This is an optimization exercise on Yosys and OpenROAD, whose aim is small area and a short achievable clock period, not a production implementation.
The RTL was checked by simulation tests, not by an equivalence proof against the original design.
Not every run is shown, and edits may drop behaviour that the tests do not exercise.

==> flow/design.v <==
module fp32_mul (
    input wire          clk         ,
    input wire          rst_n       ,
    input wire [31:0]   a           ,        
    input wire [31:0]   b           ,        
    input wire          in_valid    ,        
    output reg          out_valid   ,        
    output reg [31:0]   result               
);
    localparam TOT_BITS = 32;
    localparam EXP_BITS = 8;
    localparam MAN_BITS = 23;
    localparam MAN_STT = 0;
    localparam MAN_END = MAN_BITS-1;
    localparam EXP_STT = MAN_BITS;
    localparam EXP_END = TOT_BITS - 2;
    localparam SGN_BIT = TOT_BITS -1;
    localparam FP_BIAS = 127;
    localparam [EXP_BITS-1:0] EXP_ZERO    = {EXP_BITS{1'b0}};  
    localparam [EXP_BITS-1:0] EXP_INF_NAN = {EXP_BITS{1'b1}};  
    localparam [MAN_BITS-1:0] MAN_ZERO    = {MAN_BITS{1'b0}};
    wire a_sign, b_sign;
    wire [EXP_BITS-1:0] a_exp, b_exp;
    wire [MAN_BITS-1:0] a_mant, b_mant;
    wire a_is_zero, b_is_zero;
    wire a_is_inf, b_is_inf;
    wire a_is_nan, b_is_nan;    
    assign a_sign = a[SGN_BIT];
    assign b_sign = b[SGN_BIT];
    assign a_exp  = a[EXP_END:EXP_STT];
    assign b_exp  = b[EXP_END:EXP_STT];
    assign a_mant = a[MAN_END:MAN_STT];
    assign b_mant = b[MAN_END:MAN_STT];
    assign a_is_zero = (a_exp == 8'h00) && (a_mant == 23'h000000);   
    assign b_is_zero = (b_exp == 8'h00) && (b_mant == 23'h000000);   
    assign a_is_inf  = (a_exp == 8'hff && a_mant == 23'h0);          
    assign b_is_inf  = (b_exp == 8'hff && b_mant == 23'h0);          
    assign a_is_nan  = (a_exp == 8'hff && a_mant != 23'h0);          
    assign b_is_nan  = (b_exp == 8'hff && b_mant != 23'h0);          
    wire a_is_subnormal, b_is_subnormal;
    assign a_is_subnormal = (a_exp == 8'h00 && a_mant != 23'h0);  
    assign b_is_subnormal = (b_exp == 8'h00 && b_mant != 23'h0);  
    wire [23:0] a_mant_std, b_mant_std;
    wire a_std_leading_bit, b_std_leading_bit;
    assign a_std_leading_bit = (a_exp == 8'h00) ? 1'b0 : 1'b1;
    assign b_std_leading_bit = (b_exp == 8'h00) ? 1'b0 : 1'b1;
    assign a_mant_std = {a_std_leading_bit, a_mant};
    assign b_mant_std = {b_std_leading_bit, b_mant};
    reg s1_in_valid_reg;
    reg s1_a_sign_reg, s1_b_sign_reg;
    reg [EXP_BITS-1:0] s1_a_exp_reg, s1_b_exp_reg;
    reg [MAN_BITS:0] s1_a_mant_std_reg, s1_b_mant_std_reg;  
    reg s1_a_is_zero_reg, s1_b_is_zero_reg;
    reg s1_a_is_inf_reg,  s1_b_is_inf_reg;
    reg s1_a_is_nan_reg,  s1_b_is_nan_reg;
    reg s1_a_is_subnormal_reg, s1_b_is_subnormal_reg;
    reg s2_in_valid_reg;
    reg s2_res_sign_reg;
    reg signed [EXP_BITS+3:0] s2_res_exp_provisional_reg;   
    reg [2*MAN_BITS+1:0] s2_prod_mant_reg;
    reg s2_is_special_case_reg;
    reg [TOT_BITS-1:0] s2_special_result_word_reg;
    always @(posedge clk or negedge rst_n) begin
        if (!rst_n) begin
            s1_in_valid_reg <= 1'b0;
            s1_a_sign_reg <= 1'b0; s1_b_sign_reg <= 1'b0;
            s1_a_exp_reg <= {EXP_BITS{1'b0}}; s1_b_exp_reg <= {EXP_BITS{1'b0}};
            s1_a_mant_std_reg <= {(MAN_BITS+1){1'b0}}; s1_b_mant_std_reg <= {(MAN_BITS+1){1'b0}};
            s1_a_is_zero_reg <= 1'b0; s1_b_is_zero_reg <= 1'b0;
            s1_a_is_inf_reg <= 1'b0;  s1_b_is_inf_reg <= 1'b0;
            s1_a_is_nan_reg <= 1'b0;  s1_b_is_nan_reg <= 1'b0;
            s1_a_is_subnormal_reg <= 1'b0; s1_b_is_subnormal_reg <= 1'b0;
        end else begin
            s1_in_valid_reg <= in_valid;
            if (in_valid) begin
                s1_a_sign_reg <= a_sign; s1_b_sign_reg <= b_sign;
                s1_a_exp_reg <= a_exp; s1_b_exp_reg <= b_exp;
                s1_a_mant_std_reg <= a_mant_std; s1_b_mant_std_reg <= b_mant_std;
                s1_a_is_zero_reg <= a_is_zero; s1_b_is_zero_reg <= b_is_zero;
                s1_a_is_inf_reg <= a_is_inf;  s1_b_is_inf_reg <= b_is_inf;
                s1_a_is_nan_reg <= a_is_nan;  s1_b_is_nan_reg <= b_is_nan;
                s1_a_is_subnormal_reg <= a_is_subnormal; s1_b_is_subnormal_reg <= b_is_subnormal;
            end
        end
    end
    wire s2_res_sign_comb;
    wire signed [EXP_BITS+3:0] s2_res_exp_provisional_comb;   
    wire [2*MAN_BITS+1:0] s2_prod_mant_comb;
    wire s2_is_special_case_comb;
    wire [TOT_BITS-1:0] s2_special_result_word_comb;
    wire [EXP_BITS-1:0] eff_a_exp_s1, eff_b_exp_s1;
    assign eff_a_exp_s1 = s1_a_is_subnormal_reg ? 8'd1 : s1_a_exp_reg;
    assign eff_b_exp_s1 = s1_b_is_subnormal_reg ? 8'd1 : s1_b_exp_reg;
    assign s2_res_sign_comb = s1_a_sign_reg ^ s1_b_sign_reg;
    assign s2_res_exp_provisional_comb = $signed({3'b000, eff_a_exp_s1}) + $signed({3'b000, eff_b_exp_s1}) - $signed({3'b000, FP_BIAS});
    assign s2_prod_mant_comb = s1_a_mant_std_reg * s1_b_mant_std_reg;  
    wire s2_res_is_nan, s2_res_is_inf, s2_res_is_zero;
    wire s2_res_is_overflow;
    wire s2_res_is_underflow;
    assign s2_res_is_overflow = (s2_res_exp_provisional_comb > $signed({3'b000, EXP_INF_NAN}));
    assign s2_res_is_underflow = (s2_res_exp_provisional_comb <= -126) || 
                                ((s2_res_exp_provisional_comb == -125) && 
                                 (s1_a_exp_reg == 8'd1) && (s1_b_exp_reg == 8'd1));
    assign s2_res_is_zero = (s1_a_is_zero_reg || s1_b_is_zero_reg || 
                            (s1_a_is_subnormal_reg && s1_b_is_subnormal_reg)) && 
                            !s2_res_is_nan && !s2_res_is_inf;
    assign s2_res_is_nan = s1_a_is_nan_reg || s1_b_is_nan_reg ||
                           (s1_a_is_inf_reg && s1_b_is_zero_reg) ||
                           (s1_b_is_inf_reg && s1_a_is_zero_reg);
    assign s2_res_is_inf = ((s1_a_is_inf_reg || s1_b_is_inf_reg) && !s2_res_is_nan) || s2_res_is_overflow;
    assign s2_is_special_case_comb = s2_res_is_nan || s2_res_is_inf || s2_res_is_zero || s2_res_is_underflow;
    localparam [MAN_END:MAN_STT] QNAN_MANTISSA = (1'b1 << (MAN_BITS-1));
    assign s2_special_result_word_comb =
        s2_res_is_nan  ? {1'b0, EXP_INF_NAN, QNAN_MANTISSA} :  
        s2_res_is_inf  ? {s2_res_sign_comb, EXP_INF_NAN, MAN_ZERO} :
        (s2_res_is_zero || s2_res_is_underflow) ? {s2_res_sign_comb, EXP_ZERO, MAN_ZERO} :
                         32'b0;  
    always @(posedge clk or negedge rst_n) begin
        if (!rst_n) begin
            s2_in_valid_reg <= 1'b0;
            s2_res_sign_reg <= 1'b0;
            s2_res_exp_provisional_reg <= {(EXP_BITS+4){1'b0}};
            s2_prod_mant_reg <= {(2*MAN_BITS+2){1'b0}};
            s2_is_special_case_reg <= 1'b0;
            s2_special_result_word_reg <= {TOT_BITS{1'b0}};
        end else begin
            s2_in_valid_reg <= s1_in_valid_reg;
            if (s1_in_valid_reg) begin
                s2_res_sign_reg <= s2_res_sign_comb;
                s2_res_exp_provisional_reg <= s2_res_exp_provisional_comb;
                s2_prod_mant_reg <= s2_prod_mant_comb;
                s2_is_special_case_reg <= s2_is_special_case_comb;
                s2_special_result_word_reg <= s2_special_result_word_comb;
            end
        end
    end
    wire [TOT_BITS-1:0] result_comb;
    reg signed [EXP_BITS+3:0] norm_exp;  
    reg [2*MAN_BITS+1:0]      norm_mant_shifted;  
    reg [MAN_BITS-1:0]        final_mant;
    reg [EXP_BITS-1:0]        final_exp;
    reg                       norm_prod_is_zero;
    reg signed [EXP_BITS+3:0] exp_after_norm_shift;  
    reg [2*MAN_BITS+1:0]      mant_after_norm_shift;
    reg [5:0]                 left_shift_amount;  
    always @(*) begin
        {exp_after_norm_shift, mant_after_norm_shift, left_shift_amount} = '0;
        norm_exp = s2_res_exp_provisional_reg;
        norm_mant_shifted = s2_prod_mant_reg;
        norm_prod_is_zero = (s2_prod_mant_reg == 0);  
        if (norm_mant_shifted[2*MAN_BITS+1]) begin  
            exp_after_norm_shift = norm_exp + 1;
            mant_after_norm_shift = norm_mant_shifted >> 1;
        end else begin
            exp_after_norm_shift = norm_exp;
            mant_after_norm_shift = norm_mant_shifted;
        end
        if (!norm_prod_is_zero) begin  
            if (mant_after_norm_shift[2*MAN_BITS]) begin  
                left_shift_amount = 6'd0;
            end else if (mant_after_norm_shift[2*MAN_BITS-1]) begin  
                left_shift_amount = 6'd1;
            end else if (mant_after_norm_shift[2*MAN_BITS-2]) begin  
                left_shift_amount = 6'd2;
            end else if (mant_after_norm_shift[2*MAN_BITS-3]) begin  
                left_shift_amount = 6'd3;
            end else if (mant_after_norm_shift[2*MAN_BITS-4]) begin  
                left_shift_amount = 6'd4;
            end else if (mant_after_norm_shift[2*MAN_BITS-5]) begin  
                left_shift_amount = 6'd5;
            end else if (mant_after_norm_shift[2*MAN_BITS-6]) begin  
                left_shift_amount = 6'd6;
            end else if (mant_after_norm_shift[2*MAN_BITS-7]) begin  
                left_shift_amount = 6'd7;
            end else if (mant_after_norm_shift[2*MAN_BITS-8]) begin  
                left_shift_amount = 6'd8;
            end else if (mant_after_norm_shift[2*MAN_BITS-9]) begin  
                left_shift_amount = 6'd9;
            end else if (mant_after_norm_shift[2*MAN_BITS-10]) begin  
                left_shift_amount = 6'd10;
            end else if (mant_after_norm_shift[2*MAN_BITS-11]) begin  
                left_shift_amount = 6'd11;
            end else if (mant_after_norm_shift[2*MAN_BITS-12]) begin  
                left_shift_amount = 6'd12;
            end else if (mant_after_norm_shift[2*MAN_BITS-13]) begin  
                left_shift_amount = 6'd13;
            end else if (mant_after_norm_shift[2*MAN_BITS-14]) begin  
                left_shift_amount = 6'd14;
            end else if (mant_after_norm_shift[2*MAN_BITS-15]) begin  
                left_shift_amount = 6'd15;
            end else if (mant_after_norm_shift[2*MAN_BITS-16]) begin  
                left_shift_amount = 6'd16;
            end else if (mant_after_norm_shift[2*MAN_BITS-17]) begin  
                left_shift_amount = 6'd17;
            end else if (mant_after_norm_shift[2*MAN_BITS-18]) begin  
                left_shift_amount = 6'd18;
            end else if (mant_after_norm_shift[2*MAN_BITS-19]) begin  
                left_shift_amount = 6'd19;
            end else if (mant_after_norm_shift[2*MAN_BITS-20]) begin  
                left_shift_amount = 6'd20;
            end else if (mant_after_norm_shift[2*MAN_BITS-21]) begin  
                left_shift_amount = 6'd21;
            end else if (mant_after_norm_shift[2*MAN_BITS-22]) begin  
                left_shift_amount = 6'd22;
            end else if (mant_after_norm_shift[2*MAN_BITS-23]) begin  
                left_shift_amount = 6'd23;
            end else if (mant_after_norm_shift[2*MAN_BITS-24]) begin  
                left_shift_amount = 6'd24;
            end else if (mant_after_norm_shift[2*MAN_BITS-25]) begin  
                left_shift_amount = 6'd25;
            end else if (mant_after_norm_shift[2*MAN_BITS-26]) begin  
                left_shift_amount = 6'd26;
            end else if (mant_after_norm_shift[2*MAN_BITS-27]) begin  
                left_shift_amount = 6'd27;
            end else if (mant_after_norm_shift[2*MAN_BITS-28]) begin  
                left_shift_amount = 6'd28;
            end else if (mant_after_norm_shift[2*MAN_BITS-29]) begin  
                left_shift_amount = 6'd29;
            end else if (mant_after_norm_shift[2*MAN_BITS-30]) begin  
                left_shift_amount = 6'd30;
            end else if (mant_after_norm_shift[2*MAN_BITS-31]) begin  
                left_shift_amount = 6'd31;
            end else if (mant_after_norm_shift[2*MAN_BITS-32]) begin  
                left_shift_amount = 6'd32;
            end else if (mant_after_norm_shift[2*MAN_BITS-33]) begin  
                left_shift_amount = 6'd33;
            end else if (mant_after_norm_shift[2*MAN_BITS-34]) begin  
                left_shift_amount = 6'd34;
            end else if (mant_after_norm_shift[2*MAN_BITS-35]) begin  
                left_shift_amount = 6'd35;
            end else if (mant_after_norm_shift[2*MAN_BITS-36]) begin  
                left_shift_amount = 6'd36;
            end else if (mant_after_norm_shift[2*MAN_BITS-37]) begin  
                left_shift_amount = 6'd37;
            end else if (mant_after_norm_shift[2*MAN_BITS-38]) begin  
                left_shift_amount = 6'd38;
            end else if (mant_after_norm_shift[2*MAN_BITS-39]) begin  
                left_shift_amount = 6'd39;
            end else if (mant_after_norm_shift[2*MAN_BITS-40]) begin  
                left_shift_amount = 6'd40;
            end else if (mant_after_norm_shift[2*MAN_BITS-41]) begin  
                left_shift_amount = 6'd41;
            end else if (mant_after_norm_shift[2*MAN_BITS-42]) begin  
                left_shift_amount = 6'd42;
            end else if (mant_after_norm_shift[2*MAN_BITS-43]) begin  
                left_shift_amount = 6'd43;
            end else if (mant_after_norm_shift[2*MAN_BITS-44]) begin  
                left_shift_amount = 6'd44;
            end else if (mant_after_norm_shift[2*MAN_BITS-45]) begin  
                left_shift_amount = 6'd45;
            end else if (mant_after_norm_shift[2*MAN_BITS-46]) begin  
                left_shift_amount = 6'd46;
            end else begin  
                left_shift_amount = (2*MAN_BITS)+1;  
            end
        end
        if (left_shift_amount > 0 && left_shift_amount <= (2*MAN_BITS)+1) begin
            exp_after_norm_shift = exp_after_norm_shift - left_shift_amount;
            mant_after_norm_shift = mant_after_norm_shift << left_shift_amount;
        end
    end
    wire [MAN_BITS-1:0] unrounded_fraction = mant_after_norm_shift[(2*MAN_BITS)-1 : (2*MAN_BITS)-MAN_BITS];  
    wire guard_bit  = mant_after_norm_shift[(2*MAN_BITS)-MAN_BITS-1];  
    wire round_bit  = mant_after_norm_shift[(2*MAN_BITS)-MAN_BITS-2];  
    wire sticky_bit = |(mant_after_norm_shift[(2*MAN_BITS)-MAN_BITS-3 : 0]);  
    wire lsb_of_unrounded = unrounded_fraction[0];
    wire round_increment = guard_bit && ( (round_bit || sticky_bit) || (!(round_bit || sticky_bit) && lsb_of_unrounded) );
    wire [MAN_BITS:0] rounded_fraction_sum = {1'b0, unrounded_fraction} + round_increment;
    always @(*) begin
        final_exp = exp_after_norm_shift[EXP_BITS-1:0];  
        final_mant = rounded_fraction_sum[MAN_BITS-1:0];  
        if (exp_after_norm_shift <= 0) begin  
            final_exp = EXP_ZERO;
            final_mant = MAN_ZERO;
        end
        else if (norm_prod_is_zero || (left_shift_amount > (2*MAN_BITS))) begin
            final_exp = EXP_ZERO;
            final_mant = MAN_ZERO;
        end
        else if (exp_after_norm_shift >= $signed({4'b0000, EXP_INF_NAN})) begin  
            final_exp = EXP_INF_NAN;
            final_mant = MAN_ZERO;
        end
        else begin
            if (rounded_fraction_sum[MAN_BITS]) begin  
                final_exp = final_exp + 1;
                if (final_exp >= EXP_INF_NAN) begin
                    final_exp = EXP_INF_NAN;
                    final_mant = MAN_ZERO;
                end
            end
        end
    end
    assign result_comb = s2_is_special_case_reg ? s2_special_result_word_reg :
                         {s2_res_sign_reg, final_exp, final_mant};
    always @(posedge clk or negedge rst_n) begin
        if (!rst_n) begin
            out_valid <= 1'b0;
            result <= {TOT_BITS{1'b0}};
        end else begin
            out_valid <= s2_in_valid_reg;  
            if (s2_in_valid_reg) begin
                result <= result_comb;
            end
        end
    end
endmodule
==> flow/run.sh <==
#!/bin/bash
# synth_recipe.tcl (not shown) runs the flow's synth.tcl, then flattens the netlist and writes it again
# the make line also repeats each setting of config.mk as NAME=value (left out here)
make -C /OpenROAD-flow-scripts/flow DESIGN_CONFIG=/design/flow/config.mk WORK_HOME=/design/flow/orfs CLKGATE_MAP_FILE= SYNTH_SCRIPT=/design/flow/synth_recipe.tcl finish
==> flow/config.mk <==
export PLATFORM = sky130hd
export DESIGN_NAME = fp32_mul
export DESIGN_NICKNAME = fp32_mul
export VERILOG_FILES = /design/flow/design.v
export SDC_FILE = /design/flow/constraint.sdc
export NUM_CORES = 4
export LEC_CHECK = 0
export CAP_MARGIN = 20
export CORE_MARGIN = 2
export CORE_UTILIZATION = 40
export SLEW_MARGIN = 20
==> flow/constraint.sdc <==
create_clock -name core_clock -period 10.0 [get_ports {clk}]
set_input_delay 2.0000 -clock core_clock [delete_from_list [all_inputs] [get_ports {clk}]]
set_output_delay 2.0000 -clock core_clock [all_outputs]
set_load 0.01 [all_outputs]
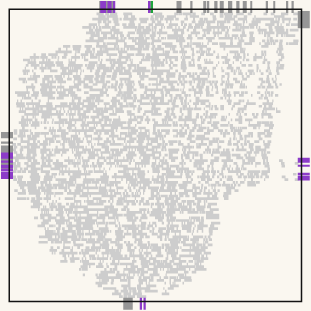
Run 1: pin map
Scale: 1 px per um. Pins as bars across the die edge, other pins in grey.
Purple shows b, pins 32, direction input, edge 13 west, 9 north, 8 east, 2 south. Green shows in_valid, pins 1, direction input, edge north.
Die W: 291 um
number of I/O port buffers: 99
die height: 291 um

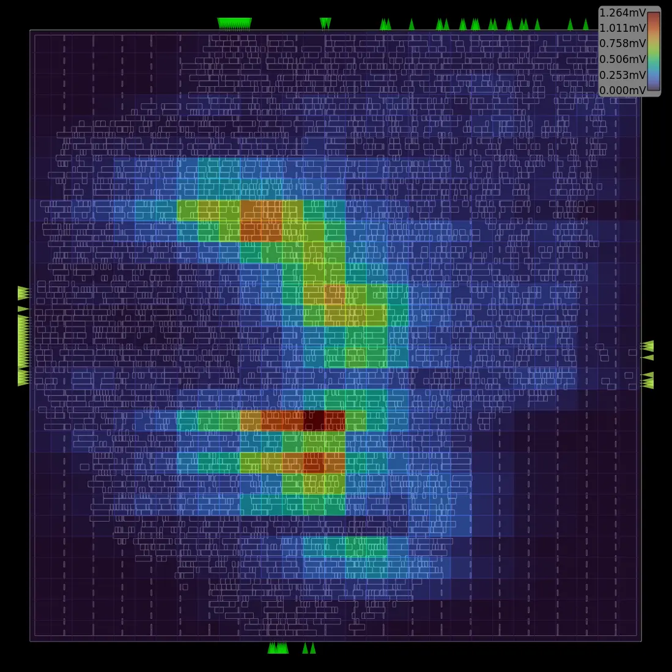
Run 1: static IR drop

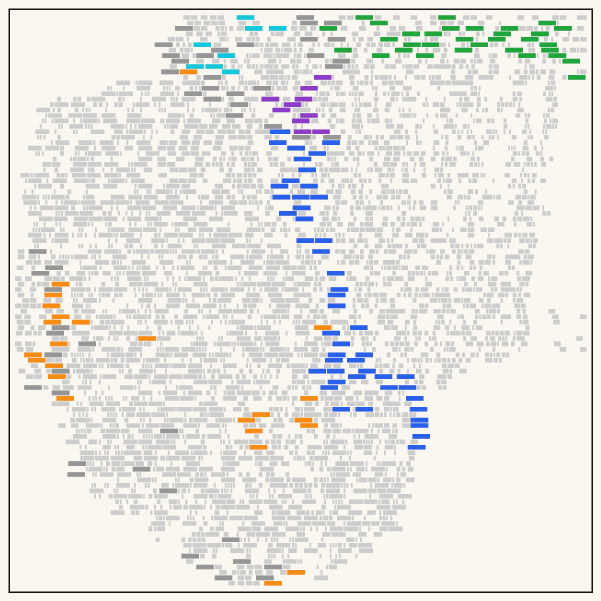
Run 1: where the registers sit
Scale: 2 px per um. Other sequential cells in the stronger grey, the rest of the logic in the fainter grey.
Blue shows s2_prod_mant_reg, placed flops 48. Orange shows s1_b_mant_std_reg, placed flops 24, where west. Green shows result, placed flops 32, where north-east. Cyan shows s1_a_exp_reg, placed flops 8. Purple shows s2_res_exp_provisional_reg, placed flops 10, where north.
register area: 0.00431 sq mm

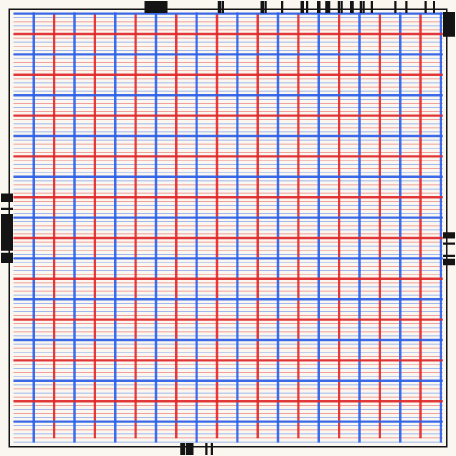
Run 1: PDN straps and rails
Scale: 1.5 px per um. Pins as bars on the die edge.
Blue shows VSS. Red shows VDD.
The core has 105 rows. 100 signal pins sit on the boundary.

==> metrics.md, run 1 <==
| Metric | Value |
|---|---|
| Worst slew margin | about a quarter |
| RSZ-0062 raised after global routing | no |
| IO Pins | 100 |
| Dpl cells | 4770 |
| Post-CTS Resized | 0 |
| Worst R2R Start | s1_b_mant_std_reg[9] |
| FFs w/ async S/R, synth | 100% |
| DR iter-0 viols | about 2500 |
| Data required, critical path | a little over 10 ns |
| Post-Synth Adder-Cell Area | a little under two fifths |
| First-pass GRT wire length | 164000 um |
| Max-slew violations | 0 |
| Most frequent cells in the layout | inv_1, nand2_1, fa_1 |
| CTS tree | built |
| Setup bufs post-CTS | 0 |
| Post-route ant nets | 0 |
| Grt ovf | 0 |
| Std cell rows | 105 |
| GRT Util Overall | around a quarter |
| Main combinational cell family by area after synthesis | adder cells |
| FF-to-FF path depth | 29 |
| Final hold vios | 0 |
| Critical Path AT | between 9 and 10 ns |
| Syn Nets | approximately 4500 |
| Critical Path Start Type | flip-flop |
| Drt via density | 5.64 |
| CP max stage delay | about 1 ns |
| Synthesized instance count | approximately 3800 |
| Post-synth top flop | dfrtp_1 |
| Worst Hold End | s2_special_result_word_reg[31] |
| Max Cap Violations | 0 |
| Worst-margin pin slew | roughly 1.1 ns |
| Highest Clock Rate | 0.111 GHz |
| Synth Area in Simple Gates | a little under a fifth |
| Detailed-route via count | between 20000 and 30000 |
| Layout Area Growth over Synthesis | 7.46% |
| Mux cell area share after synthesis | 7.56% |
| Pre-Repair DR Iteration Count | 6 |
| Worst hold path class | flip-flop to flip-flop |
| Min-delay src | s2_special_result_word_reg[31] |
| Layout net count | 4470 |
| Setup violators final | 0 |
| Max FFs per register | 48 |
| Starting density of the core | 40.2% |
| Fin crit period | 9.05 ns |
| Crit path top cell by count | fa_1 |
| CP top delay family | adder cells |
| Fin crit share | 90.5% |
| Post-Route WL | around 100000 um |
| Seq cells post-synth | 172 |
| Sequential-to-total area share from yosys stat | between 10% and 20% |
| Clock transition at the registers of the reported paths | around 0.080 ns |
| Clock sink count | ~170 |
| Post-synth EDFFs | 0 |
| Most common cell after layout, fill and taps aside | inv_1 |
| Count of cell types in the netlist | between 100 and 150 |
| Hold_buf cts | 0 |
| CP bufs+invs | 5 |
| Final Non-Filler Cells | a little under 5000 |
| Reg2reg end | s2_prod_mant_reg[47] |
| Fin util | 43.2% |
| Drt drc | 0 |
| Critical path class | flip-flop to flip-flop |
| Diodes inserted | 0 |
| Routability cong. | between 0.9 and 1 |
| Post-synthesis xor/xnor area fraction | around 2.2% |
| R2R Setup Slk | 0.95 ns |
| Root buffer cell | clkbuf_16 |
| Number of global-route vias before repair | 27500 |
| Routed WL per cell | around 21 um |
| Worst-skew pair later-pin latency | 0.49 ns |
| Status | complete, no violations |
| Cts bufs inserted | 17 |
| Post-DP HPWL | a little over 80000 um |
| Worst Hold Path Cells | 2 |
| Compound-Gate Fraction of Synth Area | roughly an eighth |
| Core region area | just over 0.08 sq mm |
| Crit. End Element | flip-flop |
| H-tree depth | 4 |
| Mapped cell area | about 0.033 sq mm |
| # fillers | 8105 |
| CP max FO | 25 |
| Initial antenna violation count | 2 |
| Synth Warn # | 1 |
| Total die area | ~0.085 sq mm |
| Clk buf depth | 2 |
| Fin Setup TNS | 0 ns |
| Avg Inst Size Synth | 8.75 sq um |
| Worst Clk Skew | 0.0133 ns |
| Largest net degree at the start of global routing | around 140 |
| Layout cells sized above 1 | a little over 8% |
| Slowest CP cell | dfrtp_1 |
==> run 1: worst max path at each step <==
stage | from | end | slack, ns | cells past startpoint
finish | s1_b_mant_std_reg[9] | s2_prod_mant_reg[47] | 0.95 | 29
global route | s1_b_mant_std_reg[12] | s2_prod_mant_reg[47] | 0.52 | 29
CTS | s1_b_mant_std_reg[9] | s2_prod_mant_reg[47] | 1.00 | 29
detailed placement | s1_b_mant_std_reg[9] | s2_prod_mant_reg[47] | 1.03 | 29
global placement | s1_b_mant_std_reg[9] | s2_prod_mant_reg[47] | 1.17 | 29
floorplan | s1_b_mant_std_reg[9] | s2_prod_mant_reg[47] | 2.03 | 30
==> run 1: stage by stage <==
step           hold slack [ns]  worst slack [ns]  area [sq um]
5_1_grt                  0.533             0.522         35300
3_3_place_gp             0.473              1.17         34700
2_1_floorplan            0.365              2.03         32900
6_report                 0.488             0.953         35300
3_5_place_dp             0.477              1.03         34700
4_1_cts                  0.496              1.00         35300
==> run 1: kinds of logic (layout without fill, tap and decap cells) <==
kind of cell               count (synthesis)  in the layout
AOI/OAI and AO/OA                        556            556
xor gates and xnor gates                  84             84
adders and majority gates                684            684
buffers and inverters                    796            768
DFF                                      172            172
muxes                                    227            227
and+or+nand+nor                         1241           1241
==> run 1: synthesized netlist by cell type (all sizes together) (13+ instances only) <==
library cell,n,area (sq um)
or3,17,106
a32oi,14,123
nand4,32,213
inv,568,2140
mux2i,92,937
clkbuf,162,608
o31ai,13,97.6
nand3,38,190
o21a,14,105
nand2,541,2040
a31oi,16,106
a221oi,13,120
dfrtp,172,4300
o22ai,73,463
a22oi,35,335
o21ai,82,414
xor2,37,324
fa,484,9690
mux2,134,1530
nor4,43,312
ha,200,2500
o211ai,17,128
a21oi,127,647
buf,66,455
a211oi,25,198
nor3,89,497
and2,202,1260
nor2b,44,275
nand2b,21,131
a21o,37,279
xnor2,47,412
and3,14,87.6
nor2,150,568
==> run 1: metal layers <==
metal	global-route usage, %	vias to the layer above	wire length, um	part of all wire (%)
met1	35.4	13700	47300	46
li1	-	12300	-	-
met3	3.61	143	6800	6.6
met4	6.89	0	2440	2.4
met5	0	-	0	0
met2	38.8	1032	45800	45
==> run 1: layout make-up <==
cell class	count	area, sq um	area share (%)
Multi-Input combinational cell	2792	25400	71.9
Sequential cell	172	4310	12.2
Inverter	568	2140	6.05
Timing Repair Buffer	168	1520	4.31
Tap cell	1070	1340	3.79
Clock buffer	17	425	1.20
Clock inverter	15	196	0.556
==> run 1: worst reg2reg max path, delay by kind of cell (launching register included) <==
kind                       cells  cell delay [ns]
AOI/OAI and AO/OA             10             2.32
xor gates and xnor gates       1             0.12
adders and majority gates      8             3.87
DFF                            1             0.98
muxes                          1             0.26
and+or+nand+nor                4             1.12
buffers and inverters          5             0.26
--- run 2: outline of the changes from run 1 ---
flow/design.v: 307 -> 1122 lines; modules unchanged: 0
  fp32_mul: edited, 307 -> 1122 lines
--- a/flow/config.mk
+++ b/flow/config.mk
@@ -6,4 +6,5 @@
 export NUM_CORES = 4
 export LEC_CHECK = 0
+export ABC_AREA = 1
 export CAP_MARGIN = 20
 export CORE_MARGIN = 2
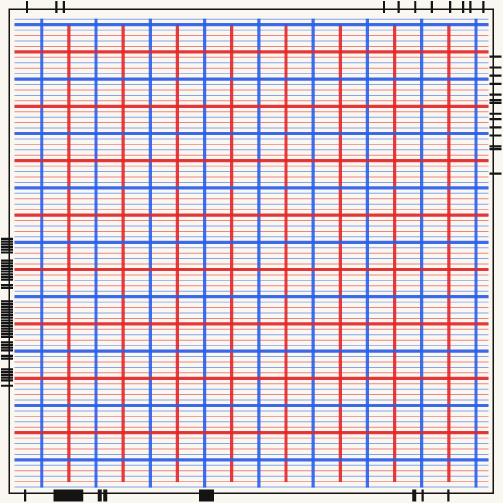
Run 2: PDN straps and rails
Scale: 2 px per um. Pins as bars on the die edge.
Blue shows VSS. Red shows VDD.
17 straps on met4. 17 straps on met5. The core has 86 rows. 87 met1 rails follow the rows. 100 signal pins sit on the boundary.
core region area: 0.0554 sq mm
Die W: 241 um
die height: 241 um

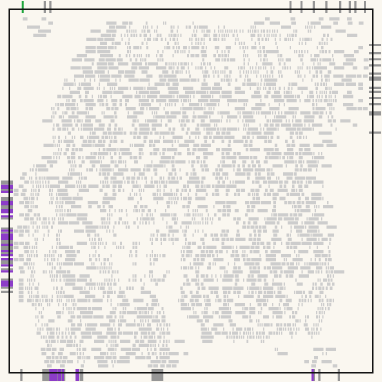
Run 2: pin map
Scale: 1.5 px per um. Pins as bars across the die edge, other pins in grey.
Green shows in_valid, pins 1, direction input, edge north. Purple shows b, pins 32, direction input, edge 21 west, 11 south.
All pins by edge: 42 west, 33 south, 14 east, 11 north.

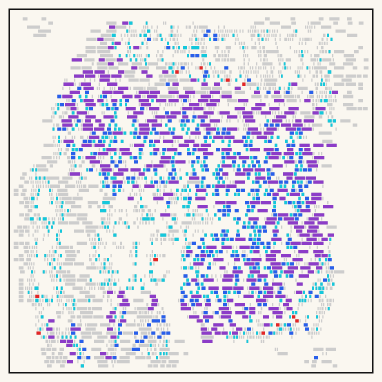
Run 2: gate families picked out
Scale: 1.5 px per um.
Red shows AND-OR and OR-AND gates, cells 11, most used a21o_1, where spread over the die. Purple shows adder and majority cells, cells 365, most used fa_1. Blue shows XOR/XNOR gates, cells 307, most used xor2_1. Cyan shows inverting AOI/OAI gates, cells 551, most used o22ai_1, where spread over the die.

==> run 2 against run 1 <==
  * Via count decreased by 24%
  * Global-route usage increased by 1.4 points
  * Fmax increased by 22%
  * Critical path type unchanged
  * Count of clock-buffer cells in the layout increased by 5
  * Synthesized cell count decreased by 20%
==> metrics.md, run 2 <==
| Metric | Value |
|---|---|
| Layout Area Growth over Synthesis | 9.72% |
| Syn Nets | 3437 (-24%) |
| Root buffer cell | clkbuf_16 |
| Largest cells by area after synthesis | fa_1, dfxtp_1, xor2_1 |
| Final hold vios | 0 (unchanged) |
| Largest net degree at the start of global routing | 89 (-38%) |
| Post-synth EDFFs | 0 (unchanged) |
| FFs w/ async S/R, synth | 1.80% (-98 points) |
| Drt via density | 5.45 (-3.4%) |
| Max FFs per register | 32 (-33%) |
| Clock transition at the registers of the reported paths | 0.07 ns (about the same) |
| Grt met1 use | 35.3% (-0.17 points) |
| Highest Clock Rate | 0.135 GHz (+22%) |
| Top cells by count, synth | inv_1, nand2_1, xor2_1, fa_1, o22ai_1 |
| Area share of the largest cell type after synthesis | 22.8% (-6.7 points) |
| # fillers | 5553 (-31%) |
| Area of the multi-input gates | 0.0164 sq mm (-35%) |
| Met3 GRT Util | 5.82% (+2.2 points) |
| GRT Util Overall | 26.1% (+1.4 points) |
| Sequential-to-total area share from yosys stat | 14.9% (+1.8 points) |
| CTS tree | built |
| Status | complete, no violations |
| Count of cell types in the netlist | 67 (-39%) |
| CP max FO | 25 (unchanged) |
| Critical Path AT | 7.80 ns (-1.61 ns) |
| DR iter-0 viols | 1954 (-23%) |
| Number of global-route vias before repair | 20500 (-26%) |
| Synth Warn # | 1 (unchanged) |
| Most common cell after layout, fill and taps aside | inv_1 |
| Routed WL per cell | 19.5 um (-8.5%) |
| Fin crit period | 7.43 ns (-1.62 ns) |
| Setup bufs post-CTS | 0 (unchanged) |
| RSZ-0062 raised after global routing | no |
| Seq cells post-synth | 167 (-2.9%) |
| Hold_buf cts | 0 (unchanged) |
| Clock sink count | 167 (-2.9%) |
| Fin Setup TNS | 0 ns (unchanged) |
| Most frequent cells in the layout | inv_1, nand2_1, xor2_1 |
| Pre-Repair DR Iteration Count | 6 (unchanged) |
| Register area | 0.00336 sq mm (-22%) |
| Detailed-route via count | 20600 (-24%) |
| Total die area | 0.0582 sq mm (-31%) |
| Worst hold path class | flip-flop to flip-flop |
| Critical path class | flip-flop to flip-flop |
| Worst-skew pair later-pin latency | 0.50 ns (about the same) |
| Worst-margin pin slew | 1.14 ns (-0.00168 ns) |
| Post-DP HPWL | 56000 um (-30%) |
| Fin util | 44.6% (+1.3 points) |
| Post-Route WL | 73600 um (-28%) |
| IO Pins | 100 (unchanged) |
| Post-route ant nets | 0 (unchanged) |
| Top-count cell post-synth | inv_1 |
| Max-slew violations | 0 (unchanged) |
| Max Cap Violations | 0 (unchanged) |
| First-pass GRT wire length | 115000 um (-30%) |
| Cell accounting for the most synthesized area | fa_1 |
| Routability cong. | 0.964 (-0.69%) |
| Critical Path Start Type | flip-flop |
| Number of I/O port buffers | 99 (unchanged) |
| Clk buf depth | 2 (unchanged) |
| Diodes inserted | 0 (unchanged) |
| Layout cells sized above 1 | 5.49% (-2.8 points) |
| Fin crit share | 74.3% (-16 points) |
| Worst slew margin | 24.1% (+0.028 points) |
| Worst Clk Skew | 0.0282 ns (+0.0149 ns) |
| Data required, critical path | 10.37 ns (about the same) |
| Setup violators final | 0 (unchanged) |
| Post-synth top flop | dfxtp_1 |
| Synthesized instance count | 3005 (-20%) |
| Starting density of the core | 40.6% (+0.39 points) |
| Initial antenna violation count | 1 (-1) |
==> run 2: stage by stage <==
step | cells | cell area (sq um) | worst slack (ns)
after floorplan | 3005 | 22500 | 4.28
after global placement | 3742 | 24100 | 2.74
after detailed placement | 3742 | 24100 | 2.66
after CTS | 3774 | 24700 | 2.68
after global routing | 3774 | 24700 | 2.08
final | 3774 | 24700 | 2.57
==> run 2: metal layers <==
metal / wire length, um / vias up / part of all wire, %
li1: - / 9569 / -
met3: 6570 / 192 / 8.9
met4: 2970 / 0 / 4.0
met5: 0 / - / 0
met1: 31800 / 9812 / 43
met2: 32300 / 991 / 44
==> run 2: area by class of cell <==
type / instances / share of cell area (%)
clock inverter: 10 / 0.380
clock buffer: 22 / 1.92
timing repair buffer: 144 / 5.38
inverter: 552 / 8.39
tap: 748 / 3.79
sequential: 167 / 13.6
multi-input combinational: 2131 / 66.5
==> run 2: worst paths after layout <==
path,from,to,slack [ns],depth (start not counted)
worst max-delay path,s1_xsh[2],s2_sticky,2.57,24
worst min-delay path,s1_inf,s2_inf,0.33,0
worst max register to register,s1_xsh[2],s2_sticky,2.57,24
worst min register to register,s1_inf,s2_inf,0.33,0
max in group asynchronous,rst_n,s2_valid,8.17,1
min in group asynchronous,rst_n,out_valid,1.69,1
==> run 2: logic make-up after synthesis <==
family | after synthesis | share of synthesized area [%]
AND/OR/NAND/NOR | 895 | 17.1
AO/OA/AOI/OAI | 562 | 14.9
multiplexers | 2 | 0.0889
XOR/XNOR | 307 | 12.0
flip-flops | 167 | 14.9
adder cells (fa/ha/maj) | 365 | 28.8
buffers and inverters | 707 | 12.1
==> run 2: worst max-delay path, stage by stage, from the launching register on <==
cell and delay, ns:
dfxtp_1 0.90, clkinv_1 0.68, nand2_1 0.20, o21ai_0 0.13
a32o_1 0.27, inv_1 0.83, o22ai_1 0.18, xor2_1 0.21
fa_1 0.54, inv_1 0.06, fa_1 0.50, fa_1 0.43
inv_1 0.10, fa_1 0.42, fa_1 0.49, ha_1 0.36
inv_1 0.07, nor3_1 0.31, a21oi_1 0.12, nand2_1 0.07
a31oi_1 0.05, nand3_1 0.11, nand3b_1 0.09, nor2_1 0.09
nand4_1 0.09
==> run 3: changes to the inputs <==
--- a/flow/design.v
+++ b/flow/design.v
@@ -36,4 +36,13 @@
         end
     endfunction
+    function [4:0] tzc24;
+        input [23:0] v;
+        integer k;
+        begin
+            tzc24 = 5'd23;
+            for (k = 22; k >= 0; k = k - 1)
+                if (v[k]) tzc24 = k[4:0];
+        end
+    endfunction
     wire        swap = b_e0;
     wire [22:0] xf   = swap ? fb : fa;
@@ -42,9 +51,12 @@
     wire [4:0]  lzb  = lzc24({~b_e0, fb});
     wire [4:0]  xsh  = swap ? lzb : lza;
-    wire [8:0]  esum = {1'b0, ea[7:1], ea[0] | a_e0} + {1'b0, eb[7:1], eb[0] | b_e0};
+    wire [3:0]  xsh_r = 4'b0001 << xsh[1:0];
+    wire [5:0]  xsh_q = 6'b000001 << xsh[4:2];
     reg         s1_valid;
     reg [22:0]  s1_xf, s1_yf;
     reg [4:0]   s1_xsh;
-    reg [8:0]   s1_esum;
+    reg [3:0]   s1_xsh_r;
+    reg [5:0]   s1_xsh_q;
+    reg [7:0]   s1_ea, s1_eb;
     reg         s1_sign, s1_nan, s1_inf, s1_zero;
     always @(posedge clk or negedge rst_n) begin
@@ -53,17 +65,68 @@
     end
     always @(posedge clk) begin
-        s1_xf   <= xf;
-        s1_yf   <= yf;
-        s1_xsh  <= xsh;
-        s1_esum <= esum;
-        s1_sign <= a[31] ^ b[31];
-        s1_nan  <= c_nan;
-        s1_inf  <= c_inf;
-        s1_zero <= c_zero;
+        s1_xf    <= xf;
+        s1_yf    <= yf;
+        s1_xsh   <= xsh;
+        s1_xsh_r <= xsh_r;
+        s1_xsh_q <= xsh_q;
+        s1_ea    <= {ea[7:1], ea[0] | a_e0};
+        s1_eb    <= {eb[7:1], eb[0] | b_e0};
+        s1_sign  <= a[31] ^ b[31];
+        s1_nan   <= c_nan;
+        s1_inf   <= c_inf;
+        s1_zero  <= c_zero;
     end
-    wire [22:0] xsf = s1_xf << s1_xsh;
+    wire [22:0] xs4, xsf;
+    assign xs4[0] = (s1_xsh_r[0] & s1_xf[0]);
+    assign xs4[1] = (s1_xsh_r[0] & s1_xf[1]) | (s1_xsh_r[1] & s1_xf[0]);
+    assign xs4[2] = (s1_xsh_r[0] & s1_xf[2]) | (s1_xsh_r[1] & s1_xf[1]) | (s1_xsh_r[2] & s1_xf[0]);
+    assign xs4[3] = (s1_xsh_r[0] & s1_xf[3]) | (s1_xsh_r[1] & s1_xf[2]) | (s1_xsh_r[2] & s1_xf[1]) | (s1_xsh_r[3] & s1_xf[0]);
+    assign xs4[4] = (s1_xsh_r[0] & s1_xf[4]) | (s1_xsh_r[1] & s1_xf[3]) | (s1_xsh_r[2] & s1_xf[2]) | (s1_xsh_r[3] & s1_xf[1]);
+    assign xs4[5] = (s1_xsh_r[0] & s1_xf[5]) | (s1_xsh_r[1] & s1_xf[4]) | (s1_xsh_r[2] & s1_xf[3]) | (s1_xsh_r[3] & s1_xf[2]);
+    assign xs4[6] = (s1_xsh_r[0] & s1_xf[6]) | (s1_xsh_r[1] & s1_xf[5]) | (s1_xsh_r[2] & s1_xf[4]) | (s1_xsh_r[3] & s1_xf[3]);
+    assign xs4[7] = (s1_xsh_r[0] & s1_xf[7]) | (s1_xsh_r[1] & s1_xf[6]) | (s1_xsh_r[2] & s1_xf[5]) | (s1_xsh_r[3] & s1_xf[4]);
+    assign xs4[8] = (s1_xsh_r[0] & s1_xf[8]) | (s1_xsh_r[1] & s1_xf[7]) | (s1_xsh_r[2] & s1_xf[6]) | (s1_xsh_r[3] & s1_xf[5]);
+    assign xs4[9] = (s1_xsh_r[0] & s1_xf[9]) | (s1_xsh_r[1] & s1_xf[8]) | (s1_xsh_r[2] & s1_xf[7]) | (s1_xsh_r[3] & s1_xf[6]);
+    assign xs4[10] = (s1_xsh_r[0] & s1_xf[10]) | (s1_xsh_r[1] & s1_xf[9]) | (s1_xsh_r[2] & s1_xf[8]) | (s1_xsh_r[3] & s1_xf[7]);
+    assign xs4[11] = (s1_xsh_r[0] & s1_xf[11]) | (s1_xsh_r[1] & s1_xf[10]) | (s1_xsh_r[2] & s1_xf[9]) | (s1_xsh_r[3] & s1_xf[8]);
+    assign xs4[12] = (s1_xsh_r[0] & s1_xf[12]) | (s1_xsh_r[1] & s1_xf[11]) | (s1_xsh_r[2] & s1_xf[10]) | (s1_xsh_r[3] & s1_xf[9]);
+    assign xs4[13] = (s1_xsh_r[0] & s1_xf[13]) | (s1_xsh_r[1] & s1_xf[12]) | (s1_xsh_r[2] & s1_xf[11]) | (s1_xsh_r[3] & s1_xf[10]);
+    assign xs4[14] = (s1_xsh_r[0] & s1_xf[14]) | (s1_xsh_r[1] & s1_xf[13]) | (s1_xsh_r[2] & s1_xf[12]) | (s1_xsh_r[3] & s1_xf[11]);
+    assign xs4[15] = (s1_xsh_r[0] & s1_xf[15]) | (s1_xsh_r[1] & s1_xf[14]) | (s1_xsh_r[2] & s1_xf[13]) | (s1_xsh_r[3] & s1_xf[12]);
+    assign xs4[16] = (s1_xsh_r[0] & s1_xf[16]) | (s1_xsh_r[1] & s1_xf[15]) | (s1_xsh_r[2] & s1_xf[14]) | (s1_xsh_r[3] & s1_xf[13]);
+    assign xs4[17] = (s1_xsh_r[0] & s1_xf[17]) | (s1_xsh_r[1] & s1_xf[16]) | (s1_xsh_r[2] & s1_xf[15]) | (s1_xsh_r[3] & s1_xf[14]);
+    assign xs4[18] = (s1_xsh_r[0] & s1_xf[18]) | (s1_xsh_r[1] & s1_xf[17]) | (s1_xsh_r[2] & s1_xf[16]) | (s1_xsh_r[3] & s1_xf[15]);
+    assign xs4[19] = (s1_xsh_r[0] & s1_xf[19]) | (s1_xsh_r[1] & s1_xf[18]) | (s1_xsh_r[2] & s1_xf[17]) | (s1_xsh_r[3] & s1_xf[16]);
+    assign xs4[20] = (s1_xsh_r[0] & s1_xf[20]) | (s1_xsh_r[1] & s1_xf[19]) | (s1_xsh_r[2] & s1_xf[18]) | (s1_xsh_r[3] & s1_xf[17]);
+    assign xs4[21] = (s1_xsh_r[0] & s1_xf[21]) | (s1_xsh_r[1] & s1_xf[20]) | (s1_xsh_r[2] & s1_xf[19]) | (s1_xsh_r[3] & s1_xf[18]);
+    assign xs4[22] = (s1_xsh_r[0] & s1_xf[22]) | (s1_xsh_r[1] & s1_xf[21]) | (s1_xsh_r[2] & s1_xf[20]) | (s1_xsh_r[3] & s1_xf[19]);
+    assign xsf[0] = (s1_xsh_q[0] & xs4[0]);
+    assign xsf[1] = (s1_xsh_q[0] & xs4[1]);
+    assign xsf[2] = (s1_xsh_q[0] & xs4[2]);
+    assign xsf[3] = (s1_xsh_q[0] & xs4[3]);
+    assign xsf[4] = (s1_xsh_q[0] & xs4[4]) | (s1_xsh_q[1] & xs4[0]);
+    assign xsf[5] = (s1_xsh_q[0] & xs4[5]) | (s1_xsh_q[1] & xs4[1]);
+    assign xsf[6] = (s1_xsh_q[0] & xs4[6]) | (s1_xsh_q[1] & xs4[2]);
+    assign xsf[7] = (s1_xsh_q[0] & xs4[7]) | (s1_xsh_q[1] & xs4[3]);
+    assign xsf[8] = (s1_xsh_q[0] & xs4[8]) | (s1_xsh_q[1] & xs4[4]) | (s1_xsh_q[2] & xs4[0]);
+    assign xsf[9] = (s1_xsh_q[0] & xs4[9]) | (s1_xsh_q[1] & xs4[5]) | (s1_xsh_q[2] & xs4[1]);
+    assign xsf[10] = (s1_xsh_q[0] & xs4[10]) | (s1_xsh_q[1] & xs4[6]) | (s1_xsh_q[2] & xs4[2]);
+    assign xsf[11] = (s1_xsh_q[0] & xs4[11]) | (s1_xsh_q[1] & xs4[7]) | (s1_xsh_q[2] & xs4[3]);
+    assign xsf[12] = (s1_xsh_q[0] & xs4[12]) | (s1_xsh_q[1] & xs4[8]) | (s1_xsh_q[2] & xs4[4]) | (s1_xsh_q[3] & xs4[0]);
+    assign xsf[13] = (s1_xsh_q[0] & xs4[13]) | (s1_xsh_q[1] & xs4[9]) | (s1_xsh_q[2] & xs4[5]) | (s1_xsh_q[3] & xs4[1]);
+    assign xsf[14] = (s1_xsh_q[0] & xs4[14]) | (s1_xsh_q[1] & xs4[10]) | (s1_xsh_q[2] & xs4[6]) | (s1_xsh_q[3] & xs4[2]);
+    assign xsf[15] = (s1_xsh_q[0] & xs4[15]) | (s1_xsh_q[1] & xs4[11]) | (s1_xsh_q[2] & xs4[7]) | (s1_xsh_q[3] & xs4[3]);
+    assign xsf[16] = (s1_xsh_q[0] & xs4[16]) | (s1_xsh_q[1] & xs4[12]) | (s1_xsh_q[2] & xs4[8]) | (s1_xsh_q[3] & xs4[4]) | (s1_xsh_q[4] & xs4[0]);
+    assign xsf[17] = (s1_xsh_q[0] & xs4[17]) | (s1_xsh_q[1] & xs4[13]) | (s1_xsh_q[2] & xs4[9]) | (s1_xsh_q[3] & xs4[5]) | (s1_xsh_q[4] & xs4[1]);
+    assign xsf[18] = (s1_xsh_q[0] & xs4[18]) | (s1_xsh_q[1] & xs4[14]) | (s1_xsh_q[2] & xs4[10]) | (s1_xsh_q[3] & xs4[6]) | (s1_xsh_q[4] & xs4[2]);
+    assign xsf[19] = (s1_xsh_q[0] & xs4[19]) | (s1_xsh_q[1] & xs4[15]) | (s1_xsh_q[2] & xs4[11]) | (s1_xsh_q[3] & xs4[7]) | (s1_xsh_q[4] & xs4[3]);
+    assign xsf[20] = (s1_xsh_q[0] & xs4[20]) | (s1_xsh_q[1] & xs4[16]) | (s1_xsh_q[2] & xs4[12]) | (s1_xsh_q[3] & xs4[8]) | (s1_xsh_q[4] & xs4[4]) | (s1_xsh_q[5] & xs4[0]);
+    assign xsf[21] = (s1_xsh_q[0] & xs4[21]) | (s1_xsh_q[1] & xs4[17]) | (s1_xsh_q[2] & xs4[13]) | (s1_xsh_q[3] & xs4[9]) | (s1_xsh_q[4] & xs4[5]) | (s1_xsh_q[5] & xs4[1]);
+    assign xsf[22] = (s1_xsh_q[0] & xs4[22]) | (s1_xsh_q[1] & xs4[18]) | (s1_xsh_q[2] & xs4[14]) | (s1_xsh_q[3] & xs4[10]) | (s1_xsh_q[4] & xs4[6]) | (s1_xsh_q[5] & xs4[2]);
     wire [23:0] xn  = {1'b1, xsf};
     wire [23:0] yn  = {1'b1, s1_yf};
-    wire [9:0]  e1 = {1'b0, s1_esum} - 10'd127 - {5'd0, s1_xsh};
+    wire [9:0]  e1 = {2'b0, s1_ea} + {2'b0, s1_eb} - 10'd127 - {5'd0, s1_xsh};
+    wire [5:0]  tzs = {1'b0, tzc24(xn)} + {1'b0, tzc24(yn)};
+    wire        sticky = (tzs < 6'd22);
     wire [24:0] yx = {yn, 1'b0};
     wire [11:0] one, two, neg;
@@ -1074,8 +1137,27 @@
     assign rs[47] = fs263;
     assign rc[47] = fc262;
-    wire [22:0] lo = {1'b0, rs[21:0]} + {1'b0, rc[21:0]};
+    wire [6-1:0] lg, lp;
+    wire [4:0] lb0 = {1'b0, rs[3:0]} + {1'b0, rc[3:0]};
+    assign lg[0] = lb0[4];
+    assign lp[0] = &(rs[3:0] ^ rc[3:0]);
+    wire [4:0] lb1 = {1'b0, rs[7:4]} + {1'b0, rc[7:4]};
+    assign lg[1] = lb1[4];
+    assign lp[1] = &(rs[7:4] ^ rc[7:4]);
+    wire [4:0] lb2 = {1'b0, rs[11:8]} + {1'b0, rc[11:8]};
+    assign lg[2] = lb2[4];
+    assign lp[2] = &(rs[11:8] ^ rc[11:8]);
+    wire [4:0] lb3 = {1'b0, rs[15:12]} + {1'b0, rc[15:12]};
+    assign lg[3] = lb3[4];
+    assign lp[3] = &(rs[15:12] ^ rc[15:12]);
+    wire [4:0] lb4 = {1'b0, rs[19:16]} + {1'b0, rc[19:16]};
+    assign lg[4] = lb4[4];
+    assign lp[4] = &(rs[19:16] ^ rc[19:16]);
+    wire [2:0] lb5 = {1'b0, rs[21:20]} + {1'b0, rc[21:20]};
+    assign lg[5] = lb5[2];
+    assign lp[5] = &(rs[21:20] ^ rc[21:20]);
     reg         s2_valid;
     reg [25:0]  s2_hs, s2_hc;
-    reg         s2_cin, s2_sticky;
+    reg [6-1:0] s2_lg, s2_lp;
+    reg         s2_sticky;
     reg [9:0]   s2_e;
     reg         s2_sign, s2_nan, s2_inf, s2_zero;
@@ -1087,6 +1169,7 @@
         s2_hs     <= rs[47:22];
         s2_hc     <= rc[47:22];
-        s2_cin    <= lo[22];
-        s2_sticky <= |lo[21:0];
+        s2_lg     <= lg;
+        s2_lp     <= lp;
+        s2_sticky <= sticky;
         s2_e      <= e1;
         s2_sign   <= s1_sign;
@@ -1095,4 +1178,11 @@
         s2_zero   <= s1_zero;
     end
+    reg s2_cin;
+    integer kb;
+    always @(*) begin
+        s2_cin = 1'b0;
+        for (kb = 0; kb < 6; kb = kb + 1)
+            s2_cin = s2_lg[kb] | (s2_lp[kb] & s2_cin);
+    end
     wire [25:0] ph = s2_hs + s2_hc + {25'd0, s2_cin};
     wire        h  = ph[25];                        
--- a/flow/config.mk
+++ b/flow/config.mk
@@ -10,3 +10,4 @@
 export CORE_MARGIN = 2
 export CORE_UTILIZATION = 40
+export SETUP_SLACK_MARGIN = 5
 export SLEW_MARGIN = 20
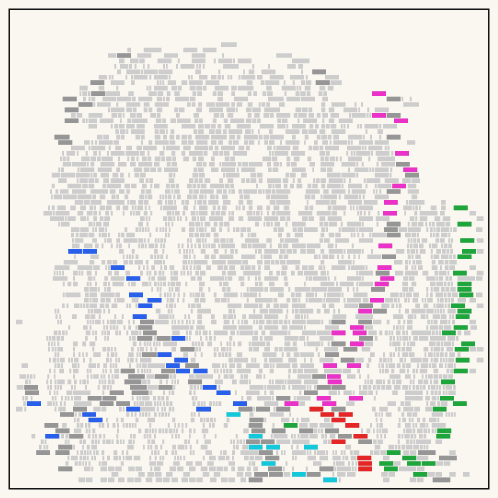
Run 3: where the registers sit
Scale: 2 px per um. Other sequential cells in the stronger grey, the rest of the logic in the fainter grey.
Magenta shows s2_hs, placed flops 26. Red shows s2_e, placed flops 10. Green shows result, placed flops 32. Cyan shows s1_ea, placed flops 8, where south. Blue shows s1_yf, placed flops 23.
Another 95 sequential cells are not coloured.

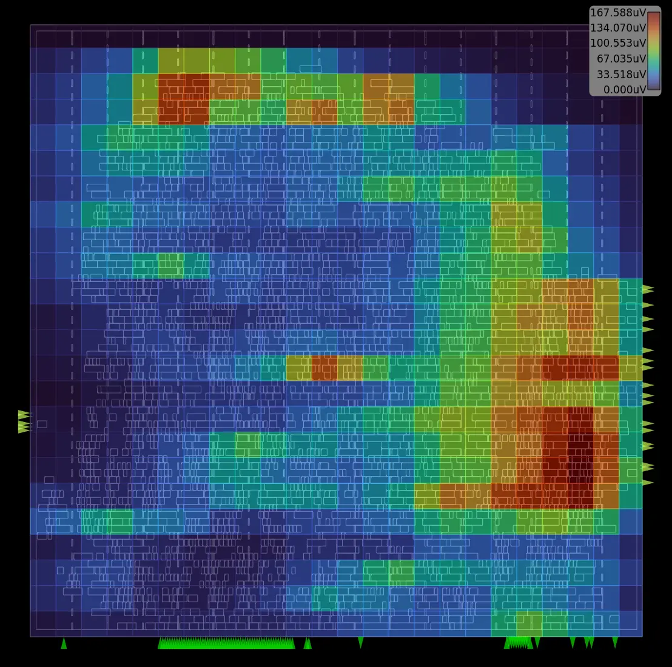
Run 3: static IR drop

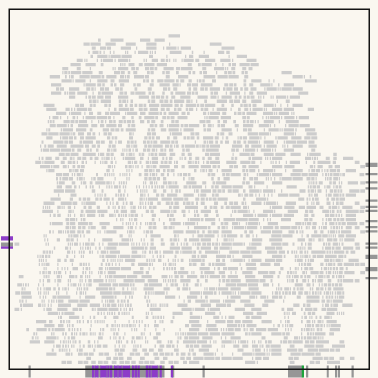
Run 3: pin map
Scale: 1.5 px per um. Pins as bars across the die edge, other pins in grey.
Green shows in_valid, pins 1, direction input, edge south. Purple shows b, pins 32, direction input, edge 29 south, 3 west.

==> run 3 against run 2 <==
  * Still clean on timing, DRC and antenna
  * Flip-flop and latch count is 27 higher
  * First-iteration DRC count grew 9.8%
  * Highest routed layer unchanged
==> metrics.md, run 3 <==
| Metric | Value |
|---|---|
| Status | complete, no violations |
| First-pass GRT wire length | 112000 um (-3.3%) |
| Count of cell types in the netlist | 62 (-7.5%) |
| Die W | 239 um (-0.94%) |
| Core region area | 0.0549 sq mm (-0.97%) |
| Worst Clk Skew | 0.0170 ns (-0.0112 ns) |
| Clock sink count | 194 (+16%) |
| Critical Path AT | 6.08 ns (-1.72 ns) |
| CTS tree | built |
| Top cells by count, synth | inv_1, nand2_1, xor2_1, fa_1, o22ai_1 |
| Critical Path Start Type | flip-flop |
| Final hold vios | 0 (unchanged) |
| Starting density of the core | 40.2% (-0.38 points) |
| IO Pins | 100 (unchanged) |
| R2R Setup Slk | 4.34 ns (+1.77 ns) |
| Fin crit period | 5.66 ns (-1.77 ns) |
| Largest cells by area after synthesis | fa_1, dfxtp_1, xor2_1 |
| Critical path class | flip-flop to flip-flop |
| GRT Util Overall | 25.3% (-0.77 points) |
| DR iter-0 viols | 2145 (+9.8%) |
| Root buffer cell | clkbuf_16 |
| Worst Hold Path Cells | 0 (unchanged) |
| Routability cong. | 0.904 (-6.2%) |
| Most frequent cells in the layout | inv_1, nand2_1, xor2_1 |
| Max FFs per register | 32 (unchanged) |
| Top-count cell post-synth | inv_1 |
| Post-DP Area | 0.0237 sq mm (-1.6%) |
| Max Cap Violations | 0 (unchanged) |
| Worst-skew pair later-pin latency | 0.50 ns (about the same) |
| Highest Clock Rate | 0.177 GHz (+31%) |
| Synth Warn # | 1 (unchanged) |
| Drt via density | 5.50 (+0.88%) |
| Worst hold path class | flip-flop to flip-flop |
| Cell accounting for the most synthesized area | fa_1 |
| Total die area | 0.0571 sq mm (-1.9%) |
| Dpl cells | 3493 (-6.7%) |
| FFs w/ async S/R, synth | 1.55% (-0.25 points) |
| Final Non-Filler Cells | 3656 (-3.1%) |
| Worst slew margin | 42.1% (+18 points) |
| Max-slew violations | 0 (unchanged) |
| Worst Hold End | s2_nan |
| Post-synth top flop | dfxtp_1 |
| Seq cells post-synth | 194 (+16%) |
| Post-Route WL | 72700 um (-1.2%) |
| Largest net degree at the start of global routing | 76 (-15%) |
| # fillers | 5259 (-5.3%) |
| Layout cells sized above 1 | 14.4% (+8.9 points) |
| Clock transition at the registers of the reported paths | 0.08 ns (about the same) |
| Post-synth EDFFs | 0 (unchanged) |
| Min-delay src | s1_nan |
| Number of global-route vias before repair | 19700 (-4.1%) |
| CP max stage delay | 0.40 ns (-0.50 ns) |
| Slowest CP cell | fa_2 |
| Worst R2R Start | s2_lp[1] |
| Data required, critical path | 10.42 ns (+0.05 ns) |
| Initial antenna violation count | 1 (unchanged) |
| Area share of the largest cell type after synthesis | 24.0% (+1.3 points) |
| RSZ-0062 raised after global routing | yes |
| Worst-margin pin slew | 0.868 ns (-0.269 ns) |
-- run 3: cell types whose count changed after synthesis, sizes merged, moves of 15 or more --
cell / change
o21ai: +19
nand2: -148
dfxtp: +27
xor2: -15
nand3: -52
inv: -21
-- run 3: repair_timing --
action | CTS | global route
gates resized for setup | 98 | 134
pin swaps | 49 | 76
endpoints found under the setup margin | 75 | 66
setup buffers | 54 | 59
gates cloned | 12 | 5
hold buffers | 0 | 0
-- run 3: worst max-delay path by stage --
| stage | depth (start not counted) | slack (ns) | to | start |
|---|---|---|---|---|
| 5_1_grt | 35 | 3.93 | result[9] | s2_lp[1] |
| 2_1_floorplan | 36 | 5.03 | result[10] | s2_lp[1] |
| 3_3_place_gp | 34 | 3.46 | result[10] | s2_lp[1] |
| 4_1_cts | 37 | 4.29 | result[5] | s2_lp[1] |
| 6_report | 34 | 4.34 | result[11] | s2_lp[1] |
| 3_5_place_dp | 36 | 3.27 | result[16] | s2_lp[1] |
-- run 3: area by class of cell --
cell class                      count  area [sq um]  area share, %
Tap cell                          704           881           3.37
Timing Repair Buffer              262          2420           9.27
Multi-Input combinational cell   1927         16200           62.1
Sequential cell                   194          3920           15.0
Clock buffer                       18           429           1.64
Clock inverter                     14           151          0.580
Timing Repair inverter              5          30.0          0.115
Antenna cell                        1          2.50        0.00958
Inverter                          531          2080           7.95
-- run 3: critical path, delay by kind of cell, from the launching register on --
family,cells,cell delay [ns]
AO/OA/AOI/OAI,13,1.54
XOR/XNOR,2,0.32
adder cells (fa/ha/maj),4,1.12
buffers and inverters,2,0.32
flip-flops,1,0.32
multiplexers,1,0.22
AND/OR/NAND/NOR,12,1.73
-- run 3: kinds of logic after synthesis --
family,after synthesis,synth area share [%]
buf+inv,683,11.9
xor+xnor,284,11.3
compound gates,569,15.4
flops,194,17.7
fa+ha+maj,370,30.0
mux,5,0.244
simple gates,692,13.6
-- run 3: layer usage --
metal / global-route usage, % / vias to the layer above / share of wire [%]
met5: 0 / - / 0
met4: 10.4 / 0 / 4.3
met3: 4.77 / 222 / 9.1
met2: 39.3 / 1086 / 44
met1: 34.5 / 9586 / 42
li1: - / 9203 / -
-- run 3: per-stage QoR --
step           hold slack (ns)  util, %  worst slack (ns)
6_report                 0.325     47.6              4.34
3_5_place_dp             0.316     43.3              3.27
4_1_cts                  0.322     45.8              4.29
5_1_grt                  0.335     47.6              3.93
2_1_floorplan            0.310        -              5.03
3_3_place_gp             0.312     43.3              3.46
==> run 4: changes to the inputs <==
--- a/flow/config.mk
+++ b/flow/config.mk
@@ -9,5 +9,5 @@
 export CAP_MARGIN = 20
 export CORE_MARGIN = 2
-export CORE_UTILIZATION = 40
+export CORE_UTILIZATION = 55
 export SETUP_SLACK_MARGIN = 5
 export SLEW_MARGIN = 20
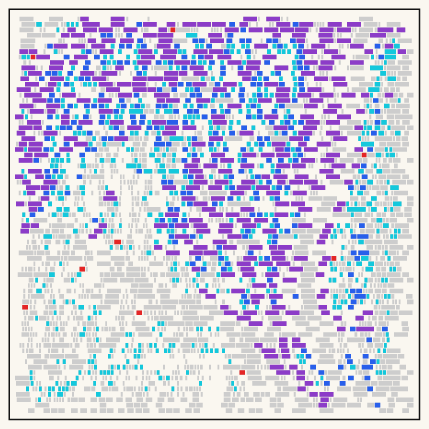
Run 4: gate families picked out
Scale: 2 px per um.
Final Non-Filler Cells: 3497
fraction of area in multi-input gates: 62.1%

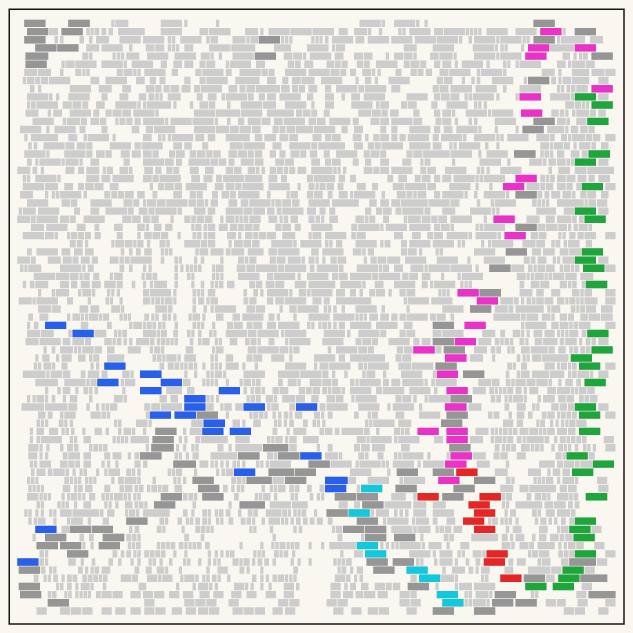
Run 4: where the registers sit
Scale: 3 px per um. Other sequential cells in the stronger grey, the rest of the logic in the fainter grey.
Magenta shows s2_hs, placed flops 26. Red shows s2_e, placed flops 10, where south-east. Blue shows s1_yf, placed flops 23. Cyan shows s1_ea, placed flops 8. Green shows result, placed flops 32, where a vertical strip on the right.
Another 95 sequential cells are not coloured.

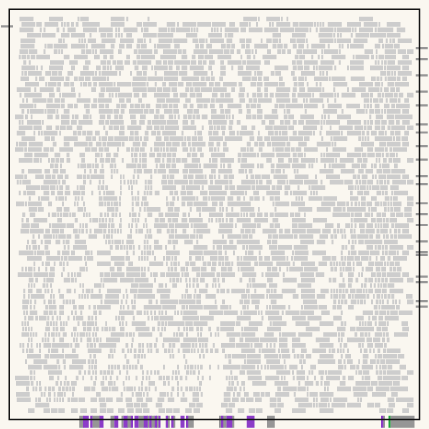
Run 4: pin map
Scale: 2 px per um. Pins as bars across the die edge, other pins in grey.
Purple shows b, pins 32, direction input, edge south. Green shows in_valid, pins 1, direction input, edge south.
All pins by edge: 78 south, 21 east, 1 west.
Die W: 204 um
die height: 204 um

==> run 4 against run 3 <==
  * Count of clock-buffer cells in the layout is 2 higher
  * Fmax shrank 5.7%
  * Non-clock buffer count grew 17
  * Synthesized area unchanged
  * Register-to-register slack worse by 0.34 ns
  * Wire length grew 1.0%
  * Hold slack worse by 0.0016 ns
  * Critical path depth rose by 2
  * Cell count down 4.3%
==> metrics.md, run 4 <==
| Metric | Value |
|---|---|
| Status | complete, no violations |
| Fin crit period | 6.00 ns (+0.342 ns) |
| Post-Synth Adder-Cell Area | 30.0% (unchanged) |
| Number of global-route vias before repair | 20300 (+3.2%) |
| CP bufs+invs | 4 (+2) |
| Register area | 0.00392 sq mm (unchanged) |
| Worst-margin pin slew | 0.788 ns (-0.0803 ns) |
| Cts bufs inserted | 17 |
| Fin crit share | 60.0% |
| Largest cells by area after synthesis | fa_1, dfxtp_1, xor2_1 |
| RSZ-0062 raised after global routing | yes |
| Area share of the largest cell type after synthesis | 24.0% (unchanged) |
| Top-count cell post-synth | inv_1 |
| GRT Util Overall | 34.9% (+9.6 points) |
| H-tree depth | 4 |
| Root buffer cell | clkbuf_16 |
| First-pass GRT wire length | 112000 um (about the same) |
| Total die area | 0.0418 sq mm (-27%) |
| CTS tree | built |
| Post-DP Area | 0.0235 sq mm (-1.1%) |
| Cell accounting for the most synthesized area | fa_1 |
| Fin util | 66.1% (+19 points) |
| Largest net degree at the start of global routing | 76 (unchanged) |
| Worst slew margin | 47.4% (+5.4 points) |
| Mux cell area share after synthesis | 0.244% (unchanged) |
| Worst hold path class | flip-flop to flip-flop |
| Pre-CTS setup slack | 3.19 ns (-0.0730 ns) |
| Slowest CP cell | fa_2 |
| Max Cap Violations | 0 (unchanged) |
| IO Pins | 100 (unchanged) |
| Seq cells post-synth | 194 (unchanged) |
| Initial antenna violation count | 1 (unchanged) |
| Synth Warn # | 1 (unchanged) |
| CP max stage delay | 0.39 ns (about the same) |
| Sequential-to-total area share from yosys stat | between 10% and 20% |
| Starting density of the core | 55.7% (+15 points) |
| Critical Path AT | 6.39 ns (+0.31 ns) |
| Worst-skew pair later-pin latency | 0.48 ns (-0.02 ns) |
| Hold_buf cts | 0 (unchanged) |
| Routability cong. | 0.921 (+1.9%) |
| Critical path class | flip-flop to flip-flop |
| Layout cells sized above 1 | 15.2% (+0.81 points) |
| Highest Clock Rate | 0.167 GHz (-5.7%) |
| DR iter-0 viols | 2223 (+3.6%) |
| Synthesized instance count | between 2000 and 3000 |
| Area of the multi-input gates | 0.0163 sq mm (+0.44%) |
| FFs w/ async S/R, synth | 1.55% (unchanged) |
| CP top delay family | simple AND/OR/NAND/NOR gates |
| Count of cell types in the netlist | 62 (unchanged) |
| # fillers | 3448 (-34%) |
| Worst Clk Skew | 0.0156 ns (-0.00142 ns) |
| Max-slew violations | 0 (unchanged) |
| Clock sink count | 194 (unchanged) |
| Mapped cell area | 0.0221 sq mm |
| Max FFs per register | 32 (unchanged) |
| Synth Area in Simple Gates | 13.6% (unchanged) |
| Post-synth top flop | dfxtp_1 |
| Setup ws final | 4.00 ns (-0.342 ns) |
| Data required, critical path | 10.39 ns (-0.03 ns) |
| Compound-Gate Fraction of Synth Area | 15.4% (unchanged) |
| Post-Route WL | 73500 um (+1.0%) |
| Post-synthesis xor/xnor area fraction | 11.3% (unchanged) |
| Critical Path Start Type | flip-flop |
| Core region area | 0.0396 sq mm (-28%) |
| Drt via density | 5.87 (+6.7%) |
| Clock transition at the registers of the reported paths | 0.08 ns (about the same) |
| Post-synth EDFFs | 0 (unchanged) |
| Dpl cells | 3310 (-5.2%) |
| Most frequent cells in the layout | inv_1, nand2_1, xor2_1 |
| Main combinational cell family by area after synthesis | adder cells |
| Syn Nets | 3234 |
| Top cells by count, synth | inv_1, nand2_1, xor2_1, fa_1, o22ai_1 |
| Diodes inserted | 0 (-1) |
| Final hold vios | 0 (unchanged) |
==> run 4: cell counts after synthesis <==
Identical to the previous run, type by type.
==> run 4: cell families after synthesis <==
logic type / count (synthesis)
muxes: 5
DFF: 194
buffers and inverters: 683
adders and majority gates: 370
AOI/OAI and AO/OA: 569
and+or+nand+nor: 692
xor gates and xnor gates: 284
==> run 4: worst reg2reg max path: cells and delay by family (launching register included) <==
kind | cells | cell delay (ns)
simple gates | 14 | 1.82
fa+ha+maj | 3 | 1.02
flops | 1 | 0.32
buf+inv | 4 | 0.47
compound gates | 13 | 1.81
xor+xnor | 2 | 0.50
==> run 4: repair_timing <==
item,CTS,global route
setup endpoints to repair,71,61
cloned,16,6
gates resized for setup,117,142
pin swaps,51,79
setup buffers,75,58
==> run 4: per-stage QoR <==
step / hold WS, ns
global route: 0.339
detailed placement: 0.313
global placement: 0.312
floorplan: 0.310
CTS: 0.322
finish: 0.324
==> run 4: path summary, 6_finish.rpt <==
check | endpoint | cells after the start | startpoint | slack (ns)
max reg2reg | result[4] | 36 | s2_lg[0] | 4.00
max in group asynchronous | s2_valid | 1 | rst_n | 8.16
min | s2_sign | 0 | s1_sign | 0.32
min in group asynchronous | out_valid | 1 | rst_n | 1.70
min reg2reg | s2_sign | 0 | s1_sign | 0.32
max | result[4] | 36 | s2_lg[0] | 4.00
==> run 4: area by class of cell <==
class	instances	share of cell area (%)
multi-input combinational	1927	62.1
sequential	194	14.9
timing repair buffer	279	10.1
inverter	531	7.96
tap	525	2.51
clock buffer	20	1.74
clock inverter	12	0.434
timing repair inverter	9	0.220
==> run 4: layer usage <==
metal  GRT usage [%]  wire [um]
met1            44.8      28900
met2            54.6      32500
met3            8.42       8050
met4            18.2       3990
met5               0         55
## Run 5: large edit since run 4, in outline
flow/design.v: 1212 -> 1568 lines; modules unchanged: 0
  fp32_mul: edited, 1212 -> 1568 lines
--- a/flow/config.mk
+++ b/flow/config.mk
@@ -9,5 +9,5 @@
 export CAP_MARGIN = 20
 export CORE_MARGIN = 2
-export CORE_UTILIZATION = 55
+export CORE_UTILIZATION = 40
 export SETUP_SLACK_MARGIN = 5
 export SLEW_MARGIN = 20
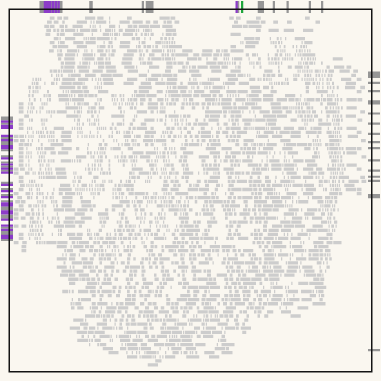
Run 5: pin map
Scale: 1.5 px per um. Pins as bars across the die edge, other pins in grey.
Die W: 241 um
die height: 241 um

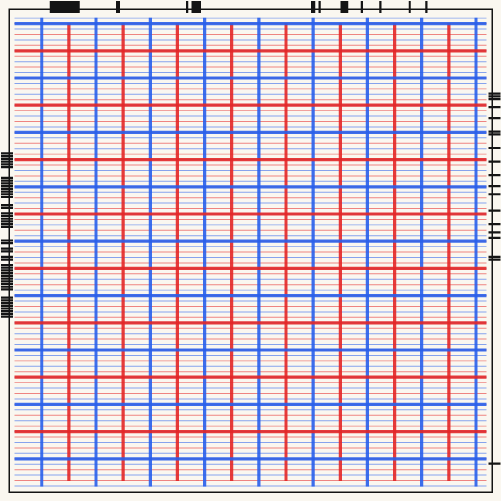
Run 5: PDN straps and rails
Scale: 2 px per um. Pins as bars on the die edge.
Blue shows VSS. Red shows VDD.
The core has 86 rows. 17 straps on met5. 100 signal pins sit on the boundary.
core region area: 0.0552 sq mm

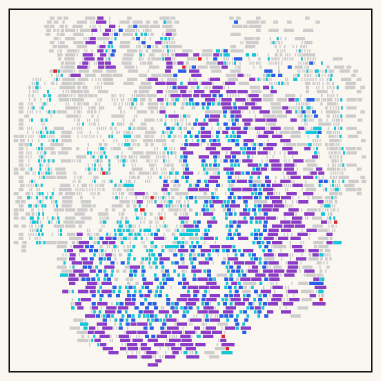
Run 5: gate families picked out
Scale: 1.5 px per um.
fraction of area in multi-input gates: 62.4%
most common cell after layout, fill and taps aside: inv_1
Final Non-Filler Cells: 3732

==> run 5 against run 4 <==
  * Cell count increased by 6.7%
  * Sequential share of layout area about the same
  * Setup slack improved by 1.1 ns
  * Non-clock buffer count decreased by 46
  * Largest cell class unchanged
  * Still clean
  * Highest routed layer is now met4
  * Die area increased by 39%
  * Fmax increased by 22%
  * Critical path type unchanged
==> metrics.md, run 5 <==
| Metric | Value |
|---|---|
| Status | complete, no violations |
| Drt drc | 0 |
| Fin crit period | 4.90 ns (-1.10 ns) |
| Most Used Layer, Global Route | met2 |
| Starting density of the core | 40.6% (-15 points) |
| Worst hold path class | flip-flop to flip-flop |
| GRT Util Overall | 24.2% (-11 points) |
| CTS tree | built |
| Number of global-route vias before repair | 19800 (-2.4%) |
| Count of cell types in the netlist | 69 (+11%) |
| Top-count cell post-synth | inv_1 |
| Area share of the largest cell type after synthesis | 23.6% (-0.44 points) |
| Met2 usage | 38.2% (-16 points) |
| Initial antenna violation count | 1 (unchanged) |
| Post-synth EDFFs | 0 (unchanged) |
| Total die area | 0.0579 sq mm (+39%) |
| Drt via density | 5.45 (-7.1%) |
| Number of I/O port buffers | between 90 and 100 |
| H-tree depth | 4 (unchanged) |
| Post-Route WL | 70800 um (-3.6%) |
| Highest Clock Rate | 0.204 GHz (+22%) |
| Max Cap Violations | 0 (unchanged) |
| Std cell rows | 86 |
| Cts bufs inserted | 17 (unchanged) |
| Post-route ant nets | 0 |
| Mapped cell area | 0.0224 sq mm (+1.5%) |
| Synth Warn # | 1 (unchanged) |
| Routed WL per cell | about 19 um |
| Detailed-route via count | around 20000 |
| Max-slew violations | 0 (unchanged) |
| Critical Path Start Type | flip-flop |
| Top cells by count, synth | inv_1, nand2_1, fa_1, xor2_1, o22ai_1 |
| Critical Path AT | 5.30 ns (-1.09 ns) |
| CP max FO | 7 |
| Routability cong. | 0.958 (+4.0%) |
| Max FFs per register | 52 (+63%) |
| Most frequent cells in the layout | inv_1, nand2_1, fa_1 |
| Data required, critical path | 10.40 ns (about the same) |
| Crit. End Element | flip-flop |
| Critical path class | flip-flop to flip-flop |
| Setup violators final | 0 |
| IO Pins | 100 (unchanged) |
| Cell accounting for the most synthesized area | fa_1 |
| Layout Area Growth over Synthesis | 16.9% |
| Largest net degree at the start of global routing | 75 (-1.3%) |
| Post-DP HPWL | 51000 um |
| # fillers | 5412 (+57%) |
| Largest cells by area after synthesis | fa_1, dfxtp_1, xor2_1 |
| First-pass GRT wire length | 108000 um (-3.4%) |
| Clock sink count | 194 (unchanged) |
| CP Launch Point | s1_xsh_r[2] |
| Clk buf depth | 2 |
| Met3 GRT Util | 4.95% (-3.5 points) |
| Clock transition at the registers of the reported paths | 0.09 ns (about the same) |
| Seq cells post-synth | 194 (unchanged) |
| Syn Nets | 3305 (+2.2%) |
| Avg Inst Size Synth | 7.83 sq um |
| Pre-Repair DR Iteration Count | 8 |
| Synthesized instance count | 2864 (+2.4%) |
| Fin Setup TNS | 0 ns |
| Sequential-to-total area share from yosys stat | 17.4% (-0.26 points) |
| Layout net count | roughly 3400 |
| Min-delay src | s1_zero |
| DR iter-0 viols | 1977 (-11%) |
| Grt met1 use | 31.6% (-13 points) |
| Worst R2R Start | s1_xsh_r[2] |
| Post-synth top flop | dfxtp_1 |
| Worst-skew pair later-pin latency | 0.50 ns (+0.02 ns) |
| Hold_buf cts | 0 (unchanged) |
| Final hold vios | 0 (unchanged) |
| Worst slew margin | 41.3% (-6.1 points) |
| Layout cells sized above 1 | 12.4% (-2.8 points) |
| Worst Clk Skew | 0.0143 ns (-0.00128 ns) |
| FFs w/ async S/R, synth | 1.55% (unchanged) |
| Root buffer cell | clkbuf_16 |
| Grt ovf | 0 |
| RSZ-0062 raised after global routing | yes |
| Fin crit share | 49.0% (-11 points) |
| Worst-margin pin slew | 0.879 ns (+0.0915 ns) |
==> run 5: cell count changes after synthesis, moves of 10 or more <==
cell     delta
inv_2      +13
nand3_1    +44
a21oi_1    -24
nor2_1     +28
inv_1      -10
o21ai_0    -10
nand2_1    +24
==> run 5: metrics by stage <==
step / instances / hold WS (ns) / setup slack [ns] / util [%] / area [sq um]
after global routing: 3731 / 0.340 / 4.93 / 47.4 / 26200
after global placement: 3601 / 0.314 / 4.35 / 43.6 / 24100
after floorplan: 2864 / 0.310 / 5.04 / - / 22400
after detailed placement: 3601 / 0.318 / 4.29 / 43.6 / 24100
after CTS: 3665 / 0.334 / 4.97 / 45.7 / 25200
final: 3732 / 0.332 / 5.10 / 47.4 / 26200
==> run 5: worst paths after layout <==
path                       endpoint  slack, ns  cells after the start
setup / recovery           s2_lg[5]       5.10                     19
hold reg to reg             s2_zero       0.33                      0
setup reg to reg           s2_lg[5]       5.10                     19
min in group asynchronous  s2_valid       1.68                      1
hold / removal              s2_zero       0.33                      0
max in group asynchronous  s1_valid       8.18                      1
==> run 5: kinds of logic after synthesis <==
family,after synthesis,synth area share (%)
AOI/OAI and AO/OA,549,14.9
xor gates and xnor gates,272,10.7
adders and majority gates,374,29.7
buffers and inverters,684,11.8
DFF,194,17.4
muxes,1,0.0502
and+or+nand+nor,790,15.4
==> run 5: repair_timing <==
item / CTS / global route
endpoints found under the setup margin: 64 / 62
gates resized for setup: 66 / 127
buffers inserted: 27 / 60
cloned: 5 / 6
pin swaps: 13 / 55
==> run 5: final cells by class <==
cell class                 instances  area, sq um  share of cell area, %
multi-input combinational       1987        16400                   62.4
sequential                       194         3920                   15.0
timing repair buffer             233         2190                   8.37
inverter                         531         2090                   7.99
tap                              748          936                   3.57
clock buffer                      17          425                   1.62
clock inverter                    15          225                  0.860
timing repair inverter             6         41.3                  0.158
antenna                            1         2.50                0.00955
==> run 5: routing by layer <==
layer	wire, um	share of wire [%]
met4	3060	4.3
met1	29100	41
met2	32100	45
met3	6630	9.4
met5	0	0
==> run 5: critical path, stage by stage, from the launching register on <==
cell and delay, ns:
dfxtp_4 0.39, buf_4 0.17, inv_2 0.06, o22ai_1 0.10, o21a_1 0.25, nor4_4 0.34, buf_12 0.16, buf_4 0.11
o22ai_1 0.08, xor2_1 0.24, fa_1 0.48, fa_1 0.55, inv_1 0.06, fa_1 0.43, inv_2 0.07, fa_1 0.38
inv_1 0.08, fa_1 0.46, ha_4 0.24, a21o_1 0.15

==> screenshots <==
Static IR drop.
panel A
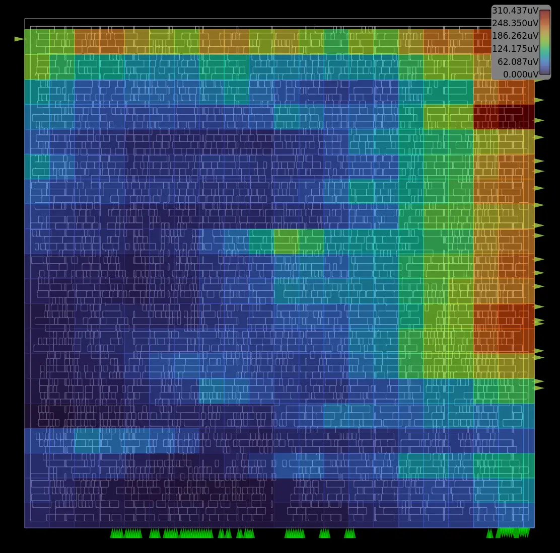
panel B
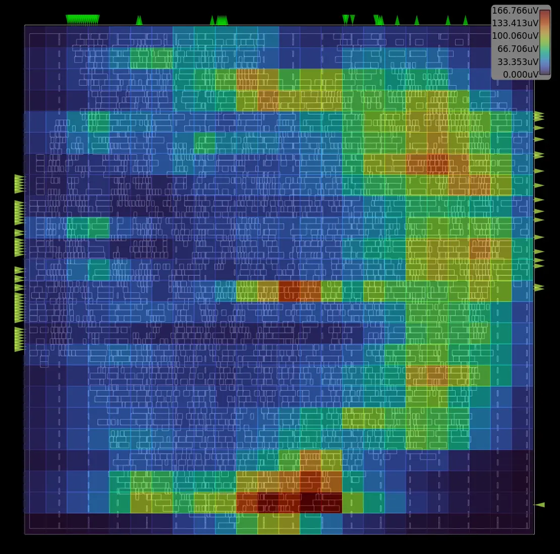
panel C
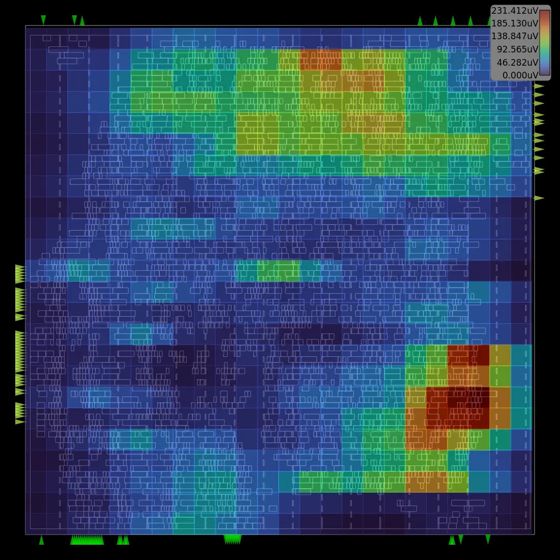
- run 4 = panel A
- run 5 = panel B
- run 2 = panel C

what the ideal ports hide:
How much do the figures lean on ideal ports? The routed layouts below were timed once more, with nothing changed but the port constraints.
Step 1 assumes that a clkbuf_16 drives the clock port and a buf_2 every other input.
Step 2 times the ports against the registers' clock, not the clock port: input delays grow and output delays shrink by t, the midpoint of the rising clock arrivals with the driver on.
Three values: ideal ports, drivers, drivers and shift; two values: the first two.
run | t, ns | setup WS [ns] | hold WS [ns] | worst setup path after step 2 | clock arrival spread, ns
run 1 | 0.548 | 0.953 / 0.953 / 0.953 | 0.488 / 0.488 / 0.488 | register to register | 0.013 / 0.014
run 2 | 0.540 | 2.572 / 2.572 / 2.572 | 0.330 / 0.330 / 0.330 | register to register | 0.028 / 0.029
run 3 | 0.544 | 4.344 / 4.344 / 4.344 | 0.325 / 0.325 / 0.325 | register to register | 0.017 / 0.017
run 4 | 0.530 | 4.002 / 4.002 / 4.002 | 0.324 / 0.324 / 0.324 | register to register | 0.018 / 0.018
run 5 | 0.548 | 5.102 / 5.102 / 4.912 | 0.332 / 0.332 / 0.332 | input to register | 0.014 / 0.015
After both steps every run listed still meets setup and hold. For run 5, which loses most, drivers alone change the setup slack by 0.000 ns; drivers and shift together by -0.190 ns.
